Context: an optimization exercise on an open-source flow, tuned for small area. The choices shown serve that exercise and are no tape-out recipe.
Only simulation tests tie the RTL to the original design; equivalence was not proved.
Not every run is shown, and edits may drop behaviour that the tests do not exercise.

### Routing congestion map, run 1

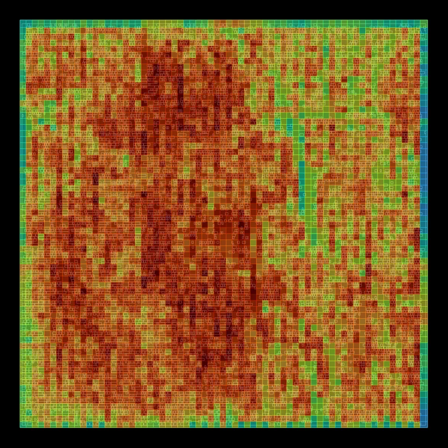
### Full-chip view from the flow's report step, run 1

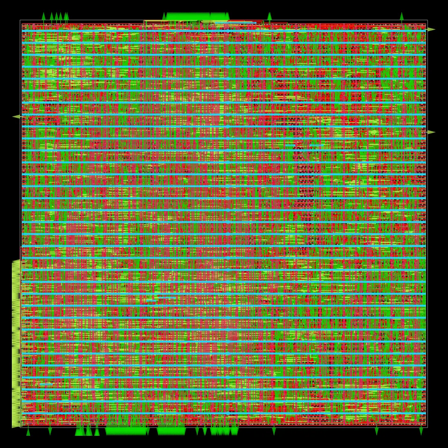
### Signal wires on met3, run 1

(1 px per um)
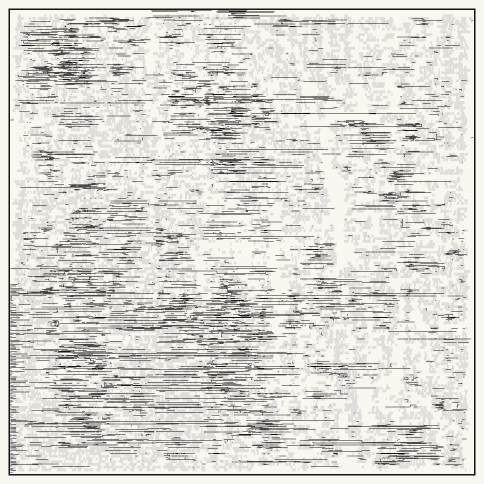
### Metal layers overlaid, run 1

(1 px per um)
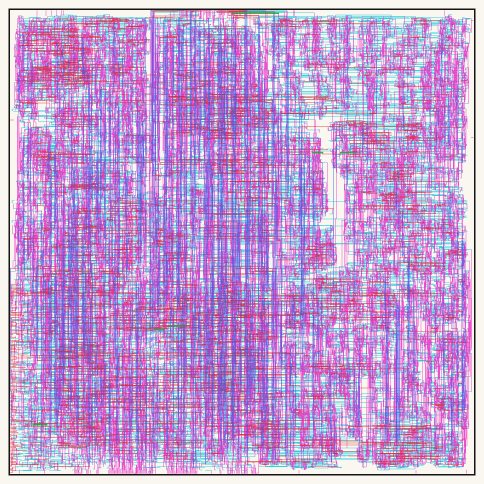
File: design/flow/config.mk
export PLATFORM = sky130hd
export DESIGN_NAME = RGBtoHSV
export DESIGN_NICKNAME = RGBtoHSV
export VERILOG_FILES = /design/flow/design.v
export SDC_FILE = /design/flow/constraint.sdc
export NUM_CORES = 8
export LEC_CHECK = 0
export CAP_MARGIN = 20
export CORE_MARGIN = 2
export CORE_UTILIZATION = 45
export PLACE_DENSITY = 0.6
export SLEW_MARGIN = 20
File: design/flow/constraint.sdc
create_clock -name core_clock -period 100.0 [get_ports {Clk}]
set_input_delay 20.0000 -clock core_clock [delete_from_list [all_inputs] [get_ports {Clk}]]
set_output_delay 20.0000 -clock core_clock [all_outputs]
set_load 0.01 [all_outputs]
File: design/flow/design.v
module	Compare_fp(Max,Min, A, B);
	input [31:0]	A, B;
	output reg [31:0] Max,Min;
	wire sign;
	assign sign = A[31] ^ B[31];
	always @ (*) begin
		if (sign) begin
			if (A[31] == 1) begin
				Max = B;
                		Min = A;
            		end
			else begin
               			Min = B;
				Max = A;
            		end
		end else begin
			if (A[31]==1) begin
				if (A[30:0]>B[30:0])begin
                   			Max = B;
                    			Min = A;
               		 	end
				else begin
					Max = A;
                    			Min = B;
                		end
			end else begin
				if (A[30:0]>B[30:0])begin
					Max = A;
                    			Min = B;
                		end
				else begin
					Max = B;
                    			Min = A;
                		end
			end
		end
	end
endmodule
module Select_RGB( 
    output reg[31:0] S1,
    output reg[31:0] S2,
    output reg[31:0] corner,
    input  [31:0] Max,
    input  [31:0] R,
    input  [31:0] G,
    input  [31:0] B
);
    always @(*) begin
        case (Max)
            R : begin
                S1 = G;
                S2 = B;
                corner = 32'b0;
                end
            G : begin
                S1 = B;
                S2 = R;
                corner = 32'h42F00000;
                end
            B : begin
                S1 = R;
                S2 = G;
                corner = 32'h43700000;
                end
            default: begin
                S1 = 32'b0;
                S2 = 32'b0;
                corner = 32'b0;
                end
        endcase  
    end
endmodule
module addSub( o, a, b, s);
	input s;
	input [31:0] a, b;
	output reg[31:0] o;
	reg [23:0] aM, bM, sM;
	reg [23:0]	tM;
	reg [7:0] aE, bE, tE;
	reg aS, bS, tS, x;
	always @ (*) begin
		aM[23:0] = {1'b1,a[22:0]};
		bM[23:0] = {1'b1,b[22:0]};
		aE[7:0] = a[30:23];
		bE[7:0] = b[30:23]; 
		aS = a[31];
		bS = s?~b[31]:b[31];
		if (aE[7:0] > bE[7:0]) begin
			tE = aE - bE;	
			bM = bM >> tE;	
			tE = aE;
		end else if (bE[7:0] > aE[7:0]) begin
			tE = bE - aE;
			aM = aM >> tE;	
			tE = bE;
		end else begin
			tE = aE;
		end
		if ((aS^bS)==1'b1) begin  
			if (aM>=bM) begin
				{x,tM} = aM - bM;
				if (bM==aM) begin
					tS = 0;
				end else begin
					tS = aS;
				end
			end else begin
				{x,tM} = bM - aM;
				tS = bS;
			end
			if(tM[23]==1) begin
					tM = tM;
			end else if (tM[22]==1) begin
					tM = tM << 1;
					tE = tE - 8'd1;
			end else if (tM[21]==1) begin
					tM = tM << 2;
					tE = tE - 8'd2;
			end else if (tM[20]==1) begin
					tM = tM << 3;
					tE = tE - 8'd3;
			end else if (tM[19]==1) begin
					tM = tM << 4;
					tE = tE - 8'd4;
			end else if (tM[18]==1) begin
					tM = tM << 5;
					tE = tE - 8'd5;
			end else if (tM[17]==1) begin
					tM = tM << 6;
					tE = tE - 8'd6;
			end else if (tM[16]==1) begin
					tM = tM << 7;
					tE = tE - 8'd7;
			end else if (tM[15]==1) begin
					tM = tM << 8;
					tE = tE - 8'd8;
			end else if (tM[14]==1) begin
					tM = tM << 9;
					tE = tE - 8'd9;
			end else if (tM[13]==1) begin
					tM = tM << 10;
					tE = tE - 8'd10;
			end else if (tM[12]==1) begin
					tM = tM << 11;
					tE = tE - 8'd11;
			end else if (tM[11]==1) begin
					tM = tM << 12;
					tE = tE - 8'd12;
			end else if (tM[10]==1) begin
					tM = tM << 13;
					tE = tE - 8'd13;
			end else if (tM[9]==1) begin
					tM = tM << 14;
					tE = tE - 8'd14;
			end else if (tM[8]==1) begin
					tM = tM << 15;
					tE = tE - 8'd15;
			end else if (tM[7]==1) begin
					tM = tM << 16;
					tE = tE - 8'd16;
			end else if (tM[6]==1) begin
					tM = tM << 17;
					tE = tE - 8'd17;
			end else if (tM[5]==1) begin
					tM = tM << 18;
					tE = tE - 8'd18;
			end else if (tM[4]==1) begin
					tM = tM << 19;
					tE = tE - 8'd19;
			end else if (tM[3]==1) begin
					tM = tM << 20;
					tE = tE - 8'd20;
			end else if (tM[2]==1) begin
					tM = tM << 21;
					tE = tE - 8'd21;
			end else if (tM[1]==1) begin
					tM = tM << 22;
					tE = tE - 8'd22;
			end else if (tM[0]==1) begin
					tM = tM << 23;
					tE = tE - 8'd23;
			end else begin
					tS = 0;
					tE = 0;
					tM = 0;
			end	
		end else begin  
			{x,tM} = aM + bM;
			if (x==1) begin
				tE = tE + 8'd1;
				tM = tM >> 1;
			end
			tS = aS;
		end
		o[31] = tS;
		o[30:23] = tE[7:0];
		o[22:0] = tM[22:0];
	end
endmodule
module div( o, a, b);
	input [31:0] a,b;
	output reg [31:0] o;
	wire [47:0] o1;
	wire [23:0] n = {1'b1, a[22:0]};
	wire [23:0] d = {1'b1, b[22:0]};
	reg  [24:0] q;
	reg  [24:0] r;
	integer i;
	always @(*) begin
		q[24] = (n >= d);
		r = q[24] ? {1'b0, n - d} : {1'b0, n};
		for (i = 23; i >= 0; i = i - 1) begin
			r = {r[23:0], 1'b0};
			q[i] = (r >= {1'b0, d});
			if (q[i]) r = r - {1'b0, d};
		end
	end
	assign o1 = {23'b0, q};
	always @(*)begin
		o[31] = a[31] ^ b[31];
			if (b[30:0]==0)
				o[31:0] = 32'hffffffff;
			else if(a[31:0]==0)
				o[31:0] = 0; 
			else if(b[22:0] == a[22:0]) begin 
				o[30:23] = a[30:23] + 8'd127 - b[30:23] ;
				o[22:0] = o1[22:0];
			end
			else if (a[22:0] > b[22:0]) begin 
				o[30:23] = a[30:23] + 8'd127 - b[30:23];
				o[22:0] = o1[23:1];
			end
			else begin
				o[30:23] = a[30:23] + 8'd127 - b[30:23]  - 8'd1;
				o[22:0] = o1[22:0];
			end
	end	
endmodule
module mul(Out, InA, InB);
	output [31:0] Out;
	input [31:0] InA, InB;
	reg [31:0] Out;
	reg sign;
	reg [7:0] expA, expB, PhanMu, expTemp;
	reg [47:0] mantise, mantiseB, mantiseA;
	reg [22:0]mantiseTemp;
	always @(*)
	begin
	sign = 1'b0;
	expA = 8'b0; expB = 8'b0; PhanMu = 8'b0; expTemp = 8'b0;
	mantise = 48'b0; mantiseB = 48'b0; mantiseA = 48'b0;
	mantiseTemp = 23'b0;
	if (InA == 32'b0 || InB == 32'b0)
			Out = 32'b0;
	else 
	begin
		sign = InA[31] ^ InB[31];
		expA = InA[30:23];
		expB = InB[30:23];
		mantiseA = {24'b0, 1'b1, InA[22:0]};
		mantiseB = {24'b0, 1'b1, InB[22:0]};
		PhanMu = (expA - 8'd127) + (expB - 8'd127) + 8'd127;
		mantise = mantiseA * mantiseB;
		begin
			if (mantise[47] == 1'b1)
			begin
				mantiseTemp = {mantise[46:24]};
				expTemp = PhanMu + 8'b1;
			end
			else
			begin
				mantiseTemp = {mantise[45:23]};
				expTemp = PhanMu;
			end
		end
		Out = {sign, expTemp, mantiseTemp};
	end
	end
endmodule
module Tier1_HSV(
    output [31:0] S1,
    output [31:0] S2,
    output [31:0] Corner,
    output [31:0] Delta_o,
    output [31:0] Max,
    input  [31:0] InR,
    input  [31:0] InG,
    input  [31:0] InB,
    input  [14:0] control_Tier1,
    input         Clk,
    input         reset
);
    wire [4:0]  Wr          = control_Tier1[4:0];
    wire [2:0]  Com_selA    = control_Tier1[6:5];
    wire        Com_selB    = control_Tier1[7];
    wire        t1_sel      = control_Tier1[8];
    wire        t2_sel      = control_Tier1[9];
    wire [4:0]  ctr_out     = control_Tier1[14:10];
    reg[31:0]   R;
    reg[31:0]   G;
    reg[31:0]   B;
    always @( posedge Clk or negedge reset) begin
        if(reset == 0) begin
            R <= 32'b0;
            G <= 32'b0;
            B <= 32'b0;
        end else if(Wr[0] == 1) begin
            R <= InR;
            G <= InG;
            B <= InB;
        end
    end
    wire[31:0]  compare_max;
    wire[31:0]  compare_min;
    reg[31:0]   t1;
    reg[31:0]   t2;
    wire [31:0] delta;
    wire [31:0] t1_temp;
    wire [31:0] t2_temp; 
    always @(posedge Clk or negedge reset) begin
        if(reset == 0 )begin
            t1 <= 32'b0;
            t2 <= 32'b0;
        end else begin
            if(Wr[1])
                t1 <= t1_temp;
            if(Wr[2])
                t2 <= t2_temp;
        end 
    end
    reg[31:0]   t3;
    always @(posedge Clk or negedge reset) begin
        if(reset == 0 )begin
            t3 <= 32'b0;
        end else if (Wr[3]) begin
            t3 <= compare_max;
        end
    end
    reg [31:0]  t4;
    reg [31:0]  t5;
    reg [31:0]  t6;
    wire [31:0] t4_temp;
    wire [31:0] t5_temp;
    wire [31:0] t6_temp;
    always @(posedge Clk or negedge reset) begin
        if(reset == 0 )begin
            t4  <= 32'b0;
            t5  <= 32'b0;
            t6  <= 32'b0;    
        end else if (Wr[4]) begin
            t4 <= t4_temp;
            t5 <= t5_temp;
            t6 <= t6_temp;
        end
    end
    assign t1_temp = t1_sel ? delta         : compare_min;
    assign t2_temp = t2_sel ? compare_min   : compare_max;
    Select_RGB sel_rgb( 
                        .S1(t4_temp),
                        .S2(t5_temp),
                        .corner(t6_temp),
                        .Max(t3),
                        .R(R),
                        .G(G),
                        .B(B)
    );
    wire [31:0] AA;
    wire [31:0] BB;
    assign AA = Com_selA[1]  ? t1 :   (Com_selA[0] ? t2 : R) ;
    assign BB = Com_selB     ? B  :   G  ;
    Compare_fp compare_fp(
                        .Max(compare_max),
                        .Min(compare_min),
                        .A(AA),
                        .B(BB)
    );
    addSub delta1( 
                .o(delta), 
                .a(t3), 
                .b(t2), 
                .s(1'b1)
    );
    assign S1       = (ctr_out[0]) ? t4 : 32'b0;
    assign S2       = (ctr_out[1]) ? t5 : 32'b0;
    assign Corner   = (ctr_out[2]) ? t6 : 32'b0;
    assign Max      = (ctr_out[3]) ? t3 : 32'b0;
    assign Delta_o  = (ctr_out[4]) ? t1 : 32'b0;
endmodule
module Tier2_HSV(
    output [31:0]   H,
    output [31:0]   S,
    output [31:0]   V,
    input  [31:0]   S1,
    input  [31:0]   S2,
    input  [31:0]   Corner,
    input  [31:0]   Delta,
    input  [31:0]   Max,
    input  [25:0]   Control,
    input           Clk,
    input           reset
);
    wire [5:0]Wr         =  Control[5:0];
    wire [5:0]Sel        =  Control[11:6];
    wire [4:0]Sel_addsub =  Control[16:12];
    wire [3:0]Sel_div    =  Control[20:17];
    wire [1:0]Sel_mul    =  Control[22:21];
    wire [2:0]ctr_out    =  Control[25:23];
    wire [31:0] wire_mul;
    wire [31:0] wire_addsub;
    wire [31:0] wire_div;
    reg[31:0] t1;
    wire[31:0] t1_temp;
    always @(posedge Clk or negedge reset) begin
        if(reset == 0 )
            t1 <= 32'b0;
        else if(Wr[0] == 1)
            t1 <= t1_temp;            
    end
    reg [31:0] t2;
    reg [31:0] t3;
    reg [31:0] t4;
    reg [31:0] t5;
    wire [31:0] t2_temp;
    wire [31:0] t3_temp;
    always @(posedge Clk or negedge reset) begin
        if(reset == 0)begin
            t2 <= 32'b0;
            t3 <= 32'b0;
            t4 <= 32'b0;
            t5 <= 32'b0;
        end else begin
	    if (Wr[1] == 1 ) begin
            	t2 <= t2_temp;
            	t3 <= t3_temp;
            end 
	    if (Wr[2] == 1)
            	t4 <= Corner;
	    if (Wr[3] == 1) 
                t5 <= wire_div;
	end
    end
    reg [31:0] t6;
    reg [31:0] t7;
    wire [31:0] t6_temp;
    wire [31:0] t7_temp;
    always @(posedge Clk or negedge reset) begin
        if(reset == 0 )begin
            t6 <= 32'b0;
            t7 <= 32'b0;
        end else begin
	   if (Wr[4] == 1)
            	t6 <= t6_temp;
           if(Wr[5] == 1)
            	t7 <= t7_temp;
	end 
    end
    assign t1_temp = (Sel[0]) ? wire_mul    : Max;
    assign t2_temp = (Sel[1]) ? wire_mul : S1;
    assign t3_temp = (Sel[2]) ? wire_div : S2;
    assign t6_temp = (Sel[4]) ? wire_addsub :(Sel[3] ? wire_div : wire_addsub);
    assign t7_temp = (Sel[5]) ? wire_addsub : Delta;
    wire [31:0] addsub_a;
    wire [31:0] addsub_b;
    wire addsub_s ;
    assign addsub_a = Sel_addsub[1] ? t7 : (Sel_addsub[0] ? t6 : t2);
    assign addsub_b = Sel_addsub[3] ?  32'h43B40000 : (Sel_addsub[2] ? t4 : t3);
    assign addsub_s = Sel_addsub[4] ?   1'b1 : 1'b0;
    addSub addsub1( .o(wire_addsub), .a(addsub_a), .b(addsub_b), .s(addsub_s));
    wire [31:0] div_a;
    wire [31:0] div_b;
    assign div_a = Sel_div[1] ? t2 : (Sel_div[0] ? t7: t1);
    assign div_b = Sel_div[3] ? t7 : (Sel_div[2] ? t1: 32'h40233333);
    div div1( .o(wire_div), .a(div_a), .b(div_b));
    wire[31:0] mul_a;
    wire[31:0] mul_b;
    assign mul_a = Sel_mul[0] ? t3              : t6;
    assign mul_b = Sel_mul[1] ? 32'h42C80000    : 32'h42700000;
    mul mul1(.Out(wire_mul), .InA(mul_a), .InB(mul_b));
    assign V = ctr_out[0] ? t5 : 32'b0;
    assign S = ctr_out[1] ? t1 : 32'b0;
    assign H = ctr_out[2] ?( (t7 == 32'hffffffff) ? 32'b0 : (t7[31] ? t6 : t7)) : 32'b0;
endmodule
module Controler(
    output reg[14:0]    control_Tier1,
    output reg[25:0]  	control_Tier2,
    output [2:0]	State_o,
    input       	Ready,
    input       	Start,
    input       	reset,
    input       	Clk
);
    reg[2:0] State;
    reg[2:0] NextState;
    always @(posedge Clk or negedge reset) begin
        if(reset == 0 ) 
            State <= 3'b0;
        else
            State <= NextState;
    end
    always @(*) begin
        case (State)
            0: begin
                NextState = 1;
                control_Tier1 = 15'b000000000000000;
                control_Tier2 = 26'b0;
            end
            1: begin
                NextState = 2;
                control_Tier1 = 15'b000000000000001;
                control_Tier2 = 26'b000_00_0101_00000_000110_000010;
            end
            2: begin
                NextState = 3;
                control_Tier1 = 15'b000000000000110;
                control_Tier2 = 26'b000_11_1010_00000_001001_010001;
            end
            3: begin
                NextState = 4;
                control_Tier1 = 15'b000000010101000;
                control_Tier2 = 26'b010_00_0000_00101_100000_100000;
            end
            4: begin
                NextState = 5;
                control_Tier1 = 15'b010001011110100;
		        control_Tier2 = 26'b001_00_0000_01010_010000_010001;
            end
            5: begin
                NextState = 6;
                control_Tier1 = 15'b001110100000010;
                control_Tier2 = 26'b100_00_0000_00000_000000_001110;
            end
	        6: begin
                NextState = 1;
                control_Tier1 = 15'b100000000000000;
                control_Tier2 = 26'b000_00_0000_10000_000000_110000;
            end
            default: begin
                control_Tier1 = 15'b0;
                control_Tier2 = 26'b0;
                NextState = 0;
            end
        endcase
    end
    assign State_o = State;
endmodule
module RGBtoHSV(
    output [31:0] H,
    output [31:0] S,
    output [31:0] V,
    output [31:0] S1,
    output [31:0] S2,
    output [31:0] Corner,
    output [31:0] Delta,
    output [31:0] Max,
    output [2:0]  State,
    input  [31:0] R,
    input  [31:0] G,
    input  [31:0] B,
    input         Clk,
    input         reset
);
   wire[14:0] Control1;
   wire[25:0] Control2;
   wire[31:0] Delta_t;
   wire[31:0] S1_t;
   wire[31:0] S2_t;
   wire[31:0] Corner_t;
   wire[31:0] Max_t;
   Tier1_HSV tier1(
	.S1(S1_t),
     	.S2(S2_t),
     	.Corner(Corner_t),
    	.Delta_o(Delta_t),
    	.Max(Max_t),
    	.InR(R),
   	.InG(G),
    	.InB(B),
	.control_Tier1(Control1),
    	.Clk(Clk),
   	.reset(reset)         
    );
    assign S1     = S1_t;
    assign S2     = S2_t;
    assign Corner = Corner_t;
    assign Delta  = Delta_t;
    assign Max    = Max_t; 
    Tier2_HSV tier2(
      	.H(H),
     	.S(S),
      	.V(V),
  	.S1(S1_t),
   	.S2(S2_t),
   	.Corner(Corner_t),
    	.Delta(Delta_t),
    	.Max(Max_t),
    	.Control(Control2),
    	.Clk(Clk),
    	.reset(reset)
    );
    Controler ctr(
   	.control_Tier1(Control1),
	.control_Tier2(Control2),
	.State_o(State),
   	.Ready(),
    	.Start(Start),
    	.reset(reset),
  	.Clk(Clk)
    );
endmodule
File: design/flow/run.sh
#!/bin/bash
# synth_recipe.tcl (not shown) runs the flow's synth.tcl, then flattens the netlist and writes it again
# the make line also repeats each setting of config.mk as NAME=value (left out here)
make -C /OpenROAD-flow-scripts/flow DESIGN_CONFIG=/design/flow/config.mk WORK_HOME=/design/flow/orfs CLKGATE_MAP_FILE= SYNTH_SCRIPT=/design/flow/synth_recipe.tcl finish
==> impl_metrics.tcl, run 1 <==
set metrics [dict create \
    crit_path_end_kind "flip-flop" \
    synth_top_area_share_pct 12.0 \
    cts_max_level 2 \
    crit_required_ps 100560 \
    clk_latency_ps 680 \
    numPortBuffers 331 \
    area_growth_pct 8.09 \
    min_path_cells 2 \
    whs_endpoint "tier2.t5[29]$_DFFE_PN0P_" \
    syn_avg_cell_area_um2 7.08 \
    cp_max_fo 170 \
    synth-edff-count 0 \
    sh_seq_area_pct 11.1 \
    startpoint_type "flip-flop" \
    cts_tree "yes" \
    postCtsHoldBufs 0 \
    place_inst 15962 \
    synth_commonest_cells "nand2_1 (1,663), a21oi_1 (1,480), nor2_1 (1,172)" \
    wirelength_met1_um 179000 \
    yosysMostFrequentCell "nand2_1" \
    avgViaCountPerCell 6.62 \
    status "complete, no violations" \
    hp-class "reg2reg" \
    crit_cells 432 \
    seq_area_frac_synth_pct 12.0 \
    final_common_cell "nand2_1" \
    ioPinCount 357 \
    busiest_layer "met2" \
    root_buffer "clkbuf_16" \
    period_share_pct 90.4 \
    synth_top_family_by_area "compound AO/OA/AOI/OAI gates" \
    post_cts_buffers 0 \
    pre_cts_ws_ps 11380 \
    worst_path_most_repeated_cell "a21o_1" \
    cp.arrival_ps 91000 \
    fin_worst_skew_ps 76.8 \
    place_area_um2 101000 \
    multi_input_cells 11603 \
    crit_type "reg2reg" \
    row_count 168 \
    met3_wirelength_um 38800 \
    multi_input_area_share_pct 76.6 \
    synth_top_flop_cell "dfrtp_1" \
    layoutNonFillerInstCount 16066 \
    first_pass_iters 8 \
    post_cts_resized 0 \
    maxCapViolations 0 \
    gp_congestion 1.02 \
    clock_path_buffers 3 \
    fin_hold_ws_ps 476 \
    wl_met2_um 203000 \
    finalSetupTns_ps 0 \
    synth_warnings 9 \
    r2r-start "ctr.State[1]$_DFF_PN0_" \
    synth_cells 13447 \
    yosys_register_bits 457 \
    nFillCells 21171 \
    synthAdderAreaFrac_pct 14.0 \
    max_stage_delay_ps 1000 \
    core-area_um2 210000 \
    largest_cell_class "multi-input combinational cells" \
    hold_start "tier2.t5[29]$_DFFE_PN0P_" \
    multi_input_area_um2 78800 \
    synthMuxAreaShare_pct 5.64 \
    synth_compound_area_share_pct 32.4 \
    hpwl_um 352000 \
    seq_cells 457 \
    critical-path-top-delay-family "compound AO/OA/AOI/OAI gates" \
    nets 14301 \
    grt_overflow 0 \
    clock_cell_area_share_pct 1.63 \
    postLayoutSetupSlackWorst_ps 9550 \
    numCtsBuffers 50 \
    mostFrequentLayoutCells "nand2_1 (1,658), a21oi_1 (1,462), nor2_1 (1,163)" \
    endpoint "tier2.t5[0]$_DFFE_PN0P_" \
    clockBufferCount 65 \
    drt_iter0_markers 11132 \
    ys_top_cells_by_area "dfrtp_1 (12%), ha_1 (12%), a21oi_1 (7.8%)" \
    slowest_stage "a31oi_1" \
    reg2reg_slack_ps 9550 \
    final-hold-violation-count 0 \
    drive_above_1_share_pct 7.37 \
    cts_sinks 457 \
    nWellTaps 2805 \
    grt_setup_unrepaired "false" \
    r2r_cells 432 \
    final-nonclk-buf-share_pct 5.45 \
    antenna_cells 13 \
    slew_viol_final 0 \
]
## Picture notes: 'Routing congestion map'
Tot GR Track Use: 41.2%
DR WL/cell: 29.0 um
met2 GRT Util: 64.8%
Util after Layout: 49.0%
met1 Use GR: 50.3%

## Picture notes: 'Full-chip view from the flow's report step'
post-route cell area: 103,000 um2
die area: 215,000 um2
Die X: 464 um

## Picture notes: 'Signal wires on met3'
The layer holds 8.4% of the routed length. The layer carries 38.8 mm of wire. 1,741 nets have wire on it. The longest straight run is 140 um.
vias: 106,392
Post-Route WL: 465,000 um
M3 GR Usage: 6.52%

## Picture notes: 'Metal layers overlaid'
Key: magenta = M2 [wire length 203 mm]; green = M5 [wire length 108 um]; cyan = M1 [wire length 179 mm]; red = M3 [wire length 38.8 mm]; blue = M4 [wire length 44.1 mm]

--- run 2 (changed files replaced; the others as in run 1) ---
==> design/flow/design.v <==
module Compare_fp(
    output ge,
    input [31:0] a,
    input [31:0] b
);
    wire [31:0] c;
    assign c[0] = ~a[31];
    genvar i;
    generate for (i = 0; i < 31; i = i + 1) begin : g
        assign c[i+1] = (a[i] & ~b[i]) | ((a[i] | ~b[i]) & c[i]);
    end endgenerate
    assign ge = (a[31] ^ b[31]) ? ~a[31] : (c[31] ^ a[31]);
endmodule
module addSub(
    output [31:0] o,
    input  [31:0] a,
    input  [31:0] b,
    input         s
);
    wire as_ = a[31];
    wire bs_ = b[31] ^ s;
    wire [31:0] cc;
    assign cc[0] = 1'b0;
    genvar i;
    generate for (i = 0; i < 31; i = i + 1) begin : gc
        assign cc[i+1] = (b[i] & ~a[i]) | ((b[i] | ~a[i]) & cc[i]);
    end endgenerate
    wire swap = cc[31];
    wire [30:0] xm = swap ? b[30:0] : a[30:0];
    wire [30:0] ym = swap ? a[30:0] : b[30:0];
    wire xs = swap ? bs_ : as_;
    wire ys = swap ? as_ : bs_;
    wire [7:0] xe = xm[30:23];
    wire [7:0] ye = ym[30:23];
    wire [7:0] sh;
    wire shc;
    rca #(8) ush(.s(sh), .co(shc), .a(xe), .b(~ye), .ci(1'b1));
    wire far = (sh[7:5] != 3'b0) | (sh[4:3] == 2'b11);
    wire [23:0] y0 = {1'b1, ym[22:0]};
    wire [23:0] y1 = sh[0] ? {1'b0,  y0[23:1]} : y0;
    wire [23:0] y2 = sh[1] ? {2'b0,  y1[23:2]} : y1;
    wire [23:0] y3 = sh[2] ? {4'b0,  y2[23:4]} : y2;
    wire [23:0] y4 = sh[3] ? {8'b0,  y3[23:8]} : y3;
    wire [23:0] y5 = sh[4] ? {16'b0, y4[23:16]} : y4;
    wire [23:0] ya = far ? 24'b0 : y5;
    wire sub = xs ^ ys;
    wire [23:0] t;
    wire tc;
    rca #(24) uad(.s(t), .co(tc), .a({1'b1, xm[22:0]}), .b(ya ^ {24{sub}}), .ci(sub));
    wire [24:0] v0 = {tc & ~sub, t};
    wire z16 = (v0[24:9] == 16'b0);
    wire [24:0] v1 = z16 ? {v0[8:0], 16'b0} : v0;
    wire z8  = (v1[24:17] == 8'b0);
    wire [24:0] v2 = z8 ? {v1[16:0], 8'b0} : v1;
    wire z4  = (v2[24:21] == 4'b0);
    wire [24:0] v3 = z4 ? {v2[20:0], 4'b0} : v2;
    wire z2  = (v3[24:23] == 2'b0);
    wire [24:0] v4 = z2 ? {v3[22:0], 2'b0} : v3;
    wire z1  = ~v4[24];
    wire [24:0] v5 = z1 ? {v4[23:0], 1'b0} : v4;
    wire zero = ~v5[24];
    wire [4:0] lz = {z16, z8, z4, z2, z1};
    wire [7:0] k = 8'd1 - {3'b0, lz};
    wire [7:0] te;
    wire tec;
    rca #(8) uex(.s(te), .co(tec), .a(xe), .b(k), .ci(1'b0));
    assign o = zero ? 32'b0 : {xs, te, v5[23:1]};
endmodule
module srt_row(
    output [26:0] So,
    output [26:0] Co,
    output        qp,
    output        qn,
    input  [26:0] S,
    input  [26:0] C,
    input  [23:0] D
);
    wire [3:0] y;
    wire yc;
    rca #(4) ue(.s(y), .co(yc), .a(S[26:23]), .b(C[26:23]), .ci(1'b0));
    assign qp = ~y[3];
    assign qn = y[3] & ~(y[2] & y[1] & y[0]);
    wire [26:0] A = ({27{qp}} & ~{3'b000, D}) | ({27{qn}} & {3'b000, D});
    wire [26:0] s = S ^ C ^ A;
    wire [26:0] c = (S & C) | (S & A) | (C & A);
    assign So = {s[25:0], 1'b0};
    assign Co = {c[24:0], qp, 1'b0};
endmodule
module div(
    output [24:0] r,
    output [11:0] qp,
    output [11:0] qn,
    input  [26:0] in2r,
    input  [23:0] D
);
    wire [26:0] S [0:12];
    wire [26:0] C [0:12];
    assign S[0] = in2r;
    assign C[0] = 27'b0;
    genvar i;
    generate for (i = 0; i < 12; i = i + 1) begin : g
        srt_row u(.So(S[i+1]), .Co(C[i+1]), .qp(qp[11-i]), .qn(qn[11-i]),
                  .S(S[i]), .C(C[i]), .D(D));
    end endgenerate
    wire co;
    rca #(25) ucpa(.s(r), .co(co), .a(S[12][25:1]), .b(C[12][25:1]), .ci(1'b0));
endmodule
module rca #(parameter N = 8) (
    output [N-1:0] s,
    output         co,
    input  [N-1:0] a,
    input  [N-1:0] b,
    input          ci
);
    wire [N-1:0] p = a ^ b;
    wire [N-1:0] g = a & b;
    wire [N:0] c;
    assign c[0] = ci;
    genvar i;
    generate for (i = 0; i < N; i = i + 1) begin : g_c
        assign c[i+1] = g[i] | (p[i] & c[i]);
    end endgenerate
    assign s = p ^ c[N-1:0];
    assign co = c[N];
endmodule
module mul100(
    output [31:0] o,
    input  [31:0] a
);
    wire [23:0] m = {1'b1, a[22:0]};
    wire [28:0] t;
    wire [27:0] s9;
    wire c9;
    rca #(28) u1(.s(s9), .co(c9), .a({4'b0, m}), .b({1'b0, m, 3'b0}), .ci(1'b0));
    wire c25;
    rca #(29) u2(.s(t), .co(c25), .a({1'b0, s9}), .b({1'b0, m, 4'b0}), .ci(1'b0));
    wire hi = t[28];
    wire [7:0] e = a[30:23] + (hi ? 8'd7 : 8'd6);
    wire [22:0] f = hi ? t[27:5] : t[26:4];
    assign o = (a == 32'b0) ? 32'b0 : {a[31], e, f};
endmodule
module mul60(
    output [31:0] o,
    input  [31:0] a
);
    wire [23:0] m = {1'b1, a[22:0]};
    wire [27:0] t;
    wire co;
    rca #(28) u0(.s(t), .co(co), .a({m, 4'b0}), .b(~{4'b0, m}), .ci(1'b1));
    wire hi = t[27];
    wire [7:0] e = a[30:23] + (hi ? 8'd6 : 8'd5);
    wire [22:0] f = hi ? t[26:4] : t[25:3];
    assign o = (a == 32'b0) ? 32'b0 : {a[31], e, f};
endmodule
module Controler(
    output reg [2:0] State,
    input            reset,
    input            Clk
);
    always @(posedge Clk or negedge reset) begin
        if (reset == 0)
            State <= 3'd0;
        else if (State == 3'd6)
            State <= 3'd1;
        else if (State == 3'd7)
            State <= 3'd0;
        else
            State <= State + 3'd1;
    end
endmodule
module RGBtoHSV(
    output [31:0] H,
    output [31:0] S,
    output [31:0] V,
    output [31:0] S1,
    output [31:0] S2,
    output [31:0] Corner,
    output [31:0] Delta,
    output [31:0] Max,
    output [2:0]  State,
    input  [31:0] R,
    input  [31:0] G,
    input  [31:0] B,
    input         Clk,
    input         reset
);
    wire [2:0] st;
    Controler ctr(.State(st), .reset(reset), .Clk(Clk));
    assign State = st;
    wire s1 = (st == 3'd1);
    wire s2 = (st == 3'd2);
    wire s3 = (st == 3'd3);
    wire s4 = (st == 3'd4);
    wire s5 = (st == 3'd5);
    wire s6 = (st == 3'd6);
    wire s45 = s4 | s5;
    reg [31:0] rR, rG, rB;
    always @(posedge Clk) begin
        if (s1) begin
            rR <= R;
            rG <= G;
            rB <= B;
        end
    end
    wire geRG, geRB, geGB;
    Compare_fp cRG(.ge(geRG), .a(rR), .b(rG));
    Compare_fp cRB(.ge(geRB), .a(rR), .b(rB));
    Compare_fp cGB(.ge(geGB), .a(rG), .b(rB));
    wire mR = geRG & geRB;
    wire mG = ~mR & geGB;
    wire mB = ~mR & ~geGB;
    wire nB = geRB & geGB;
    wire nG = ~nB & geRG;
    wire nR = ~nB & ~geRG;
    wire [31:0] busMax = ({32{mR}} & rR) | ({32{mG}} & rG) | ({32{mB}} & rB);
    wire [31:0] cornerv = ({32{mG}} & 32'h42F00000) | ({32{mB}} & 32'h43700000);
    reg  [31:0] q1, q2, q3;
    wire aR = (s3 & mR) | (s45 & mB);
    wire aG = (s3 & mG) | (s45 & mR);
    wire aB = (s3 & mB) | (s45 & mG);
    wire aQ = s1 | s2;
    wire [31:0] busA = ({32{aR}} & rR) | ({32{aG}} & rG) | ({32{aB}} & rB) | ({32{aQ}} & q1);
    wire bR = (s3 & nR) | (s45 & mG);
    wire bG = (s3 & nG) | (s45 & mB);
    wire bB = (s3 & nB) | (s45 & mR);
    wire [31:0] busB = ({32{bR}} & rR) | ({32{bG}} & rG) | ({32{bB}} & rB)
                     | ({32{s1}} & cornerv) | ({32{s2}} & 32'h43B40000);
    wire [31:0] aso;
    addSub as0(.o(aso), .a(busA), .b(busB), .s(~aQ));
    wire [31:0] P;
    mul60 m60(.o(P), .a(aso));
    reg  [24:0] rem;
    reg  [10:0] exr;
    reg  [10:0] pst, nst;
    wire first = s1 | s3 | s5;
    wire [31:0] dvf = (s1 | s2) ? 32'h40233333 : ((s3 | s4) ? busMax : q3);
    wire [31:0] ddf = s1 ? busMax : (s3 ? aso : {exr[8:0], rem[22:0]});
    wire [23:0] fc;
    assign fc[0] = 1'b1;
    genvar i;
    generate for (i = 0; i < 23; i = i + 1) begin : gfc
        assign fc[i+1] = (ddf[i] & ~dvf[i]) | ((ddf[i] | ~dvf[i]) & fc[i]);
    end endgenerate
    wire ge = fc[23];
    wire [23:0] nm = {1'b1, ddf[22:0]};
    wire [26:0] in2r = first ? (ge ? {3'b000, nm} : {2'b00, nm, 1'b0})
                             : {rem[24], rem, 1'b0};
    wire [24:0] rnew;
    wire [11:0] qp, qn;
    div dv(.r(rnew), .qp(qp), .qn(qn), .in2r(in2r), .D({1'b1, dvf[22:0]}));
    wire isFF = (dvf[30:0] == 31'b0);
    wire isZ  = (ddf == 32'b0);
    wire [7:0] ex = ddf[30:23] + 8'd127 - dvf[30:23] - {7'b0, ~ge};
    always @(posedge Clk) begin
        rem <= s4 ? {2'b01, P[22:0]} : rnew;
        exr <= s4 ? {2'b00, P[31:23]} : {isFF, isZ, ddf[31] ^ dvf[31], ex};
        pst <= qp[10:0];
        nst <= qn[10:0];
    end
    wire [23:0] qv;
    wire qc;
    rca #(24) ucv(.s(qv), .co(qc), .a({1'b1, pst, qp}), .b(~{1'b0, nst, qn}), .ci(~rnew[24]));
    wire [31:0] divres = exr[10] ? 32'hFFFFFFFF : (exr[9] ? 32'b0 : {exr[8:0], qv[22:0]});
    always @(posedge Clk) begin
        if (s6)
            q1 <= divres;
        else if (s1)
            q1 <= aso;
        else if (s2)
            q1 <= (q1 == 32'hFFFFFFFF) ? 32'b0 : (q1[31] ? aso : q1);
        if (s3)
            q2 <= q3;
        else if (s4)
            q2 <= divres;
        if (s2)
            q3 <= divres;
        else if (s3)
            q3 <= aso;
    end
    assign Max    = busMax;
    assign S1     = busA;
    assign S2     = busB;
    assign Corner = cornerv;
    assign Delta  = q3;
    assign V      = q2;
    mul100 m100(.o(S), .a(q2));
    assign H      = q1;
endmodule
### Signal metal coverage by tile, run 2

(1 px per um) The die is cut into 29 by 29 equal tiles; white is low, dark blue is high, scaled to the fullest tile. Values are wire area over tile area, all layers added.
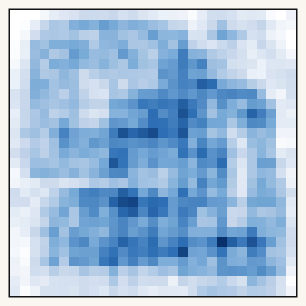
1.5% of the tiles are nearly empty. 32% of the tiles are over half the peak. The densest ninth of the die: center. The mean over all tiles is 0.35. The fullest tile reaches 0.87. The emptiest ninth of the die: upper right.

### Full-chip view from the flow's report step, run 2

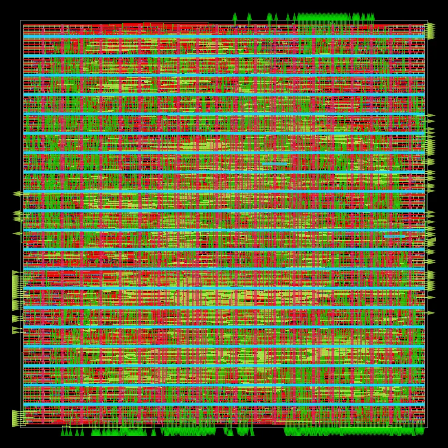
I/O pin total: 357
FP Rows: 103
Die X: 286 um
Post-Route WL: 164,000 um

==> run 2 against run 1 <==
  * Core utilization grew 3.1 points
  * Final area is 60% lower
  * Still clean on timing, DRC and antenna
  * Sequential share of layout area rose by 5.9 points
  * Via count decreased by 68%
  * First-iteration DRC count is 55% lower
  * Worst setup slack better by 7500 ps
  * Synthesized cell count shrank 69%
  * Largest cell class unchanged
  * Hold slack improved by 140 ps
  * Register-to-register slack improved by 7500 ps
  * Non-clock buffer count fell by 170
  * Final cell count decreased by 66%
==> impl_metrics.tcl, run 2 <==
set metrics [dict create \
    final_common_cell "nor2_1" \
    cp.arrival_ps 83300 \
    reg2reg_slack_ps 17070 \
    endpoint "q2[22]$_DFFE_PN_" \
    post_cts_resized 0 \
    startpoint_type "flip-flop" \
    grt_setup_unrepaired "false" \
    synth_top_area_share_pct 21.5 \
    finalSetupTns_ps 0 \
    syn_avg_cell_area_um2 8.45 \
    hpwl_um 130000 \
    vias 34466 \
    crit_required_ps 100370 \
    whs_endpoint "ctr.State[0]$_DFF_PN0_" \
    drt_iter0_markers 5060 \
    seq_cells 253 \
    numCtsBuffers 30 \
    clock_path_buffers 3 \
    slew_viol_final 0 \
    root_buffer "clkbuf_16" \
    hp-class "reg2reg" \
    wl_met2_um 69600 \
    drive_above_1_share_pct 7.09 \
    area_growth_pct 14.9 \
    numPortBuffers 331 \
    first_pass_iters 9 \
    sh_seq_area_pct 17.0 \
    gp_congestion 1.03 \
    slowest_stage "a222oi_1" \
    maxCapViolations 0 \
    cts_sinks 253 \
    antenna_cells 1 \
    layoutNonFillerInstCount 5511 \
    crit_type "reg2reg" \
    clockBufferCount 37 \
    wl_per_cell_um 29.7 \
    hold_start "ctr.State[0]$_DFF_PN0_" \
    clock_cell_area_share_pct 2.37 \
    busiest_layer "met2" \
    max_stage_delay_ps 1070 \
    fin_hold_ws_ps 612 \
    final-hold-violation-count 0 \
    nWellTaps 1050 \
    status "complete, no violations" \
    finish.instance_area_um2 41100 \
    met3_wirelength_um 18400 \
    grt_use_met3_pct 9.31 \
    min_path_cells 1 \
    grt.met2_usage_pct 58.3 \
    postLayoutSetupSlackWorst_ps 17070 \
    synth_compound_area_share_pct 20.5 \
    multi_input_cells 3200 \
    grt_overflow 0 \
    ys_top_cells_by_area "fa_1 (21%), edfxtp_1 (16%), a21oi_1 (5.7%)" \
    multi_input_area_share_pct 62.5 \
    worst_path_most_repeated_cell "fa_1" \
    pre_cts_ws_ps 17990 \
]
==> run 3: changes to the inputs <==
--- a/design/flow/config.mk
+++ b/design/flow/config.mk
@@ -6,4 +6,5 @@
 export NUM_CORES = 8
 export LEC_CHECK = 0
+export ABC_AREA = 1
 export CAP_MARGIN = 20
 export CORE_MARGIN = 2
### Gate families picked out, run 3

(2 px per um)
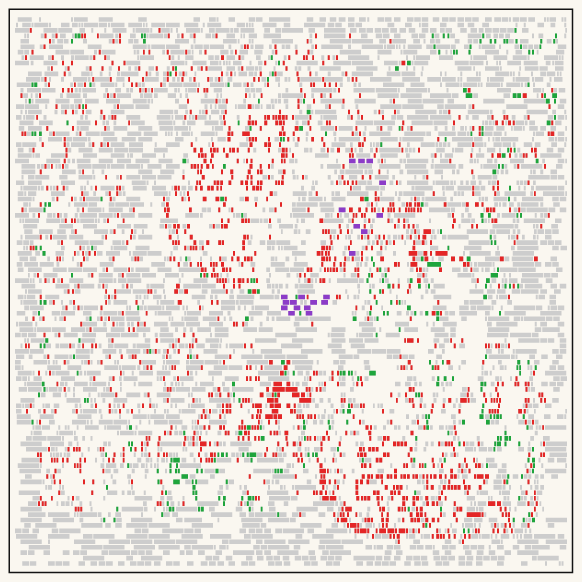
Key: purple = mux cells [cells 21, most used mux2i_1, where center]; green = nor cells [cells 339, most used nor2_1, where all over the die]; red = nand cells [cells 1,442, most used nand2_1, where all over the die]

### Full-chip view from the flow's report step, run 3

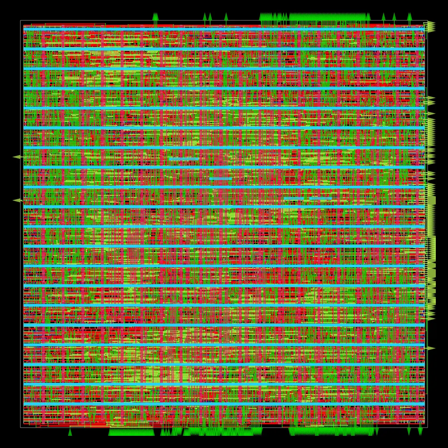
Util after Layout: 52.5%
Post-Route WL: 159,000 um
Die X: 281 um
Die Y: 281 um

==> run 3 against run 2 <==
  * Still clean
  * Worst setup slack gained 180 ps
  * Sequential cell count is the same
  * First-iteration DRC count shrank 16%
  * Final cell count grew 7.5%
==> impl_metrics.tcl, run 3 <==
set metrics [dict create \
    seq_cells 253 \
    slew_viol_final 0 \
    antenna_found_initial 6 \
    vias 34175 \
    met3_wirelength_um 14900 \
    clock_cell_area_share_pct 3.27 \
    first_pass_iters 8 \
    area_growth_pct 15.7 \
    hp-class "reg2reg" \
    synth_top_area_share_pct 22.3 \
    busiest_layer "met2" \
    post_cts_resized 0 \
    nWellTaps 1030 \
    hold_start "ctr.State[0]$_DFF_PN0_" \
    crit_required_ps 100310 \
    largest_cell_class "multi-input combinational cells" \
    row_count 101 \
    hpwl_um 129000 \
    endpoint "q1[22]$_DFFE_PP_" \
    clock_path_buffers 3 \
    drive_above_1_share_pct 6.03 \
    status "complete, no violations" \
    clockBufferCount 48 \
    final-hold-violation-count 0 \
    root_buffer "clkbuf_16" \
    grt_use_met3_pct 7.09 \
    syn_avg_cell_area_um2 7.42 \
    layoutNonFillerInstCount 5923 \
    numCtsBuffers 36 \
    ys_top_cells_by_area "fa_1 (22%), edfxtp_1 (17%), nand2_1 (13%)" \
    cp.arrival_ps 83050 \
    grt_overflow 0 \
    gp_congestion 1.05 \
    antenna_cells 3 \
    multi_input_area_share_pct 58.7 \
    ioPinCount 357 \
    startpoint_type "flip-flop" \
    final_common_cell "nand2_1" \
    fin_hold_ws_ps 569 \
    grt_setup_unrepaired "false" \
    postLayoutSetupSlackWorst_ps 17260 \
    sh_seq_area_pct 17.5 \
    whs_endpoint "ctr.State[0]$_DFF_PN0_" \
    maxCapViolations 0 \
    min_path_cells 1 \
    wl_met2_um 70500 \
    cts_sinks 253 \
    drt_iter0_markers 4259 \
    grt.met2_usage_pct 62.3 \
    finalSetupTns_ps 0 \
    reg2reg_slack_ps 17260 \
]
==> run 4: changes to the inputs <==
--- a/design/flow/config.mk
+++ b/design/flow/config.mk
@@ -10,4 +10,6 @@
 export CORE_MARGIN = 2
 export CORE_UTILIZATION = 45
+export CTS_BUF_LIST = sky130_fd_sc_hd__clkbuf_4
+export CTS_CLUSTER_SIZE = 30
 export PLACE_DENSITY = 0.6
 export SLEW_MARGIN = 20
### Signal metal coverage by tile, run 4

(1.5 px per um) The die is cut into 28 by 28 equal tiles; white is low, dark blue is high, scaled to the fullest tile. Values are wire area over tile area, all layers added.
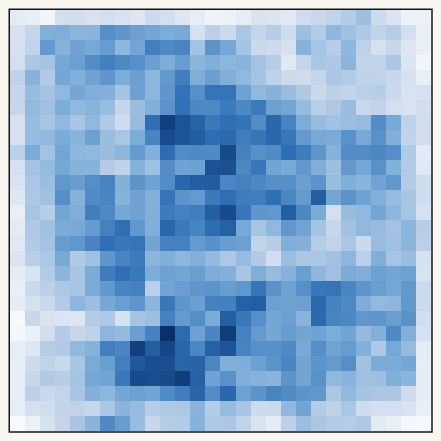
42% of the tiles are over half the peak. The fullest tile reaches 0.77. The mean over all tiles is 0.35. The emptiest ninth of the die: upper right.
DR WL/cell: 26.6 um
Tot GR Track Use: 40.5%
Post-Route WL: 160,000 um
vias: 34,461

### Metal layers overlaid, run 4

(1.5 px per um)
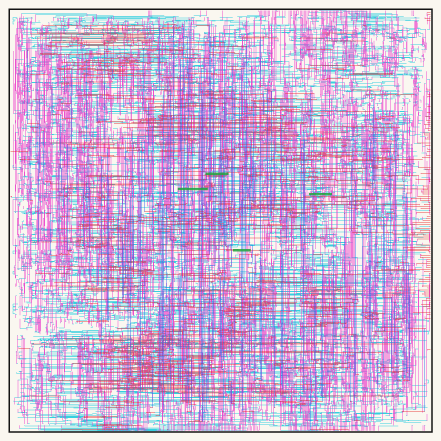
Key: green = M5 [wire length 56.1 um]; cyan = M1 [wire length 61.7 mm]; magenta = M2 [wire length 70.8 mm]; blue = M4 [wire length 12,000 um]; red = M3 [wire length 15,200 um]

==> run 4 against run 3 <==
  * Via count is 0.84% higher
  * Final area fell by 0.72%
  * Worst setup slack improved by 59 ps
  * Non-clock buffer count unchanged
  * Final cell count grew 1.4%
  * Maximum frequency is essentially flat
  * Die area stayed put
  * Clock skew increased by 77 ps
  * Highest routed layer unchanged
==> impl_metrics.tcl, run 4 <==
set metrics [dict create \
    multi_input_area_um2 23400 \
    sh_seq_area_pct 17.7 \
    synth-edff-count 192 \
    place_inst 5854 \
    synthAdderAreaFrac_pct 27.4 \
    clock_cell_area_share_pct 2.52 \
    met3_wirelength_um 15200 \
    slew_viol_final 0 \
    syn-cell-area_um2 34500 \
    synth_warnings 3 \
    startpoint_type "flip-flop" \
    nets 5529 \
    yosys_register_bits 253 \
    wl_met2_um 70800 \
    timing.rr.end "q3[22]$_DFFE_PP_" \
    cp.arrival_ps 83240 \
    pre_cts_ws_ps 18130 \
    clk_latency_ps 890 \
    core-area_um2 75900 \
    crit_type "reg2reg" \
    root_buffer "clkbuf_4" \
    synth_async_sr_flop_share_pct 1.19 \
    critPathBufInv 53 \
    gp_congestion 1.05 \
    reg2reg_slack_ps 17320 \
    fmax_mhz 12.1 \
    grt.met2_usage_pct 62.5 \
    largest_cell_class "multi-input combinational cells" \
    grt_setup_unrepaired "false" \
    endpoint "q3[22]$_DFFE_PP_" \
    layoutNonFillerInstCount 6007 \
    final-nonclk-buf-share_pct 9.92 \
    maxSlewHeadroom_pct 17.2 \
    clockBufferCount 120 \
    grt_overflow 0 \
    drt_iter0_markers 4452 \
    grt_pass1_wl_um 229000 \
    ff_latch_area_um2 7000 \
    seq_cells 253 \
    hp-class "reg2reg" \
    synth-simple-area-share_pct 22.5 \
    fin_worst_skew_ps 104 \
    ys_top_cells_by_area "fa_1 (22%), edfxtp_1 (17%), nand2_1 (13%)" \
    fin_util_pct 52.2 \
    crit_required_ps 100550 \
    place_area_um2 38600 \
    cts_max_level 3 \
    period_share_pct 82.7 \
    crit_cells 368 \
    syn_avg_cell_area_um2 7.42 \
    cts_sinks 253 \
    die_h_um 281 \
    status "complete, no violations" \
    postLayoutSetupSlackWorst_ps 17320 \
    synth_top_family_by_area "adder cells" \
    buffers 413 \
    row_count 101 \
    wirelength_met1_um 61700 \
    min_path_cells 1 \
    ys_types 67 \
    maxCapViolations 0 \
    synth_top_area_share_pct 22.3 \
    ant_nets 0 \
    whs_endpoint "ctr.State[0]$_DFF_PN0_" \
    ioPinCount 357 \
    final-hold-violation-count 0 \
    finish.instance_area_um2 39600 \
    antenna_found_initial 10 \
    fin_hold_ws_ps 577 \
    tightest_slew_ps 1230 \
    busiest_layer "met2" \
    numCtsBuffers 79 \
    synth_cells 4650 \
    nWellTaps 1030 \
    synth_commonest_cells "nand2_1 (1,157), inv_1 (733), o21ai_0 (498)" \
    worst_path_most_repeated_cell "fa_1" \
    finalSetupTns_ps 0 \
    yosysMostFrequentCell "nand2_1" \
    slowest_stage "a221oi_1" \
    clock_path_buffers 3 \
    multi_input_area_share_pct 59.2 \
    hpwl_um 129000 \
    grt_use_met3_pct 8.84 \
    setup_viol 0 \
    die_x_um 281 \
    hold_start "ctr.State[0]$_DFF_PN0_" \
    first_pass_iters 8 \
    drive_above_1_share_pct 7.33 \
    synth_top_flop_cell "edfxtp_1" \
    antenna_cells 8 \
    area_growth_pct 14.9 \
    cts_tree "yes" \
    n_all_inverters 780 \
    post_cts_resized 0 \
    final_common_cell "nand2_1" \
    crit_path_end_kind "flip-flop" \
    top_layer "met5" \
]
==> run 5: changes to the inputs <==
--- a/design/flow/config.mk
+++ b/design/flow/config.mk
@@ -10,6 +10,5 @@
 export CORE_MARGIN = 2
 export CORE_UTILIZATION = 45
-export CTS_BUF_LIST = sky130_fd_sc_hd__clkbuf_4
-export CTS_CLUSTER_SIZE = 30
+export CTS_BUF_LIST = sky130_fd_sc_hd__clkbuf_2 sky130_fd_sc_hd__clkbuf_4
 export PLACE_DENSITY = 0.6
 export SLEW_MARGIN = 20
### Full-chip view from the flow's report step, run 5

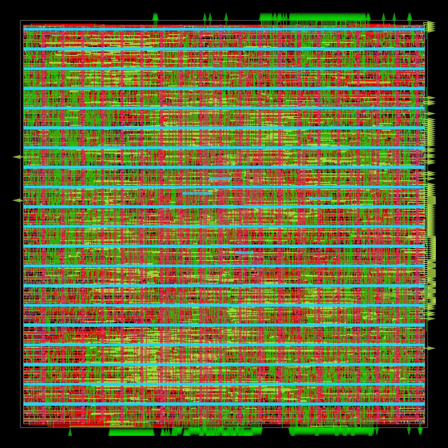
fin cells: 6,007
Util after Layout: 52.2%
die area: 78,900 um2
post-route cell area: 39,600 um2
FP Rows: 101

### Routing congestion map, run 5

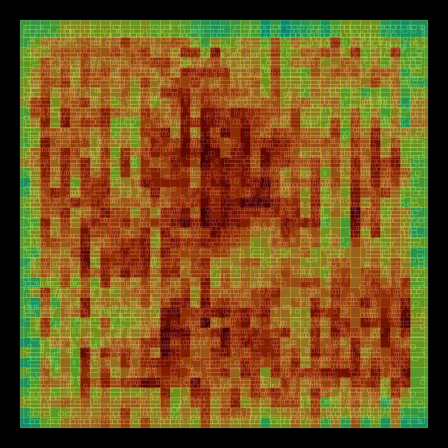
gr busiest metal: met2
met1 Use GR: 51.4%
met2 GRT Util: 62.5%

==> run 5 against run 4 <==
  * Critical path depth unchanged
  * Wire length unchanged
  * Non-clock buffer count unchanged
  * Core utilization unchanged
  * Still clean on timing, DRC and antenna
  * Synthesized cell count is the same
  * Critical path type unchanged
==> impl_metrics.tcl, run 5 <==
set metrics [dict create \
    reg2reg_slack_ps 17320 \
    die_h_um 281 \
    hpwl_um 129000 \
    grt_setup_unrepaired "false" \
    multi_input_area_share_pct 59.2 \
    synth_top_family_by_area "adder cells" \
    slew_viol_final 0 \
    nets 5529 \
    top_layer "met5" \
    crit_type "reg2reg" \
    clock_cell_area_share_pct 2.52 \
    startpoint_type "flip-flop" \
    tightest_slew_ps 1230 \
    crit_path_end_kind "flip-flop" \
    numPortBuffers 331 \
    synth_cells 4650 \
    antenna_cells 8 \
    maxSlewHeadroom_pct 17.2 \
    postLayoutSetupSlackWorst_ps 17320 \
    fmax_mhz 12.1 \
    min_path_cells 1 \
    met3_wirelength_um 15200 \
    nWellTaps 1030 \
    crit_cells 368 \
    first_pass_iters 8 \
    grt_overflow 0 \
    yosysMostFrequentCell "nand2_1" \
    vias 34461 \
    cts_tree "yes" \
    synth-simple-area-share_pct 22.5 \
    sh_seq_area_pct 17.7 \
    timing.rr.end "q3[22]$_DFFE_PP_" \
    ioPinCount 357 \
    final_common_cell "nand2_1" \
    syn-cell-area_um2 34500 \
    post_cts_resized 0 \
    maxCapViolations 0 \
    clock_path_buffers 3 \
    synth_async_sr_flop_share_pct 1.19 \
    syn_avg_cell_area_um2 7.42 \
    clockBufferCount 120 \
    place_area_um2 38600 \
    grt_use_met3_pct 8.84 \
    area_growth_pct 14.9 \
    wl_met2_um 70800 \
    ff_latch_area_um2 7000 \
    die_x_um 281 \
    synth_top_area_share_pct 22.3 \
    final-hold-violation-count 0 \
    ys_top_cells_by_area "fa_1 (22%), edfxtp_1 (17%), nand2_1 (13%)" \
    gp_congestion 1.05 \
    slowest_stage "a221oi_1" \
    finalSetupTns_ps 0 \
    endpoint "q3[22]$_DFFE_PP_" \
    critPathBufInv 53 \
    whs_endpoint "ctr.State[0]$_DFF_PN0_" \
    multi_input_area_um2 23400 \
    final-nonclk-buf-share_pct 9.92 \
    clk_latency_ps 890 \
    synth_commonest_cells "nand2_1 (1,157), inv_1 (733), o21ai_0 (498)" \
    ys_types 67 \
    setup_viol 0 \
    n_all_inverters 780 \
    largest_cell_class "multi-input combinational cells" \
    drt_iter0_markers 4452 \
    cts_max_level 3 \
    hp-class "reg2reg" \
    cp.arrival_ps 83240 \
    seq_cells 253 \
    cts_sinks 253 \
    hold_start "ctr.State[0]$_DFF_PN0_" \
    status "complete, no violations" \
    synth-edff-count 192 \
    drive_above_1_share_pct 7.33 \
    root_buffer "clkbuf_4" \
    grt_usage_pct 40.5 \
    grt_pass1_wl_um 229000 \
    pre_cts_ws_ps 18130 \
    yosys_register_bits 253 \
    buffers 413 \
    wl_per_cell_um 26.6 \
    fin_hold_ws_ps 577 \
    synthAdderAreaFrac_pct 27.4 \
    worst_path_most_repeated_cell "fa_1" \
    antenna_found_initial 10 \
    place_inst 5854 \
]
==> run 6: changes to the inputs <==
==> design/flow/flow/run.sh (new file) <==
#!/bin/bash
# Standard layout, except that the port buffers buffer_ports inserts are
# sky130_fd_sc_hd__buf_1 instead of the default delay buffer.
set -euo pipefail
bash standard.sh "BUFFER_PORTS_ARGS=-buffer_cell sky130_fd_sc_hd__buf_1" finish > standard.log 2>&1
==> design/flow/standard.sh (new file) <==
#!/bin/bash
# synth_recipe.tcl (not shown) runs the flow's synth.tcl, then flattens the netlist and writes it again
# the make line also repeats each setting of config.mk as NAME=value (left out here)
make -C /OpenROAD-flow-scripts/flow DESIGN_CONFIG=/design/flow/config.mk WORK_HOME=/design/flow/orfs CLKGATE_MAP_FILE= SYNTH_SCRIPT=/design/flow/synth_recipe.tcl "${@:-finish}"
--- a/design/flow/config.mk
+++ b/design/flow/config.mk
@@ -10,5 +10,5 @@
 export CORE_MARGIN = 2
 export CORE_UTILIZATION = 45
-export CTS_BUF_LIST = sky130_fd_sc_hd__clkbuf_2 sky130_fd_sc_hd__clkbuf_4
+export CTS_BUF_LIST = sky130_fd_sc_hd__clkbuf_8
 export PLACE_DENSITY = 0.6
 export SLEW_MARGIN = 20
removed: design/flow/run.sh
### Gate families picked out, run 6

(2 px per um)
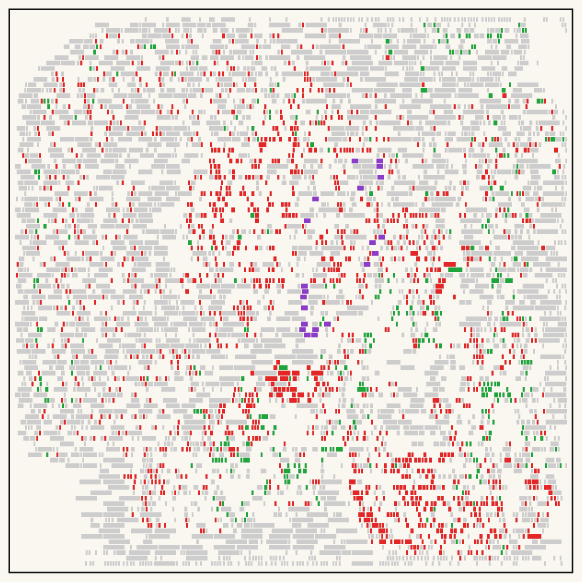
Key: green = nor cells [cells 339, most used nor2_1, where all over the die]; red = nand cells [cells 1,442, most used nand2_1, where all over the die]; purple = mux cells [cells 21, most used mux2i_1, where center]

### Routing congestion map, run 6

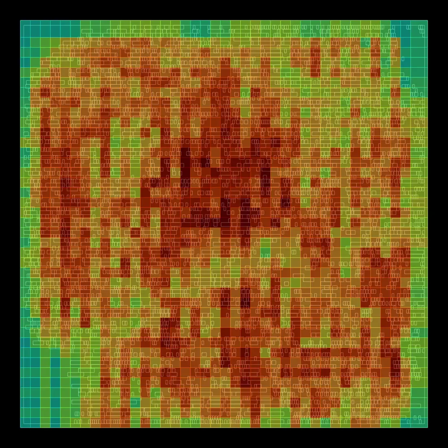
met2 GRT Util: 61.2%
DR WL/cell: 26.0 um

==> run 6 against run 5 <==
  * Critical endpoint is now q1[22]$_DFFE_PP_
  * Via count shrank 1.2%
  * Highest routed layer unchanged
  * Wire length is 3.3% lower
  * Count of clock-buffer cells in the layout fell by 67
  * Largest cell class unchanged
  * Sequential share of layout area grew 1.0 points
  * Clock skew is 66 ps lower
  * Worst setup slack lost 1000 ps
  * Maximum frequency decreased by 1.2%
  * Global-route usage fell by 1.5 points
  * First-iteration DRC count fell by 12%
==> impl_metrics.tcl, run 6 <==
set metrics [dict create \
    yosysMostFrequentCell "nand2_1" \
    die_h_um 281 \
    area_growth_pct 8.75 \
    final-hold-violation-count 0 \
    wl_met2_um 69400 \
    gp_congestion 1.04 \
    numPortBuffers 331 \
    cts_sinks 253 \
    synth_async_sr_flop_share_pct 1.19 \
    synth-simple-area-share_pct 22.5 \
    hpwl_um 125000 \
    multi_input_area_um2 23500 \
    final_common_cell "nand2_1" \
    hp-class "reg2reg" \
    crit_type "reg2reg" \
    slowest_stage "nor2_1" \
    grtUsageMet1_pct 49.5 \
    top_layer "met5" \
    clock_cell_area_share_pct 2.59 \
    nets 5497 \
    syn_avg_cell_area_um2 7.42 \
    clockBufferCount 53 \
    syn-cell-area_um2 34500 \
    fin_util_pct 49.4 \
    postLayoutSetupSlackWorst_ps 16300 \
    setup_viol 0 \
    vias 34052 \
    slew_viol_final 0 \
    busiest_layer "met2" \
    hold_start "ctr.State[0]$_DFF_PN0_" \
    post_cts_resized 0 \
    ioPinCount 357 \
    clock_path_buffers 3 \
    row_count 101 \
    antenna_found_initial 8 \
    grt_setup_unrepaired "false" \
    synth_top_area_share_pct 22.3 \
    largest_cell_class "multi-input combinational cells" \
    critPathBufInv 53 \
    drt_iter0_markers 3908 \
    grt_use_met3_pct 7.71 \
    reg2reg_slack_ps 16300 \
    endpoint "q1[22]$_DFFE_PP_" \
    cts_tree "yes" \
    nWellTaps 1030 \
    yosys_register_bits 253 \
    clk_latency_ps 690 \
    seq_cells 253 \
    grt_overflow 0 \
    ys_top_cells_by_area "fa_1 (22%), edfxtp_1 (17%), nand2_1 (13%)" \
    finalSetupTns_ps 0 \
    synth_commonest_cells "nand2_1 (1,157), inv_1 (733), o21ai_0 (498)" \
    status "complete, no violations" \
    place_inst 5849 \
    crit_cells 371 \
    grt_pass1_wl_um 223000 \
]
==> run 7: changes to the inputs <==
--- a/design/flow/config.mk
+++ b/design/flow/config.mk
@@ -10,5 +10,4 @@
 export CORE_MARGIN = 2
 export CORE_UTILIZATION = 45
-export CTS_BUF_LIST = sky130_fd_sc_hd__clkbuf_8
 export PLACE_DENSITY = 0.6
 export SLEW_MARGIN = 20
### Routing congestion map, run 7

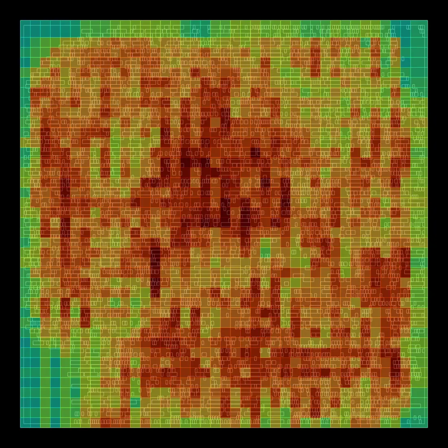
Tot GR Track Use: 39.0%
met2 GRT Util: 61.7%
Util after Layout: 49.6%
M3 GR Usage: 7.60%

### Full-chip view from the flow's report step, run 7

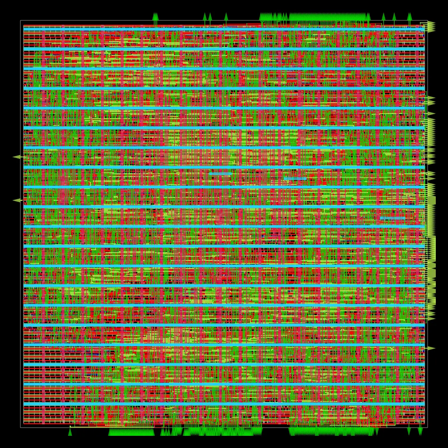
post-route cell area: 37,700 um2
fin cells: 5,914

==> run 7 against run 6 <==
  * Still clean on timing, DRC and antenna
  * Count of clock-buffer cells in the layout fell by 15
  * Die area stayed put
  * Global-route usage about the same
  * Critical endpoint unchanged
==> impl_metrics.tcl, run 7 <==
set metrics [dict create \
    status "complete, no violations" \
    n_all_inverters 780 \
    hold_start "ctr.State[0]$_DFF_PN0_" \
    final_common_cell "nand2_1" \
    synth_commonest_cells "nand2_1 (1,157), inv_1 (733), o21ai_0 (498)" \
    setup_viol 0 \
    synth-simple-area-share_pct 22.5 \
    post_cts_resized 0 \
    place_inst 5849 \
    clock_cell_area_share_pct 3.03 \
    synth_async_sr_flop_share_pct 1.19 \
    synth_top_flop_cell "edfxtp_1" \
    finalSetupTns_ps 0 \
    met3_wirelength_um 14200 \
    clk_latency_ps 580 \
    vias 34001 \
    hp-class "reg2reg" \
    slew_viol_final 0 \
    buffers 409 \
    crit_type "reg2reg" \
    syn-cell-area_um2 34500 \
    ys_top_cells_by_area "fa_1 (22%), edfxtp_1 (17%), nand2_1 (13%)" \
    numPortBuffers 331 \
    gp_congestion 1.04 \
    yosysMostFrequentCell "nand2_1" \
    seq_area_frac_synth_pct 20.3 \
    area_growth_pct 9.20 \
    cts_tree "yes" \
    grt_overflow 0 \
    postLayoutSetupSlackWorst_ps 16330 \
    wl_met2_um 69700 \
    critPathBufInv 53 \
    root_buffer "clkbuf_16" \
    largest_cell_class "multi-input combinational cells" \
    die_h_um 281 \
    grt_pass1_wl_um 223000 \
    grtUsageMet1_pct 49.7 \
    endpoint "q1[22]$_DFFE_PP_" \
    cp_max_fo 80 \
    avgViaCountPerCell 5.75 \
    nFillCells 7806 \
    cts_sinks 253 \
    critical_path.startpoint "rR[31]$_DFFE_PP_" \
    ioPinCount 357 \
    row_count 101 \
    worst_path_most_repeated_cell "fa_1" \
    nWellTaps 1030 \
    drt_iter0_markers 4183 \
    place_area_um2 36500 \
    fmax_mhz 12.0 \
    clockBufferCount 38 \
    top_layer "met5" \
    grt_setup_unrepaired "false" \
    syn_avg_cell_area_um2 7.42 \
    seq_cells 253 \
    synth_compound_area_share_pct 14.9 \
    busiest_layer "met2" \
    synthAdderAreaFrac_pct 27.4 \
    nets 5481 \
    clock_path_buffers 3 \
    hpwl_um 125000 \
    yosys_register_bits 253 \
    fin_worst_skew_ps 28.4 \
    reg2reg_slack_ps 16330 \
    multi_input_area_um2 23500 \
    final-hold-violation-count 0 \
    antenna_found_initial 6 \
    crit_cells 371 \
    r2r-start "rR[31]$_DFFE_PP_" \
    slowest_stage "nor2_1" \
    wl_per_cell_um 26.2 \
    synth_top_area_share_pct 22.3 \
]
==> run 8: changes to the inputs <==
==> design/flow/flow/run.sh (replaced) <==
#!/bin/bash
# Standard synthesis, then the combinational logic between the standard
# synthesis's registers, adders and tie cells is mapped again by ABC for
# area (registers keep their names and cells), then the standard layout
# with sky130_fd_sc_hd__buf_1 as the port buffer.
set -euo pipefail
R=orfs/results/${FLOW_PLATFORM}/RGBtoHSV/base
LIB=${FLOW_HOME}/platforms/${FLOW_PLATFORM}/lib/sky130_fd_sc_hd__tt_025C_1v80.lib
bash standard.sh synth > synth.log 2>&1
cp $R/1_2_yosys.v $R/1_2_yosys.std.v
DU=$(sed -n '/^export DONT_USE_CELLS/,/^$/p' ${FLOW_HOME}/platforms/${FLOW_PLATFORM}/config.mk | grep -o 'sky130_fd_sc_hd__[a-z0-9_]*' | sed 's/^/-dont_use /' | tr '\n' ' ')
sed -e "s#@LIB@#${LIB}#g" -e "s#@IN@#$R/1_2_yosys.std.v#g" -e "s#@OUT@#$R/1_2_yosys.v#g" -e "s#@DU@#${DU}#g" \
    flow/resyn.ys.in > resyn.ys
yosys -s resyn.ys > resyn.log 2>&1
bash standard.sh "BUFFER_PORTS_ARGS=-buffer_cell sky130_fd_sc_hd__buf_1" finish > standard.log 2>&1
==> design/flow/flow/resyn.ys.in (new file) <==
read_liberty -ignore_miss_func @LIB@
read_verilog @IN@
hierarchy -top RGBtoHSV
blackbox sky130_fd_sc_hd__fa_1 sky130_fd_sc_hd__ha_1 sky130_fd_sc_hd__edfxtp_1 sky130_fd_sc_hd__dfxtp_1 sky130_fd_sc_hd__dfrtp_1 sky130_fd_sc_hd__conb_1
flatten
opt_clean
abc -liberty @LIB@ @DU@ -script +strash;dch;map,-B,0.9;topo;dnsize
opt_clean -purge
stat -liberty @LIB@
write_verilog -noattr -noexpr -nohex -nodec @OUT@
--- a/design/flow/config.mk
+++ b/design/flow/config.mk
@@ -10,4 +10,5 @@
 export CORE_MARGIN = 2
 export CORE_UTILIZATION = 45
+export CTS_BUF_LIST = sky130_fd_sc_hd__clkbuf_8
 export PLACE_DENSITY = 0.6
 export SLEW_MARGIN = 20
### Gate families picked out, run 8

(2 px per um)
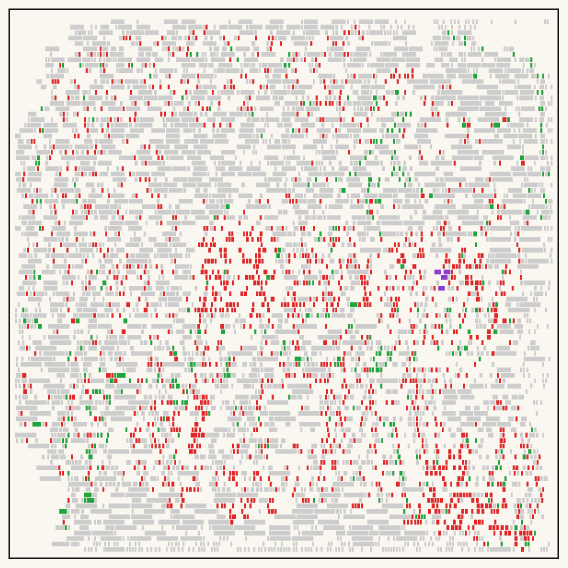
Key: green = nor cells [cells 333, most used nor2_1, where all over the die]; purple = mux cells [cells 4, most used mux2i_1, where middle right]; red = nand cells [cells 1,418, most used nand2_1, where all over the die]

### Metal layers overlaid, run 8

(1.5 px per um)
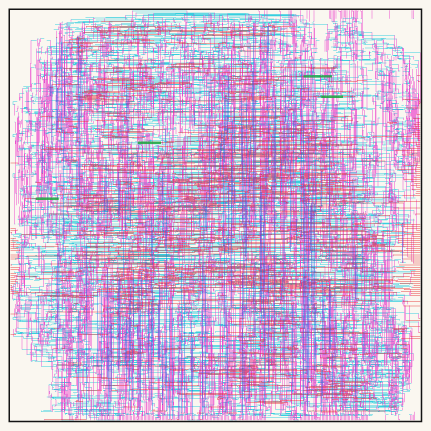
Tot GR Track Use: 40.1%
DR WL/cell: 25.8 um

==> run 8 against run 7 <==
  * Critical endpoint is now q3[22]$_DFFE_PP_
  * Sequential cell count did not move
  * Largest cell class unchanged
  * Count of clock-buffer cells in the layout is 12 higher
  * Highest routed layer unchanged
  * Synthesized area shrank 5.0%
  * Clock skew grew 9.6 ps
  * Core utilization rose by 2.3 points
  * Die area decreased by 5.0%
  * Critical path type unchanged
==> impl_metrics.tcl, run 8 <==
set metrics [dict create \
    status "complete, no violations" \
    grt_use_met3_pct 9.95 \
    hp-class "reg2reg" \
    cts_tree "yes" \
    endpoint "q3[22]$_DFFE_PP_" \
    syn-cell-area_um2 32800 \
    slew_viol_final 0 \
    vias 34256 \
    clk_latency_ps 690 \
    synth_cells 4373 \
    post_cts_resized 0 \
    cp_max_fo 75 \
    seq_cells 253 \
    busiest_layer "met2" \
    crit_cells 382 \
    root_buffer "clkbuf_8" \
    worst_path_most_repeated_cell "nand2_1" \
    fmax_mhz 10.9 \
    avgViaCountPerCell 5.83 \
    final_common_cell "nand2_1" \
    multi_input_area_um2 23000 \
    wl_met2_um 62800 \
    met3_wirelength_um 19000 \
    top_layer "met5" \
    nWellTaps 950 \
    ioPinCount 357 \
    post_cts_buffers 0 \
    clock_path_buffers 3 \
    numPortBuffers 331 \
    area_growth_pct 13.7 \
    slowest_stage "nor2_1" \
    timing.rr.end "q3[22]$_DFFE_PP_" \
    reg2reg_slack_ps 8660 \
    setup_viol 0 \
    grt_overflow 0 \
    critical_path.startpoint "rR[31]$_DFFE_PP_" \
    postLayoutSetupSlackWorst_ps 8660 \
    r2r-start "rR[31]$_DFFE_PP_" \
    grt.met2_usage_pct 58.2 \
    grtUsageMet1_pct 55.9 \
    clock_cell_area_share_pct 2.81 \
    finalSetupTns_ps 0 \
    cts_sinks 253 \
    critPathBufInv 52 \
    syn_avg_cell_area_um2 7.49 \
    fin_worst_skew_ps 38.1 \
    n_all_inverters 789 \
    grt_pass1_wl_um 219000 \
    hold_start "q3[25]$_DFFE_PP_" \
    buffers 431 \
    largest_cell_class "multi-input combinational cells" \
    antenna_found_initial 11 \
    whs_endpoint "q2[25]$_DFFE_PN_" \
    final-hold-violation-count 0 \
    nets 5503 \
    nFillCells 7326 \
    place_area_um2 36200 \
    crit_type "reg2reg" \
    layoutNonFillerInstCount 5876 \
    drt_iter0_markers 4680 \
    finish.instance_area_um2 37200 \
    gp_congestion 1.06 \
    die_h_um 274 \
    place_inst 5777 \
]
==> run 9: changes to the inputs <==
--- a/design/flow/flow/resyn.ys.in
+++ b/design/flow/flow/resyn.ys.in
@@ -5,5 +5,5 @@
 flatten
 opt_clean
-abc -liberty @LIB@ @DU@ -script +strash;dch;map,-B,0.9;topo;dnsize
+abc -liberty @LIB@ @DU@ -script +&get,-n;&st;&dch;&nf,-R,1000;&put;topo;dnsize
 opt_clean -purge
 stat -liberty @LIB@
### Routing congestion map, run 9

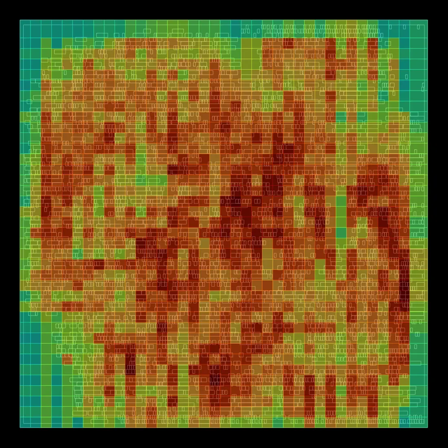
M3 GR Usage: 7.84%
DR WL/cell: 25.4 um

### Full-chip view from the flow's report step, run 9

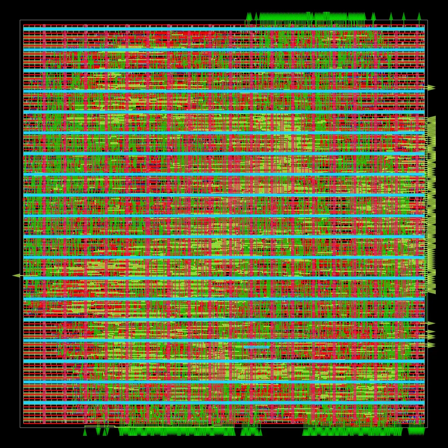
fin cells: 5,170
Util after Layout: 52.1%
Die Y: 267 um

==> run 9 against run 8 <==
  * Still clean
  * Maximum frequency grew 2.0%
  * Non-clock buffer count shrank 4
==> impl_metrics.tcl, run 9 <==
set metrics [dict create \
    clock_path_buffers 3 \
    first_pass_iters 6 \
    fmax_mhz 11.2 \
    crit_type "reg2reg" \
    pre_cts_ws_ps 11140 \
    largest_cell_class "multi-input combinational cells" \
    r2r-start "rR[31]$_DFFE_PP_" \
    hpwl_um 104000 \
    top_layer "met5" \
    endpoint "q2[22]$_DFFE_PN_" \
    row_count 96 \
    slew_viol_final 0 \
    clk_latency_ps 700 \
    timing.rr.end "q2[22]$_DFFE_PN_" \
    die_area_um2 71300 \
    gp_congestion 1.05 \
    ioPinCount 357 \
    slowest_stage "nand2b_1" \
    antenna_found_initial 3 \
    grt_max_degree 105 \
    avgViaCountPerCell 6.00 \
    ff_latch_area_um2 7000 \
    whs_endpoint "ctr.State[0]$_DFF_PN0_" \
    period_needed_ps 89540 \
    wirelength_met1_um 50600 \
    cp.arrival_ps 89910 \
    critPathBufInv 44 \
    startpoint_type "flip-flop" \
    postLayoutSetupSlackWorst_ps 10460 \
    worst_path_most_repeated_cell "fa_1" \
    postCtsHoldBufs 0 \
    critical-path-top-delay-family "adder cells" \
    drive_above_1_share_pct 5.15 \
    setup_viol 0 \
    seq_cells 253 \
    final_common_cell "nand2_1" \
    finish.instance_area_um2 35700 \
    nFillCells 6713 \
    hp-class "reg2reg" \
    hold_start "ctr.State[0]$_DFF_PN0_" \
    reg2reg_slack_ps 10460 \
    nWellTaps 931 \
    cts_tree "yes" \
    crit_cells 372 \
    clockBufferCount 50 \
    cp_max_fo 104 \
    place_inst 5075 \
    vias 31036 \
    buffers 427 \
    max_stage_delay_ps 780 \
    grt.met2_usage_pct 57.4 \
    tightest_slew_ps 1270 \
    drt_wl_total_um 131000 \
    drt_iter0_markers 4357 \
    numPortBuffers 331 \
    ant_nets 0 \
    multi_input_area_um2 22700 \
    fin_hold_ws_ps 578 \
    grtUsageMet1_pct 47.6 \
    post-route-drc-count 0 \
    final-hold-violation-count 0 \
    synth_warnings 3 \
    final-nonclk-buf-share_pct 5.54 \
    die_x_um 267 \
    finalSetupTns_ps 0 \
    syn_avg_cell_area_um2 8.43 \
    core-area_um2 68600 \
    clock_cell_area_share_pct 3.01 \
    status "complete, no violations" \
    area_growth_pct 14.7 \
    crit_path_end_kind "flip-flop" \
    wl_met2_um 58900 \
    n_all_inverters 490 \
    grt_pass1_wl_um 193000 \
    place_area_um2 34600 \
    grt_overflow 0 \
    grt_setup_unrepaired "false" \
    root_buffer "clkbuf_8" \
    antenna_cells 2 \
    grt_usage_pct 36.7 \
    post_cts_resized 0 \
    multi_input_area_share_pct 63.4 \
    mostFrequentLayoutCells "nand2_1 (547), clkinv_1 (497), o21ai_0 (434)" \
    post_cts_buffers 0 \
    synth_cells 3693 \
    met3_wirelength_um 13600 \
    syn-cell-area_um2 31100 \
    busiest_layer "met2" \
    cts_sinks 253 \
    maxCapViolations 0 \
    critical_path.startpoint "rR[31]$_DFFE_PP_" \
    nets 4820 \
    fin_worst_skew_ps 42.4 \
]
==> run 10: changes to the inputs <==
--- a/design/flow/flow/run.sh
+++ b/design/flow/flow/run.sh
@@ -1,5 +1,5 @@
 #!/bin/bash
 # Standard synthesis, then the combinational logic between the standard
-# synthesis's registers, adders and tie cells is mapped again by ABC for
+# synthesis's registers, full adders and tie cells is mapped again by ABC for
 # area (registers keep their names and cells), then the standard layout
 # with sky130_fd_sc_hd__buf_1 as the port buffer.
==> design/flow/flow/resyn.ys.in (replaced) <==
read_liberty -ignore_miss_func @LIB@
read_verilog @IN@
hierarchy -top RGBtoHSV
blackbox sky130_fd_sc_hd__fa_1 sky130_fd_sc_hd__edfxtp_1 sky130_fd_sc_hd__dfxtp_1 sky130_fd_sc_hd__dfrtp_1 sky130_fd_sc_hd__conb_1
flatten
opt_clean
abc -liberty @LIB@ @DU@ -script +&get,-n;&st;&dch;&nf,-R,1000;&put;topo;dnsize
opt_clean -purge
stat -liberty @LIB@
write_verilog -noattr -noexpr -nohex -nodec @OUT@
### Signal wires on met3, run 10

(2 px per um)
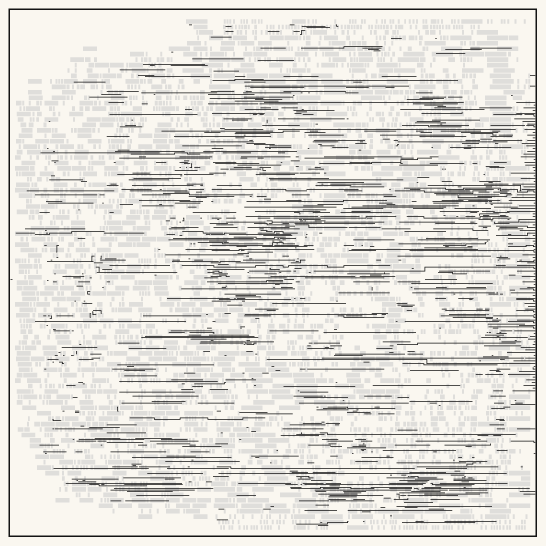
The wires run mostly horizontal. 610 nets have wire on it.
M3 GR Usage: 8.36%
vias: 30,953
Post-Route WL: 135,000 um

### Gate families picked out, run 10

(2 px per um)
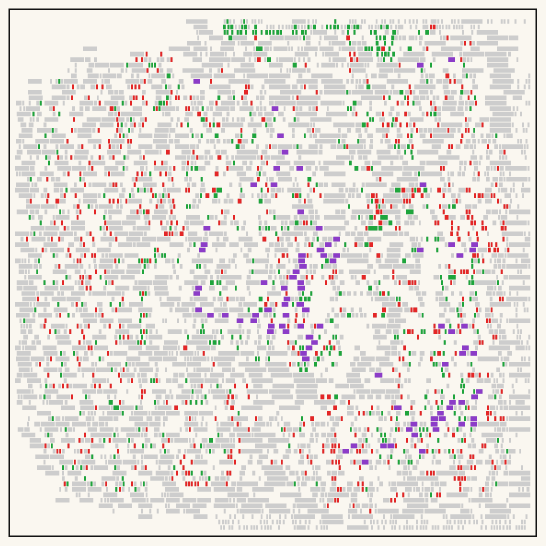
Key: green = nor cells [cells 506, most used nor2_1, where all over the die]; purple = mux cells [cells 92, most used mux2i_1]; red = nand cells [cells 670, most used nand2_1, where all over the die]

==> run 10 against run 9 <==
  * Still clean
  * Synthesized area decreased by 3.2%
  * Non-clock buffer count increased by 18
  * Core utilization increased by 0.81 points
  * Synthesized cell count decreased by 2.0%
  * Final area decreased by 2.3%
  * First-iteration DRC count increased by 2.2%
  * Count of clock-buffer cells in the layout increased by 2
  * Highest routed layer unchanged
==> impl_metrics.tcl, run 10 <==
set metrics [dict create \
    status "complete, no violations" \
    cts_tree "yes" \
    critical-path-top-delay-family "adder cells" \
    row_count 94 \
    setup_viol 0 \
    grt.met2_usage_pct 60.5 \
    die_area_um2 69100 \
    crit_cells 348 \
    wl_met2_um 61100 \
    grt_setup_unrepaired "false" \
    gp_congestion 1.04 \
    syn-cell-area_um2 30100 \
    ant_nets 0 \
    grt_overflow 0 \
    n_all_inverters 388 \
    grt_max_degree 95 \
    met3_wirelength_um 13900 \
    nFillCells 6472 \
    place_area_um2 33700 \
    busiest_layer "met2" \
    final_common_cell "nand2_1" \
    startpoint_type "flip-flop" \
    pre_cts_ws_ps 16190 \
    postLayoutSetupSlackWorst_ps 15540 \
    clock_cell_area_share_pct 3.41 \
    reg2reg_slack_ps 15540 \
    final-nonclk-buf-share_pct 6.01 \
    grt_pass1_wl_um 197000 \
    hpwl_um 105000 \
    crit_path_end_kind "flip-flop" \
    whs_endpoint "q2[26]$_DFFE_PN_" \
    fin_hold_ws_ps 612 \
    buffers 445 \
    clock_path_buffers 3 \
    critical_path.startpoint "rR[31]$_DFFE_PP_" \
    area_growth_pct 15.8 \
    slowest_stage "nand2b_1" \
    hp-class "reg2reg" \
    finish.instance_area_um2 34900 \
    timing.rr.end "q1[21]$_DFFE_PP_" \
    cts_sinks 253 \
    first_pass_iters 10 \
    largest_cell_class "multi-input combinational cells" \
    top_layer "met5" \
    seq_cells 253 \
    post_cts_resized 0 \
    nets 4622 \
    drive_above_1_share_pct 5.81 \
]
==> run 11: changes to the inputs <==
--- a/design/flow/design.v
+++ b/design/flow/design.v
@@ -262,19 +262,15 @@
     rca #(24) ucv(.s(qv), .co(qc), .a({1'b1, pst, qp}), .b(~{1'b0, nst, qn}), .ci(~rnew[24]));
     wire [31:0] divres = exr[10] ? 32'hFFFFFFFF : (exr[9] ? 32'b0 : {exr[8:0], qv[22:0]});
+    wire [31:0] hsel = (q1 == 32'hFFFFFFFF) ? 32'b0 : (q1[31] ? aso : q1);
+    wire h1 = ~(s6 | s1 | s2);
+    wire h2 = ~(s3 | s4);
+    wire h3 = ~(s2 | s3);
+    wire [31:0] q1n = ({32{s6}} & divres) | ({32{s1}} & aso) | ({32{s2}} & hsel) | ({32{h1}} & q1);
+    wire [31:0] q2n = ({32{s3}} & q3) | ({32{s4}} & divres) | ({32{h2}} & q2);
+    wire [31:0] q3n = ({32{s2}} & divres) | ({32{s3}} & aso) | ({32{h3}} & q3);
     always @(posedge Clk) begin
-        if (s6)
-            q1 <= divres;
-        else if (s1)
-            q1 <= aso;
-        else if (s2)
-            q1 <= (q1 == 32'hFFFFFFFF) ? 32'b0 : (q1[31] ? aso : q1);
-        if (s3)
-            q2 <= q3;
-        else if (s4)
-            q2 <= divres;
-        if (s2)
-            q3 <= divres;
-        else if (s3)
-            q3 <= aso;
+        q1 <= q1n;
+        q2 <= q2n;
+        q3 <= q3n;
     end
     assign Max    = busMax;
--- a/design/flow/config.mk
+++ b/design/flow/config.mk
@@ -7,8 +7,8 @@
 export LEC_CHECK = 0
 export ABC_AREA = 1
-export CAP_MARGIN = 20
+export CAP_MARGIN = 0
 export CORE_MARGIN = 2
-export CORE_UTILIZATION = 45
+export CORE_UTILIZATION = 60
 export CTS_BUF_LIST = sky130_fd_sc_hd__clkbuf_8
-export PLACE_DENSITY = 0.6
-export SLEW_MARGIN = 20
+export PLACE_DENSITY = 0.7
+export SLEW_MARGIN = 0
### Signal metal coverage by tile, run 11

(1.5 px per um) The die is cut into 23 by 23 equal tiles; white is low, dark blue is high, scaled to the fullest tile. Values are wire area over tile area, all layers added.
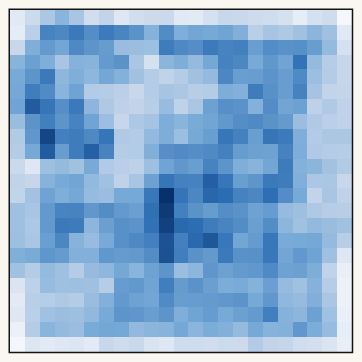
The fullest tile reaches 1.0. The mean over all tiles is 0.48. The emptiest ninth of the die: lower left. The densest ninth of the die: center. 46% of the tiles are over half the peak.

### Metal layers overlaid, run 11

(2 px per um)
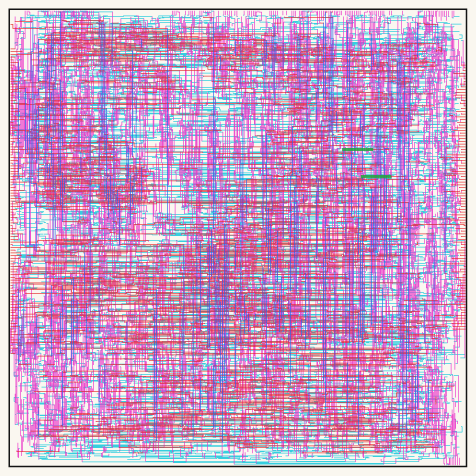
Key: magenta = M2 [wire length 51.9 mm]; cyan = M1 [wire length 49.5 mm]; red = M3 [wire length 23.8 mm]; blue = M4 [wire length 7,880 um]; green = M5 [wire length 27.6 um]

==> run 11 against run 10 <==
  * The layout now fails its checks (capacitance limit, slew limit)
  * Final area down 2.1%
  * Synthesized area shrank 0.25%
  * Critical endpoint is now q2[21]$_DFF_P_
  * Non-clock buffer count shrank 7
  * First-iteration DRC count increased by 38%
  * Core utilization rose by 16 points
  * Sequential cell count unchanged
  * Sequential share of layout area fell by 2.4 points
  * Hold slack worse by 120 ps
  * Critical path type unchanged
  * Global-route usage is 12 points higher
  * Maximum frequency down 0.74%
==> impl_metrics.tcl, run 11 <==
set metrics [dict create \
    gp_congestion 1.05 \
    crit_path_end_kind "flip-flop" \
    met3_wirelength_um 23800 \
    grtUsageMet1_pct 68.3 \
    seq_cells 253 \
    cts_tree "yes" \
    grt_overflow 0 \
    crit_cells 355 \
    fin_hold_ws_ps 491 \
    whs_endpoint "q3[11]$_DFF_P_" \
    slew_viol_final 1 \
    cts_sinks 253 \
    postLayoutSetupSlackWorst_ps 14910 \
    syn-cell-area_um2 30100 \
    largest_cell_class "multi-input combinational cells" \
    postCtsHoldBufs 0 \
    critical-path-top-delay-family "adder cells" \
    post_cts_resized 0 \
    grt_max_degree 95 \
    final_common_cell "nand2_1" \
    ant_nets 0 \
    area_growth_pct 13.7 \
    hp-class "reg2reg" \
    die_h_um 228 \
    drt_wl_total_um 133000 \
    grt_use_met3_pct 22.9 \
    timing.rr.end "q2[21]$_DFF_P_" \
    place_inst 4912 \
    drive_above_1_share_pct 5.00 \
    start_util_pct 60.3 \
    place_area_um2 33300 \
    nets 4770 \
    first_pass_iters 12 \
    grt_setup_unrepaired "false" \
    period_share_pct 85.1 \
    grt_pass1_wl_um 195000 \
    finish.instance_area_um2 34200 \
    status "complete, but fails checks" \
    wl_met2_um 51900 \
    busiest_layer "met1" \
    setup_viol 0 \
    hpwl_um 103000 \
    grt_usage_pct 50.1 \
    top_layer "met5" \
    row_count 82 \
    grt.met2_usage_pct 67.5 \
    buffers 438 \
    slowest_stage "clkinv_1" \
    startpoint_type "flip-flop" \
    clock_cell_area_share_pct 2.63 \
    final-nonclk-buf-share_pct 5.98 \
    critical_path.startpoint "rR[31]$_DFFE_PP_" \
    pre_cts_ws_ps 16750 \
    reg2reg_slack_ps 14910 \
    so_faults "capacitance limit, slew limit" \
    vias 33603 \
    maxCapViolations 2 \
    die_area_um2 51900 \
    clock_path_buffers 3 \
    n_all_inverters 399 \
    nFillCells 4313 \
]
==> run 12: changes to the inputs <==
--- a/design/flow/config.mk
+++ b/design/flow/config.mk
@@ -7,8 +7,8 @@
 export LEC_CHECK = 0
 export ABC_AREA = 1
-export CAP_MARGIN = 0
+export CAP_MARGIN = 10
 export CORE_MARGIN = 2
 export CORE_UTILIZATION = 60
 export CTS_BUF_LIST = sky130_fd_sc_hd__clkbuf_8
 export PLACE_DENSITY = 0.7
-export SLEW_MARGIN = 0
+export SLEW_MARGIN = 10
### Signal wires on met3, run 12

(2 px per um)
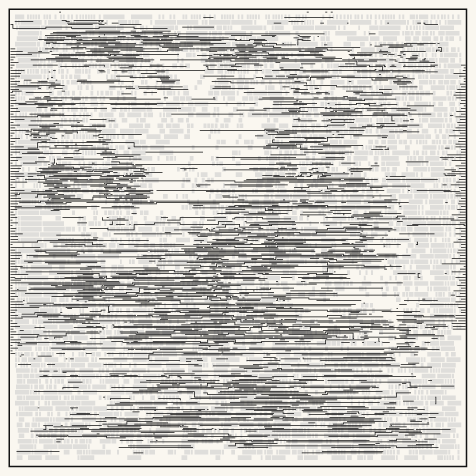
The layer holds 18% of the routed length. The longest straight run is 110 um. The wires run mostly horizontal.

### Routing congestion map, run 12

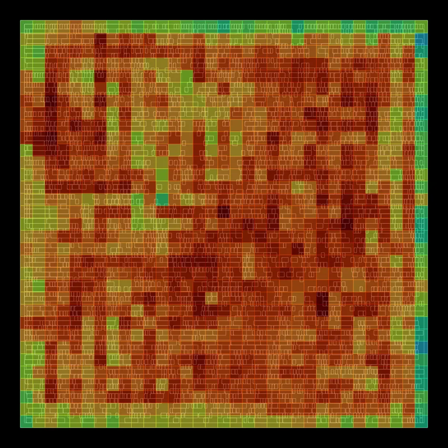
Util after Layout: 68.6%
DR WL/cell: 26.6 um
M3 GR Usage: 22.9%
Tot GR Track Use: 50.1%
met2 GRT Util: 67.5%

==> run 12 against run 11 <==
  * Now clean on timing, DRC and antenna
  * Count of clock-buffer cells in the layout did not move
  * Synthesized area did not move
  * Via count barely moved
  * First-iteration DRC count did not move
  * Worst setup slack got worse by 21 ps
  * Maximum frequency barely moved
  * Wire length barely moved
  * Highest routed layer unchanged
==> impl_metrics.tcl, run 12 <==
set metrics [dict create \
    n_all_inverters 399 \
    grt_max_degree 95 \
    min_path_cells 2 \
    crit_type "reg2reg" \
    ant_nets 0 \
    antenna_cells 6 \
    root_buffer "clkbuf_8" \
    buffers 438 \
    layoutNonFillerInstCount 4997 \
    synth_cells 3778 \
    cts_sinks 253 \
    final_common_cell "nand2_1" \
    hold_start "q3[11]$_DFF_P_" \
    period_needed_ps 85110 \
    place_inst 4912 \
    nets 4770 \
    seq_cells 253 \
    first_pass_iters 13 \
    finish.instance_area_um2 34200 \
    cp_max_fo 94 \
    hpwl_um 103000 \
    crit_path_end_kind "flip-flop" \
    cts_max_level 2 \
    whs_endpoint "q3[11]$_DFF_P_" \
    row_count 82 \
    hp-class "reg2reg" \
    post_cts_resized 0 \
    clock_path_buffers 3 \
    die_h_um 228 \
    multi_input_area_share_pct 66.8 \
    critical_path.startpoint "rR[31]$_DFFE_PP_" \
    top_layer "met5" \
    critical-path-top-delay-family "adder cells" \
    met3_wirelength_um 23900 \
    core-area_um2 49900 \
    maxCapViolations 0 \
    start_util_pct 60.3 \
    busiest_layer "met1" \
    drt_wl_total_um 133000 \
    grt_pass1_wl_um 195000 \
    gp_congestion 1.05 \
    drive_above_1_share_pct 5.00 \
    clock_cell_area_share_pct 2.63 \
    period_share_pct 85.1 \
    grt_overflow 0 \
    crit_cells 355 \
    numPortBuffers 331 \
    slowest_stage "clkinv_1" \
    grt_setup_unrepaired "false" \
    setup_viol 0 \
    cts_tree "yes" \
    largest_cell_class "multi-input combinational cells" \
    postLayoutSetupSlackWorst_ps 14890 \
    fin_hold_ws_ps 491 \
    startpoint_type "flip-flop" \
    antenna_found_initial 5 \
    synth_warnings 3 \
    timing.rr.end "q2[21]$_DFF_P_" \
    multi_input_area_um2 22800 \
    status "complete, no violations" \
    grtUsageMet1_pct 68.3 \
    final-nonclk-buf-share_pct 5.98 \
    area_growth_pct 13.7 \
    syn-cell-area_um2 30100 \
    pre_cts_ws_ps 16750 \
    die_area_um2 51900 \
    nFillCells 4314 \
    wl_met2_um 51800 \
    vias 33618 \
    reg2reg_slack_ps 14890 \
    postCtsHoldBufs 0 \
    clockBufferCount 53 \
    place_area_um2 33300 \
    final-hold-violation-count 0 \
    crit_required_ps 100540 \
    slew_viol_final 0 \
]
==> run 13: changes to the inputs <==
--- a/design/flow/config.mk
+++ b/design/flow/config.mk
@@ -7,8 +7,8 @@
 export LEC_CHECK = 0
 export ABC_AREA = 1
-export CAP_MARGIN = 10
+export CAP_MARGIN = 20
 export CORE_MARGIN = 2
-export CORE_UTILIZATION = 60
+export CORE_UTILIZATION = 45
 export CTS_BUF_LIST = sky130_fd_sc_hd__clkbuf_8
-export PLACE_DENSITY = 0.7
-export SLEW_MARGIN = 10
+export PLACE_DENSITY = 0.6
+export SLEW_MARGIN = 20
### Routing congestion map, run 13

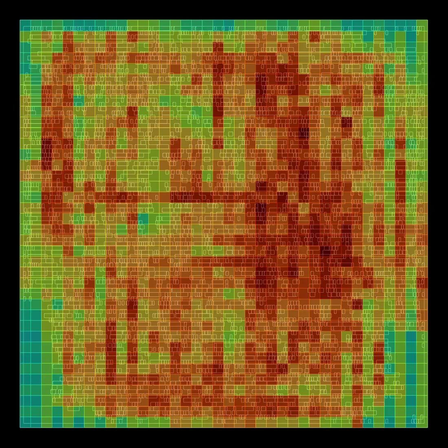
Tot GR Track Use: 37.9%
DR WL/cell: 25.6 um
Util after Layout: 52.4%
met2 GRT Util: 53.9%

### Full-chip view from the flow's report step, run 13

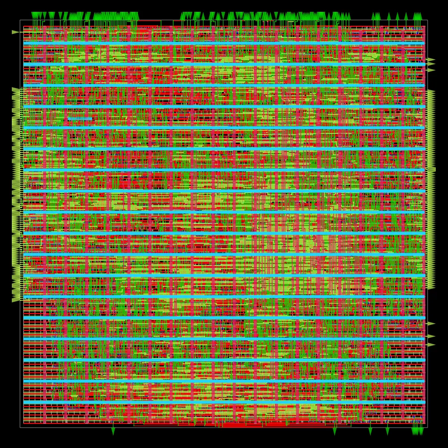
FP Rows: 94
fin cells: 5,203
Post-Route WL: 133,000 um

==> run 13 against run 12 <==
  * Global-route usage down 12 points
  * Critical path type unchanged
  * First-iteration DRC count decreased by 31%
  * Final area rose by 1.1%
  * Non-clock buffer count rose by 7
  * Still clean
  * Maximum frequency grew 3.1%
  * Critical path depth is 4 lower
  * Register-to-register slack improved by 2600 ps
  * Highest routed layer unchanged
  * Sequential cell count unchanged
  * Wire length rose by 0.17%
==> impl_metrics.tcl, run 13 <==
set metrics [dict create \
    status "complete, no violations" \
    setup_viol 0 \
    max_stage_delay_ps 670 \
    buffers 445 \
    synth_cells 3778 \
    post-route-drc-count 0 \
    r2r_cells 351 \
    final-nonclk-buf-share_pct 6.07 \
    antenna_cells 5 \
    met3_wirelength_um 18400 \
    nWellTaps 864 \
    crit_required_ps 100560 \
    slew_viol_final 0 \
    timing.rr.end "q3[22]$_DFF_P_" \
    synth_warnings 3 \
    ant_nets 0 \
    grtUsageMet1_pct 53.7 \
    nFillCells 6616 \
    period_share_pct 82.5 \
    die_area_um2 68900 \
    grt_overflow 0 \
    area_growth_pct 14.9 \
    clock_cell_area_share_pct 2.79 \
    nets 4780 \
    largest_cell_class "multi-input combinational cells" \
    critPathBufInv 43 \
    fin_worst_skew_ps 53.6 \
    post_cts_resized 0 \
    reg2reg_slack_ps 17490 \
    critical-path-top-delay-family "adder cells" \
    postLayoutSetupSlackWorst_ps 17490 \
    ioPinCount 357 \
    wl_met2_um 54300 \
    place_area_um2 33600 \
    vias 32211 \
    multi_input_area_share_pct 66.1 \
    syn-cell-area_um2 30100 \
    n_all_inverters 399 \
    cts_sinks 253 \
    cts_max_level 2 \
    crit_type "reg2reg" \
    clk_latency_ps 710 \
    avgViaCountPerCell 6.19 \
    maxCapViolations 0 \
    cts_tree "yes" \
    final_common_cell "nand2_1" \
    hp-class "reg2reg" \
    grt_pass1_vias 30040 \
    finish.instance_area_um2 34600 \
    root_buffer "clkbuf_8" \
    maxSlewHeadroom_pct 25.6 \
    grt_pass1_wl_um 197000 \
    die_x_um 262 \
    drive_above_1_share_pct 5.21 \
    final-hold-violation-count 0 \
    busiest_layer "met2" \
    grt_max_degree 95 \
    wirelength_met1_um 55100 \
    hold_start "q3[10]$_DFF_P_" \
    syn_avg_cell_area_um2 7.96 \
    first_pass_iters 10 \
    whs_endpoint "q2[10]$_DFF_P_" \
    die_h_um 262 \
    cp.arrival_ps 83080 \
    worst_path_most_repeated_cell "fa_1" \
    gp_congestion 1.05 \
    multi_input_cells 3150 \
    start_util_pct 45.6 \
    startpoint_type "flip-flop" \
    place_inst 5111 \
    slowest_stage "buf_4" \
    pre_cts_ws_ps 18220 \
    min_path_cells 2 \
    grt_use_met3_pct 12.6 \
    grt_setup_unrepaired "false" \
    top_layer "met5" \
    crit_path_end_kind "flip-flop" \
    r2r-start "rR[31]$_DFFE_PP_" \
    core-area_um2 66000 \
    fin_hold_ws_ps 506 \
    period_needed_ps 82510 \
    clockBufferCount 52 \
    multi_input_area_um2 22900 \
    antenna_found_initial 6 \
    critical_path.startpoint "rR[31]$_DFFE_PP_" \
    hpwl_um 105000 \
    cp_max_fo 94 \
    crit_cells 351 \
    numPortBuffers 331 \
    clock_path_buffers 3 \
    postCtsHoldBufs 0 \
    seq_cells 253 \
]
==> run 14: changes to the inputs <==
--- a/design/flow/flow/run.sh
+++ b/design/flow/flow/run.sh
@@ -3,5 +3,6 @@
 # synthesis's registers, full adders and tie cells is mapped again by ABC for
 # area (registers keep their names and cells), then the standard layout
-# with sky130_fd_sc_hd__buf_1 as the port buffer.
+# with sky130_fd_sc_hd__buf_1 as the port buffer and a clock tree
+# without dummy loads.
 set -euo pipefail
 R=orfs/results/${FLOW_PLATFORM}/RGBtoHSV/base
@@ -13,3 +14,4 @@
     flow/resyn.ys.in > resyn.ys
 yosys -s resyn.ys > resyn.log 2>&1
-bash standard.sh "BUFFER_PORTS_ARGS=-buffer_cell sky130_fd_sc_hd__buf_1" finish > standard.log 2>&1
+bash standard.sh "BUFFER_PORTS_ARGS=-buffer_cell sky130_fd_sc_hd__buf_1" \
+    "CTS_ARGS=-sink_clustering_enable -repair_clock_nets -dont_use_dummy_load -buf_list sky130_fd_sc_hd__clkbuf_8" finish > standard.log 2>&1
### Full-chip view from the flow's report step, run 14

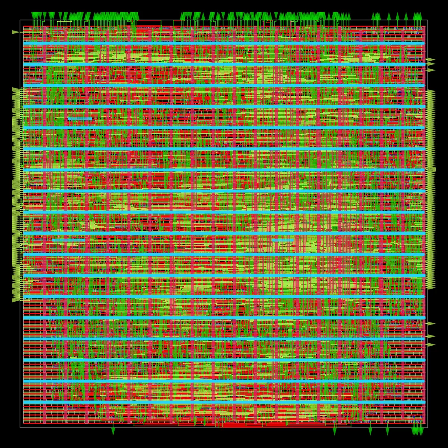
die area: 68,900 um2
Util after Layout: 51.9%

### Metal layers overlaid, run 14

(2 px per um)
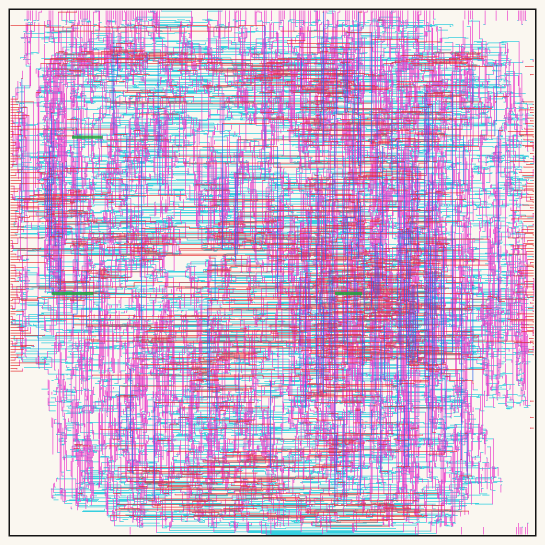
Key: blue = M4 [wire length 5,640 um]; cyan = M1 [wire length 54.5 mm]; green = M5 [wire length 45.1 um]; red = M3 [wire length 18,800 um]; magenta = M2 [wire length 54.0 mm]

==> run 14 against run 13 <==
  * Sequential cell count unchanged
  * Non-clock buffer count did not move
  * Global-route usage about the same
  * Count of clock-buffer cells in the layout fell by 3
  * Wire length fell by 0.32%
  * Clock skew is 36 ps higher
  * Hold slack barely moved
==> impl_metrics.tcl, run 14 <==
set metrics [dict create \
    clk_latency_ps 690 \
    r2r_cells 351 \
    drt_wl_total_um 133000 \
    grt_overflow 0 \
    numPortBuffers 331 \
    clock_path_buffers 3 \
    vias 31997 \
    startpoint_type "flip-flop" \
    nWellTaps 864 \
    place_inst 5111 \
    fin_hold_ws_ps 506 \
    postLayoutSetupSlackWorst_ps 17450 \
    ioPinCount 357 \
    gp_congestion 1.05 \
    drive_above_1_share_pct 4.80 \
    multi_input_area_um2 22900 \
    critical-path-top-delay-family "adder cells" \
    crit_cells 351 \
    post_cts_resized 0 \
    die_x_um 262 \
    min_path_cells 2 \
    grt_pass1_vias 29929 \
    busiest_layer "met2" \
    final_common_cell "nand2_1" \
    period_needed_ps 82550 \
    status "complete, no violations" \
    hold_start "q3[11]$_DFF_P_" \
    cts_tree "yes" \
    clockBufferCount 49 \
    nets 4780 \
    wl_per_cell_um 25.7 \
    wl_met2_um 54000 \
    grtUsageMet1_pct 53.3 \
    final-nonclk-buf-share_pct 6.12 \
    multi_input_area_share_pct 66.7 \
    layoutNonFillerInstCount 5164 \
    postCtsHoldBufs 0 \
    met3_wirelength_um 18800 \
    grt.met2_usage_pct 54.0 \
    maxSlewHeadroom_pct 23.2 \
]
==> run 15: changes to the inputs <==
--- a/design/flow/flow/run.sh
+++ b/design/flow/flow/run.sh
@@ -15,3 +15,3 @@
 yosys -s resyn.ys > resyn.log 2>&1
 bash standard.sh "BUFFER_PORTS_ARGS=-buffer_cell sky130_fd_sc_hd__buf_1" \
-    "CTS_ARGS=-sink_clustering_enable -repair_clock_nets -dont_use_dummy_load -buf_list sky130_fd_sc_hd__clkbuf_8" finish > standard.log 2>&1
+    "CTS_ARGS=-sink_clustering_enable -repair_clock_nets -dont_use_dummy_load -buf_list sky130_fd_sc_hd__clkbuf_4 -sink_clustering_size 10" finish > standard.log 2>&1
### Routing congestion map, run 15

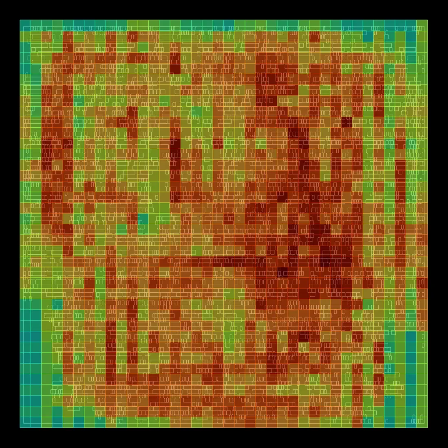
met2 GRT Util: 54.1%
M3 GR Usage: 13.4%
Util after Layout: 51.8%
met1 Use GR: 53.3%
DR WL/cell: 25.6 um

### Gate families picked out, run 15

(2 px per um)
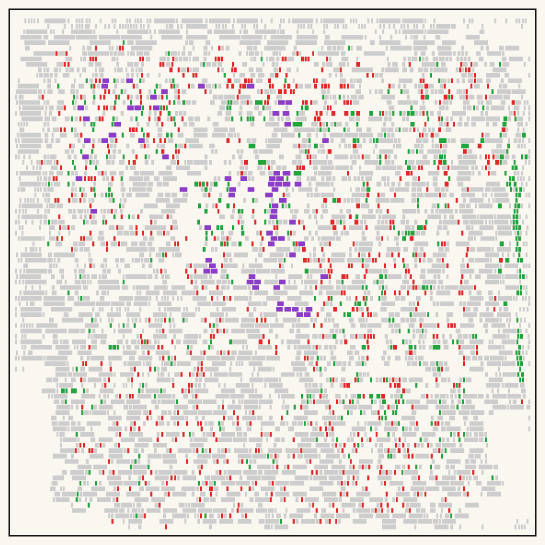
Key: red = nand cells [cells 745, most used nand2_1, where all over the die]; purple = mux cells [cells 73, most used mux2i_1]; green = nor cells [cells 464, most used nor2_1, where all over the die]

==> run 15 against run 14 <==
  * Still clean on timing, DRC and antenna
  * Synthesized area unchanged
  * Count of clock-buffer cells in the layout increased by 27
  * Clock skew increased by 47 ps
  * Final cell count increased by 0.60%
  * Worst setup slack got worse by 9.5 ps
  * First-iteration DRC count decreased by 1.1%
  * Synthesized cell count unchanged
  * Critical endpoint unchanged
==> impl_metrics.tcl, run 15 <==
set metrics [dict create \
    min_path_cells 2 \
    finalSetupTns_ps 0 \
    multi_input_cells 3150 \
    n_all_inverters 399 \
    seq_cells 253 \
    met3_wirelength_um 18700 \
    r2r_cells 351 \
    grt_usage_pct 38.0 \
    period_needed_ps 82560 \
    fin_hold_ws_ps 493 \
    period_share_pct 82.6 \
    fin_worst_skew_ps 137 \
    vias 32220 \
    ant_nets 0 \
    numPortBuffers 331 \
    cts_sinks 253 \
    nFillCells 6661 \
    hpwl_um 105000 \
    first_pass_iters 8 \
    layoutNonFillerInstCount 5195 \
    clk_latency_ps 870 \
    multi_input_area_um2 22900 \
    worst_path_most_repeated_cell "fa_1" \
    final_common_cell "nand2_1" \
    timing.rr.end "q3[22]$_DFF_P_" \
    busiest_layer "met2" \
    mostFrequentLayoutCells "nand2_1 (666), o21ai_0 (497), clkinv_1 (398)" \
    synth_cells 3778 \
    cts_tree "yes" \
    nWellTaps 864 \
    final-nonclk-buf-share_pct 6.14 \
    ff_latch_area_um2 6040 \
    place_area_um2 33600 \
    tightest_slew_ps 1320 \
    grt_setup_unrepaired "false" \
    clockBufferCount 76 \
    postCtsHoldBufs 0 \
    drt_wl_total_um 133000 \
    slew_viol_final 0 \
    critical-path-top-delay-family "adder cells" \
    syn-cell-area_um2 30100 \
    wl_met2_um 54200 \
    drive_above_1_share_pct 5.37 \
    whs_endpoint "q2[10]$_DFF_P_" \
    reg2reg_slack_ps 17440 \
    clk_pin_slew_ps 60 \
    grt_pass1_vias 30183 \
    hp-class "reg2reg" \
    post_cts_resized 0 \
    top_layer "met5" \
    sh_seq_area_pct 17.7 \
    numCtsBuffers 76 \
    antenna_cells 8 \
    root_buffer "clkbuf_4" \
    avgViaCountPerCell 6.20 \
    multi_input_area_share_pct 66.9 \
    grt_pass1_wl_um 197000 \
    crit_type "reg2reg" \
    startpoint_type "flip-flop" \
    cts_max_level 3 \
    drt_iter0_markers 4194 \
    setup_viol 0 \
    die_area_um2 68900 \
    buffers 445 \
    status "complete, no violations" \
    clock_path_buffers 3 \
    crit_path_end_kind "flip-flop" \
    grt_overflow 0 \
    crit_cells 351 \
    fmax_mhz 12.1 \
    row_count 94 \
    maxSlewHeadroom_pct 11.3 \
    critical_path.startpoint "rR[31]$_DFFE_PP_" \
    die_x_um 262 \
    gp_congestion 1.05 \
    largest_cell_class "multi-input combinational cells" \
    postLayoutSetupSlackWorst_ps 17440 \
    wirelength_met1_um 54500 \
    synth_warnings 3 \
    nets 4807 \
    ioPinCount 357 \
    crit_required_ps 100760 \
    cp.arrival_ps 83320 \
    syn_avg_cell_area_um2 7.96 \
    place_inst 5111 \
    finish.instance_area_um2 34200 \
    hold_start "q3[10]$_DFF_P_" \
    endpoint "q3[22]$_DFF_P_" \
]
==> run 16: changes to the inputs <==
--- a/design/flow/design.v
+++ b/design/flow/design.v
@@ -130,9 +130,11 @@
     wire [23:0] m = {1'b1, a[22:0]};
     wire [28:0] t;
-    wire [27:0] s9;
-    wire c9;
-    rca #(28) u1(.s(s9), .co(c9), .a({4'b0, m}), .b({1'b0, m, 3'b0}), .ci(1'b0));
+    wire [28:0] x0 = {5'b0, m};
+    wire [28:0] x1 = {2'b0, m, 3'b0};
+    wire [28:0] x2 = {1'b0, m, 4'b0};
+    wire [28:0] cs = x0 ^ x1 ^ x2;
+    wire [28:0] cc = (x0 & x1) | (x0 & x2) | (x1 & x2);
     wire c25;
-    rca #(29) u2(.s(t), .co(c25), .a({1'b0, s9}), .b({1'b0, m, 4'b0}), .ci(1'b0));
+    rca #(29) u2(.s(t), .co(c25), .a(cs), .b({cc[27:0], 1'b0}), .ci(1'b0));
     wire hi = t[28];
     wire [7:0] e = a[30:23] + (hi ? 8'd7 : 8'd6);
@@ -251,5 +253,8 @@
     wire isFF = (dvf[30:0] == 31'b0);
     wire isZ  = (ddf == 32'b0);
-    wire [7:0] ex = ddf[30:23] + 8'd127 - dvf[30:23] - {7'b0, ~ge};
+    wire [7:0] ex0, ex;
+    wire exc0, exc1;
+    rca #(8) uex0(.s(ex0), .co(exc0), .a(ddf[30:23]), .b(~dvf[30:23]), .ci(ge));
+    rca #(8) uex1(.s(ex), .co(exc1), .a(ex0), .b(8'h7F), .ci(1'b0));
     always @(posedge Clk) begin
         rem <= s4 ? {2'b01, P[22:0]} : rnew;
@@ -258,7 +263,12 @@
         nst <= qn[10:0];
     end
-    wire [23:0] qv;
-    wire qc;
-    rca #(24) ucv(.s(qv), .co(qc), .a({1'b1, pst, qp}), .b(~{1'b0, nst, qn}), .ci(~rnew[24]));
+    wire [23:0] dp = {1'b1, pst, qp};
+    wire [23:0] dn = {1'b0, nst, qn};
+    wire [24:0] bw;
+    assign bw[0] = rnew[24];
+    generate for (i = 0; i < 24; i = i + 1) begin : gcv
+        assign bw[i+1] = dn[i] | (~dp[i] & bw[i]);
+    end endgenerate
+    wire [23:0] qv = (dp | dn) ^ bw[23:0];
     wire [31:0] divres = exr[10] ? 32'hFFFFFFFF : (exr[9] ? 32'b0 : {exr[8:0], qv[22:0]});
     wire [31:0] hsel = (q1 == 32'hFFFFFFFF) ? 32'b0 : (q1[31] ? aso : q1);
--- a/design/flow/config.mk
+++ b/design/flow/config.mk
@@ -7,8 +7,8 @@
 export LEC_CHECK = 0
 export ABC_AREA = 1
-export CAP_MARGIN = 20
+export CAP_MARGIN = 10
 export CORE_MARGIN = 2
 export CORE_UTILIZATION = 45
-export CTS_BUF_LIST = sky130_fd_sc_hd__clkbuf_8
+export GPL_TIMING_DRIVEN = 0
 export PLACE_DENSITY = 0.6
-export SLEW_MARGIN = 20
+export SLEW_MARGIN = 10
### Metal layers overlaid, run 16

(2 px per um)
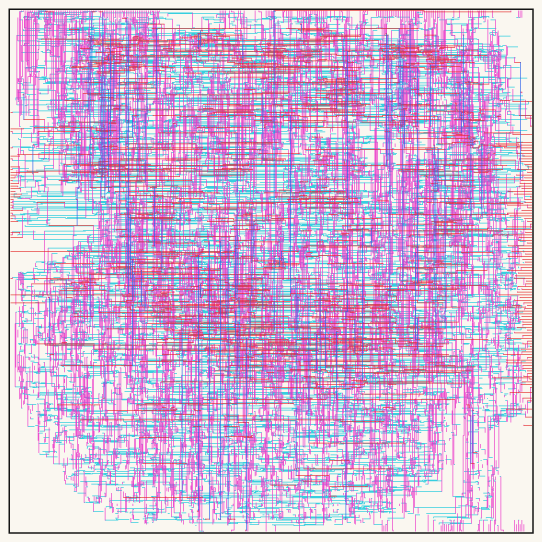
Key: magenta = M2 [wire length 53.9 mm]; blue = M4 [wire length 4,660 um]; cyan = M1 [wire length 51.9 mm]; red = M3 [wire length 14,100 um]

### Full-chip view from the flow's report step, run 16

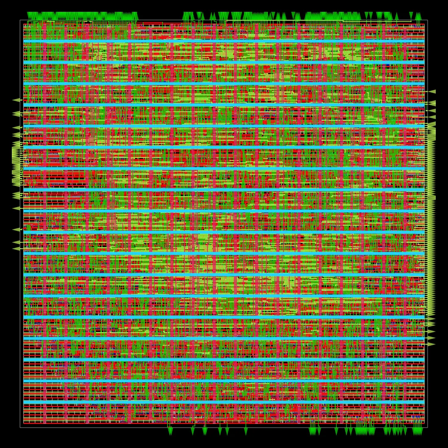
Die Y: 261 um
Util after Layout: 51.9%
Die X: 261 um
die area: 68,200 um2
post-route cell area: 34,000 um2

==> run 16 against run 15 <==
  * Still clean
  * Final cell count down 2.8%
  * Die area down 1.1%
  * Sequential share of layout area up 0.073 points
  * Core utilization up 0.076 points
  * Hold slack better by 8.7 ps
  * Maximum frequency down 11%
  * Register-to-register slack worse by 11000 ps
  * Critical endpoint is now q1[22]$_DFF_P_
==> impl_metrics.tcl, run 16 <==
set metrics [dict create \
    clockBufferCount 73 \
    grtUsageMet1_pct 52.1 \
    hp-class "reg2reg" \
    startpoint_type "flip-flop" \
    crit_path_end_kind "flip-flop" \
    period_needed_ps 93110 \
    nWellTaps 864 \
    status "complete, no violations" \
    slew_viol_final 0 \
    wl_per_cell_um 24.7 \
    wl_met2_um 53900 \
    buffers 388 \
    hold_start "q3[18]$_DFF_P_" \
    grt_pass1_wl_um 184000 \
    avgViaCountPerCell 6.18 \
    finalSetupTns_ps 0 \
    drive_above_1_share_pct 4.69 \
    wirelength_met1_um 51900 \
    endpoint "q1[22]$_DFF_P_" \
    ant_nets 0 \
    crit_required_ps 100690 \
    grt_overflow 0 \
    ff_latch_area_um2 6040 \
    period_share_pct 93.1 \
    top_layer "met4" \
    multi_input_area_share_pct 67.0 \
    fin_worst_skew_ps 56.6 \
    nets 4654 \
    cts_max_level 3 \
    synth_cells 3695 \
    gp_congestion 0.969 \
    fin_hold_ws_ps 501 \
    place_area_um2 33400 \
    drt_wl_total_um 125000 \
    grt_pass1_vias 28622 \
    drt_iter0_markers 4051 \
    crit_cells 313 \
    postCtsHoldBufs 0 \
    reg2reg_slack_ps 6890 \
    fmax_mhz 10.7 \
    post_cts_resized 0 \
    synth_warnings 3 \
    cts_tree "yes" \
    crit_type "reg2reg" \
    multi_input_area_um2 22800 \
    seq_cells 253 \
    r2r_cells 313 \
    tightest_slew_ps 1350 \
    setup_viol 0 \
    grt_usage_pct 36.0 \
    row_count 94 \
    cts_sinks 253 \
    nFillCells 6535 \
    grt.met2_usage_pct 53.4 \
    cp.arrival_ps 93800 \
    hpwl_um 99600 \
    numCtsBuffers 73 \
    first_pass_iters 7 \
    largest_cell_class "multi-input combinational cells" \
    final_common_cell "nand2_1" \
    final-nonclk-buf-share_pct 6.36 \
    clk_latency_ps 860 \
    syn_avg_cell_area_um2 8.05 \
    antenna_cells 8 \
    grt_use_met3_pct 7.79 \
    place_inst 4971 \
]

## Gallery

Gate families picked out.
(2 px per um)
(a)
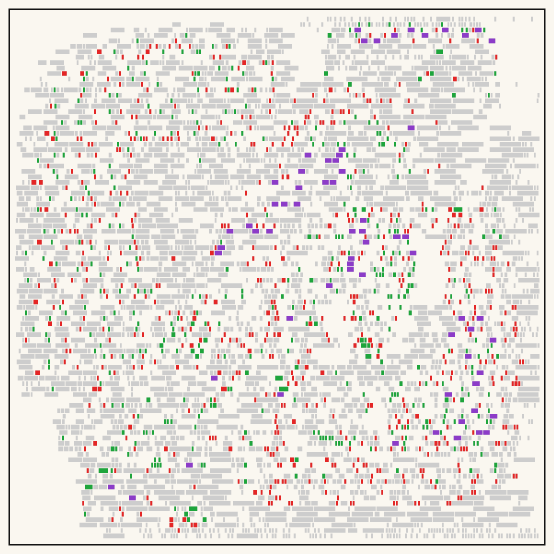
(b)
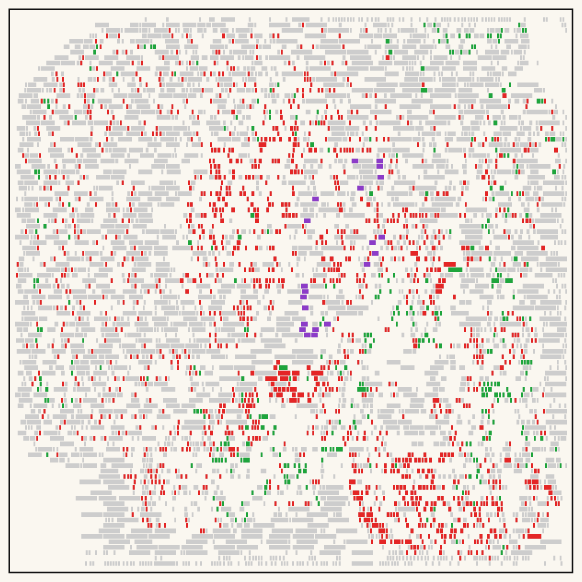
(c)
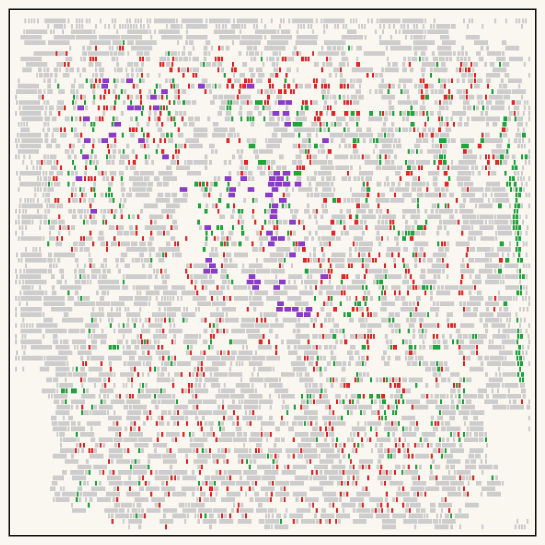
(d)
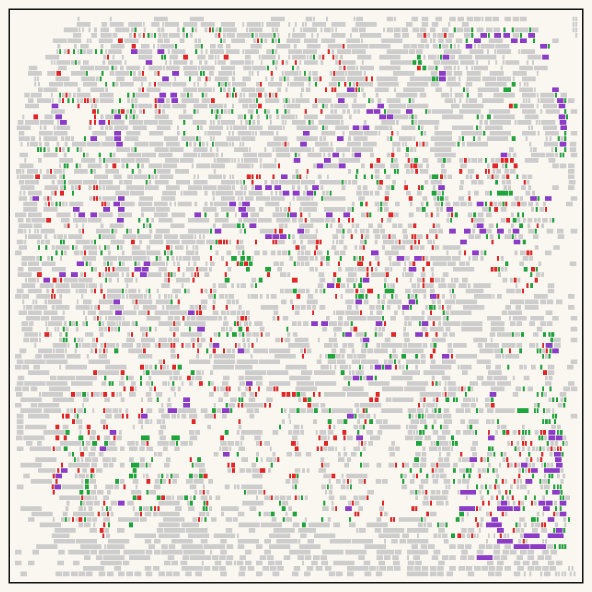
(e)
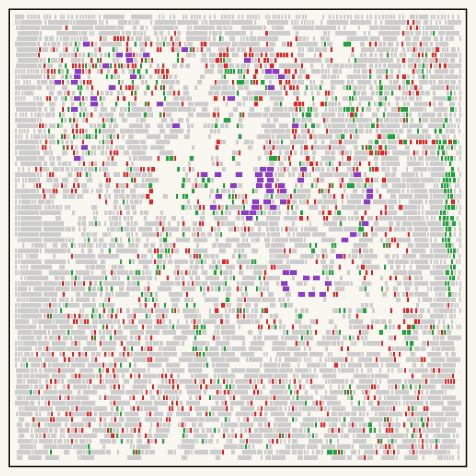
(f)
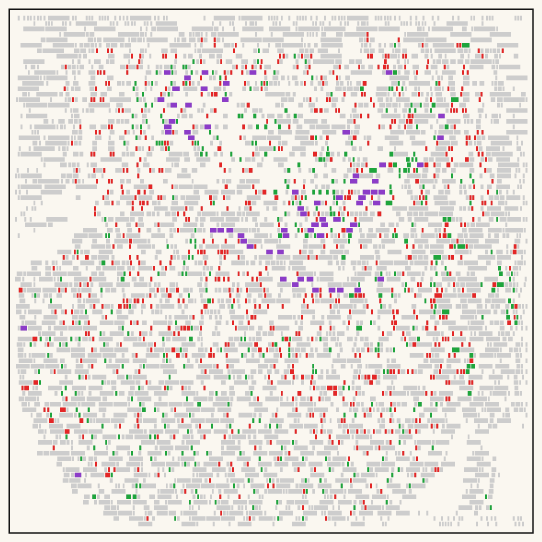
The one with the smallest die is (e).
(a) -> run 9
(d) -> run 2
(e) -> run 12
(c) -> run 14
(b) -> run 7
(f) -> run 16

Key to (b):
Key: purple = mux cells [cells 21, most used mux2i_1, where center]; red = nand cells [cells 1,442, most used nand2_1, where all over the die]; green = nor cells [cells 339, most used nor2_1, where all over the die]


==> notes/layouts.md <==
Pictures saved along the way, in no particular order.

Gate families picked out.
(2 px per um)
shot_01.png
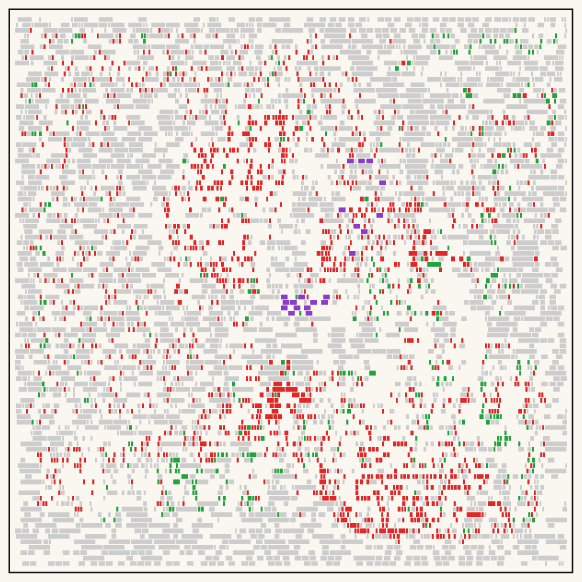
shot_02.png
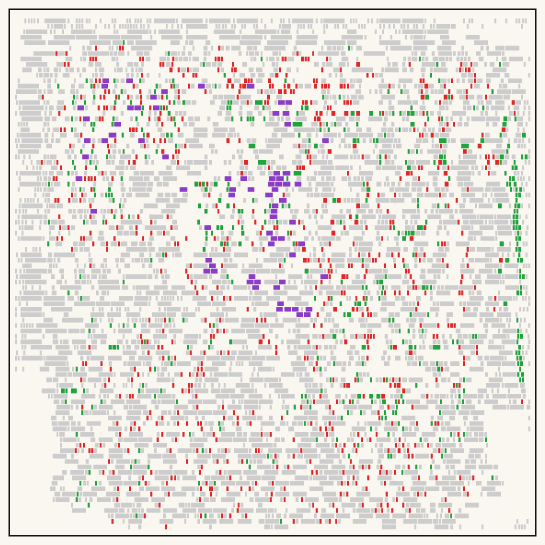
shot_01.png: run 4
shot_02.png: run 13

Key to shot_02.png:
Key: purple = mux cells [cells 73, most used mux2i_1]; green = nor cells [cells 464, most used nor2_1, where all over the die]; red = nand cells [cells 745, most used nand2_1, where all over the die]

separate check: timing with driven ports:
Ports are ideal in the flow. The routed layouts listed here were re-timed in OpenROAD.
Step 1, drivers: a clkbuf_16 drives Clk and a buf_2 each remaining input, both assumed.
Step 2 adds t to the input delays and takes it off the output delays; t is the mean of the earliest and latest rising clock arrival at the registers after step 1. Input paths then give back, and output paths get back, about the clock's delay inside the block.
a / b / c = no drivers / after step 1 / after step 2; a / b = the first two.
| run | t (ns) | setup WS [ns] | worst setup path after step 2 | cell pins on the clock port's net |
|---|---|---|---|---|
| run 1 | 0.715 | 9.554 / 9.554 / 9.554 | register to register | 1 |
| run 2 | 0.670 | 17.074 / 17.074 / 17.074 | register to register | 1 |
| run 3 | 0.637 | 17.257 / 17.257 / 17.257 | register to register | 1 |
| run 4 | 0.904 | 17.316 / 17.316 / 17.316 | register to register | 1 |
| run 5 | 0.904 | 17.316 / 17.316 / 17.316 | register to register | 1 |
| run 6 | 0.731 | 16.297 / 16.297 / 16.297 | register to register | 1 |
| run 7 | 0.631 | 16.334 / 16.334 / 16.334 | register to register | 1 |
| run 8 | 0.732 | 8.659 / 8.659 / 8.659 | register to register | 1 |
| run 9 | 0.734 | 10.462 / 10.462 / 10.462 | register to register | 1 |
| run 10 | 0.756 | 15.539 / 15.539 / 15.539 | register to register | 1 |
| run 11 | 0.754 | 14.910 / 14.910 / 14.910 | register to register | 1 |
| run 12 | 0.752 | 14.889 / 14.889 / 14.889 | register to register | 1 |
| run 13 | 0.744 | 17.486 / 17.486 / 17.486 | register to register | 1 |
| run 14 | 0.706 | 17.450 / 17.450 / 17.450 | register to register | 1 |
| run 15 | 0.867 | 17.440 / 17.440 / 17.440 | register to register | 1 |
| run 16 | 0.889 | 6.888 / 6.888 / 6.888 | register to register | 1 |
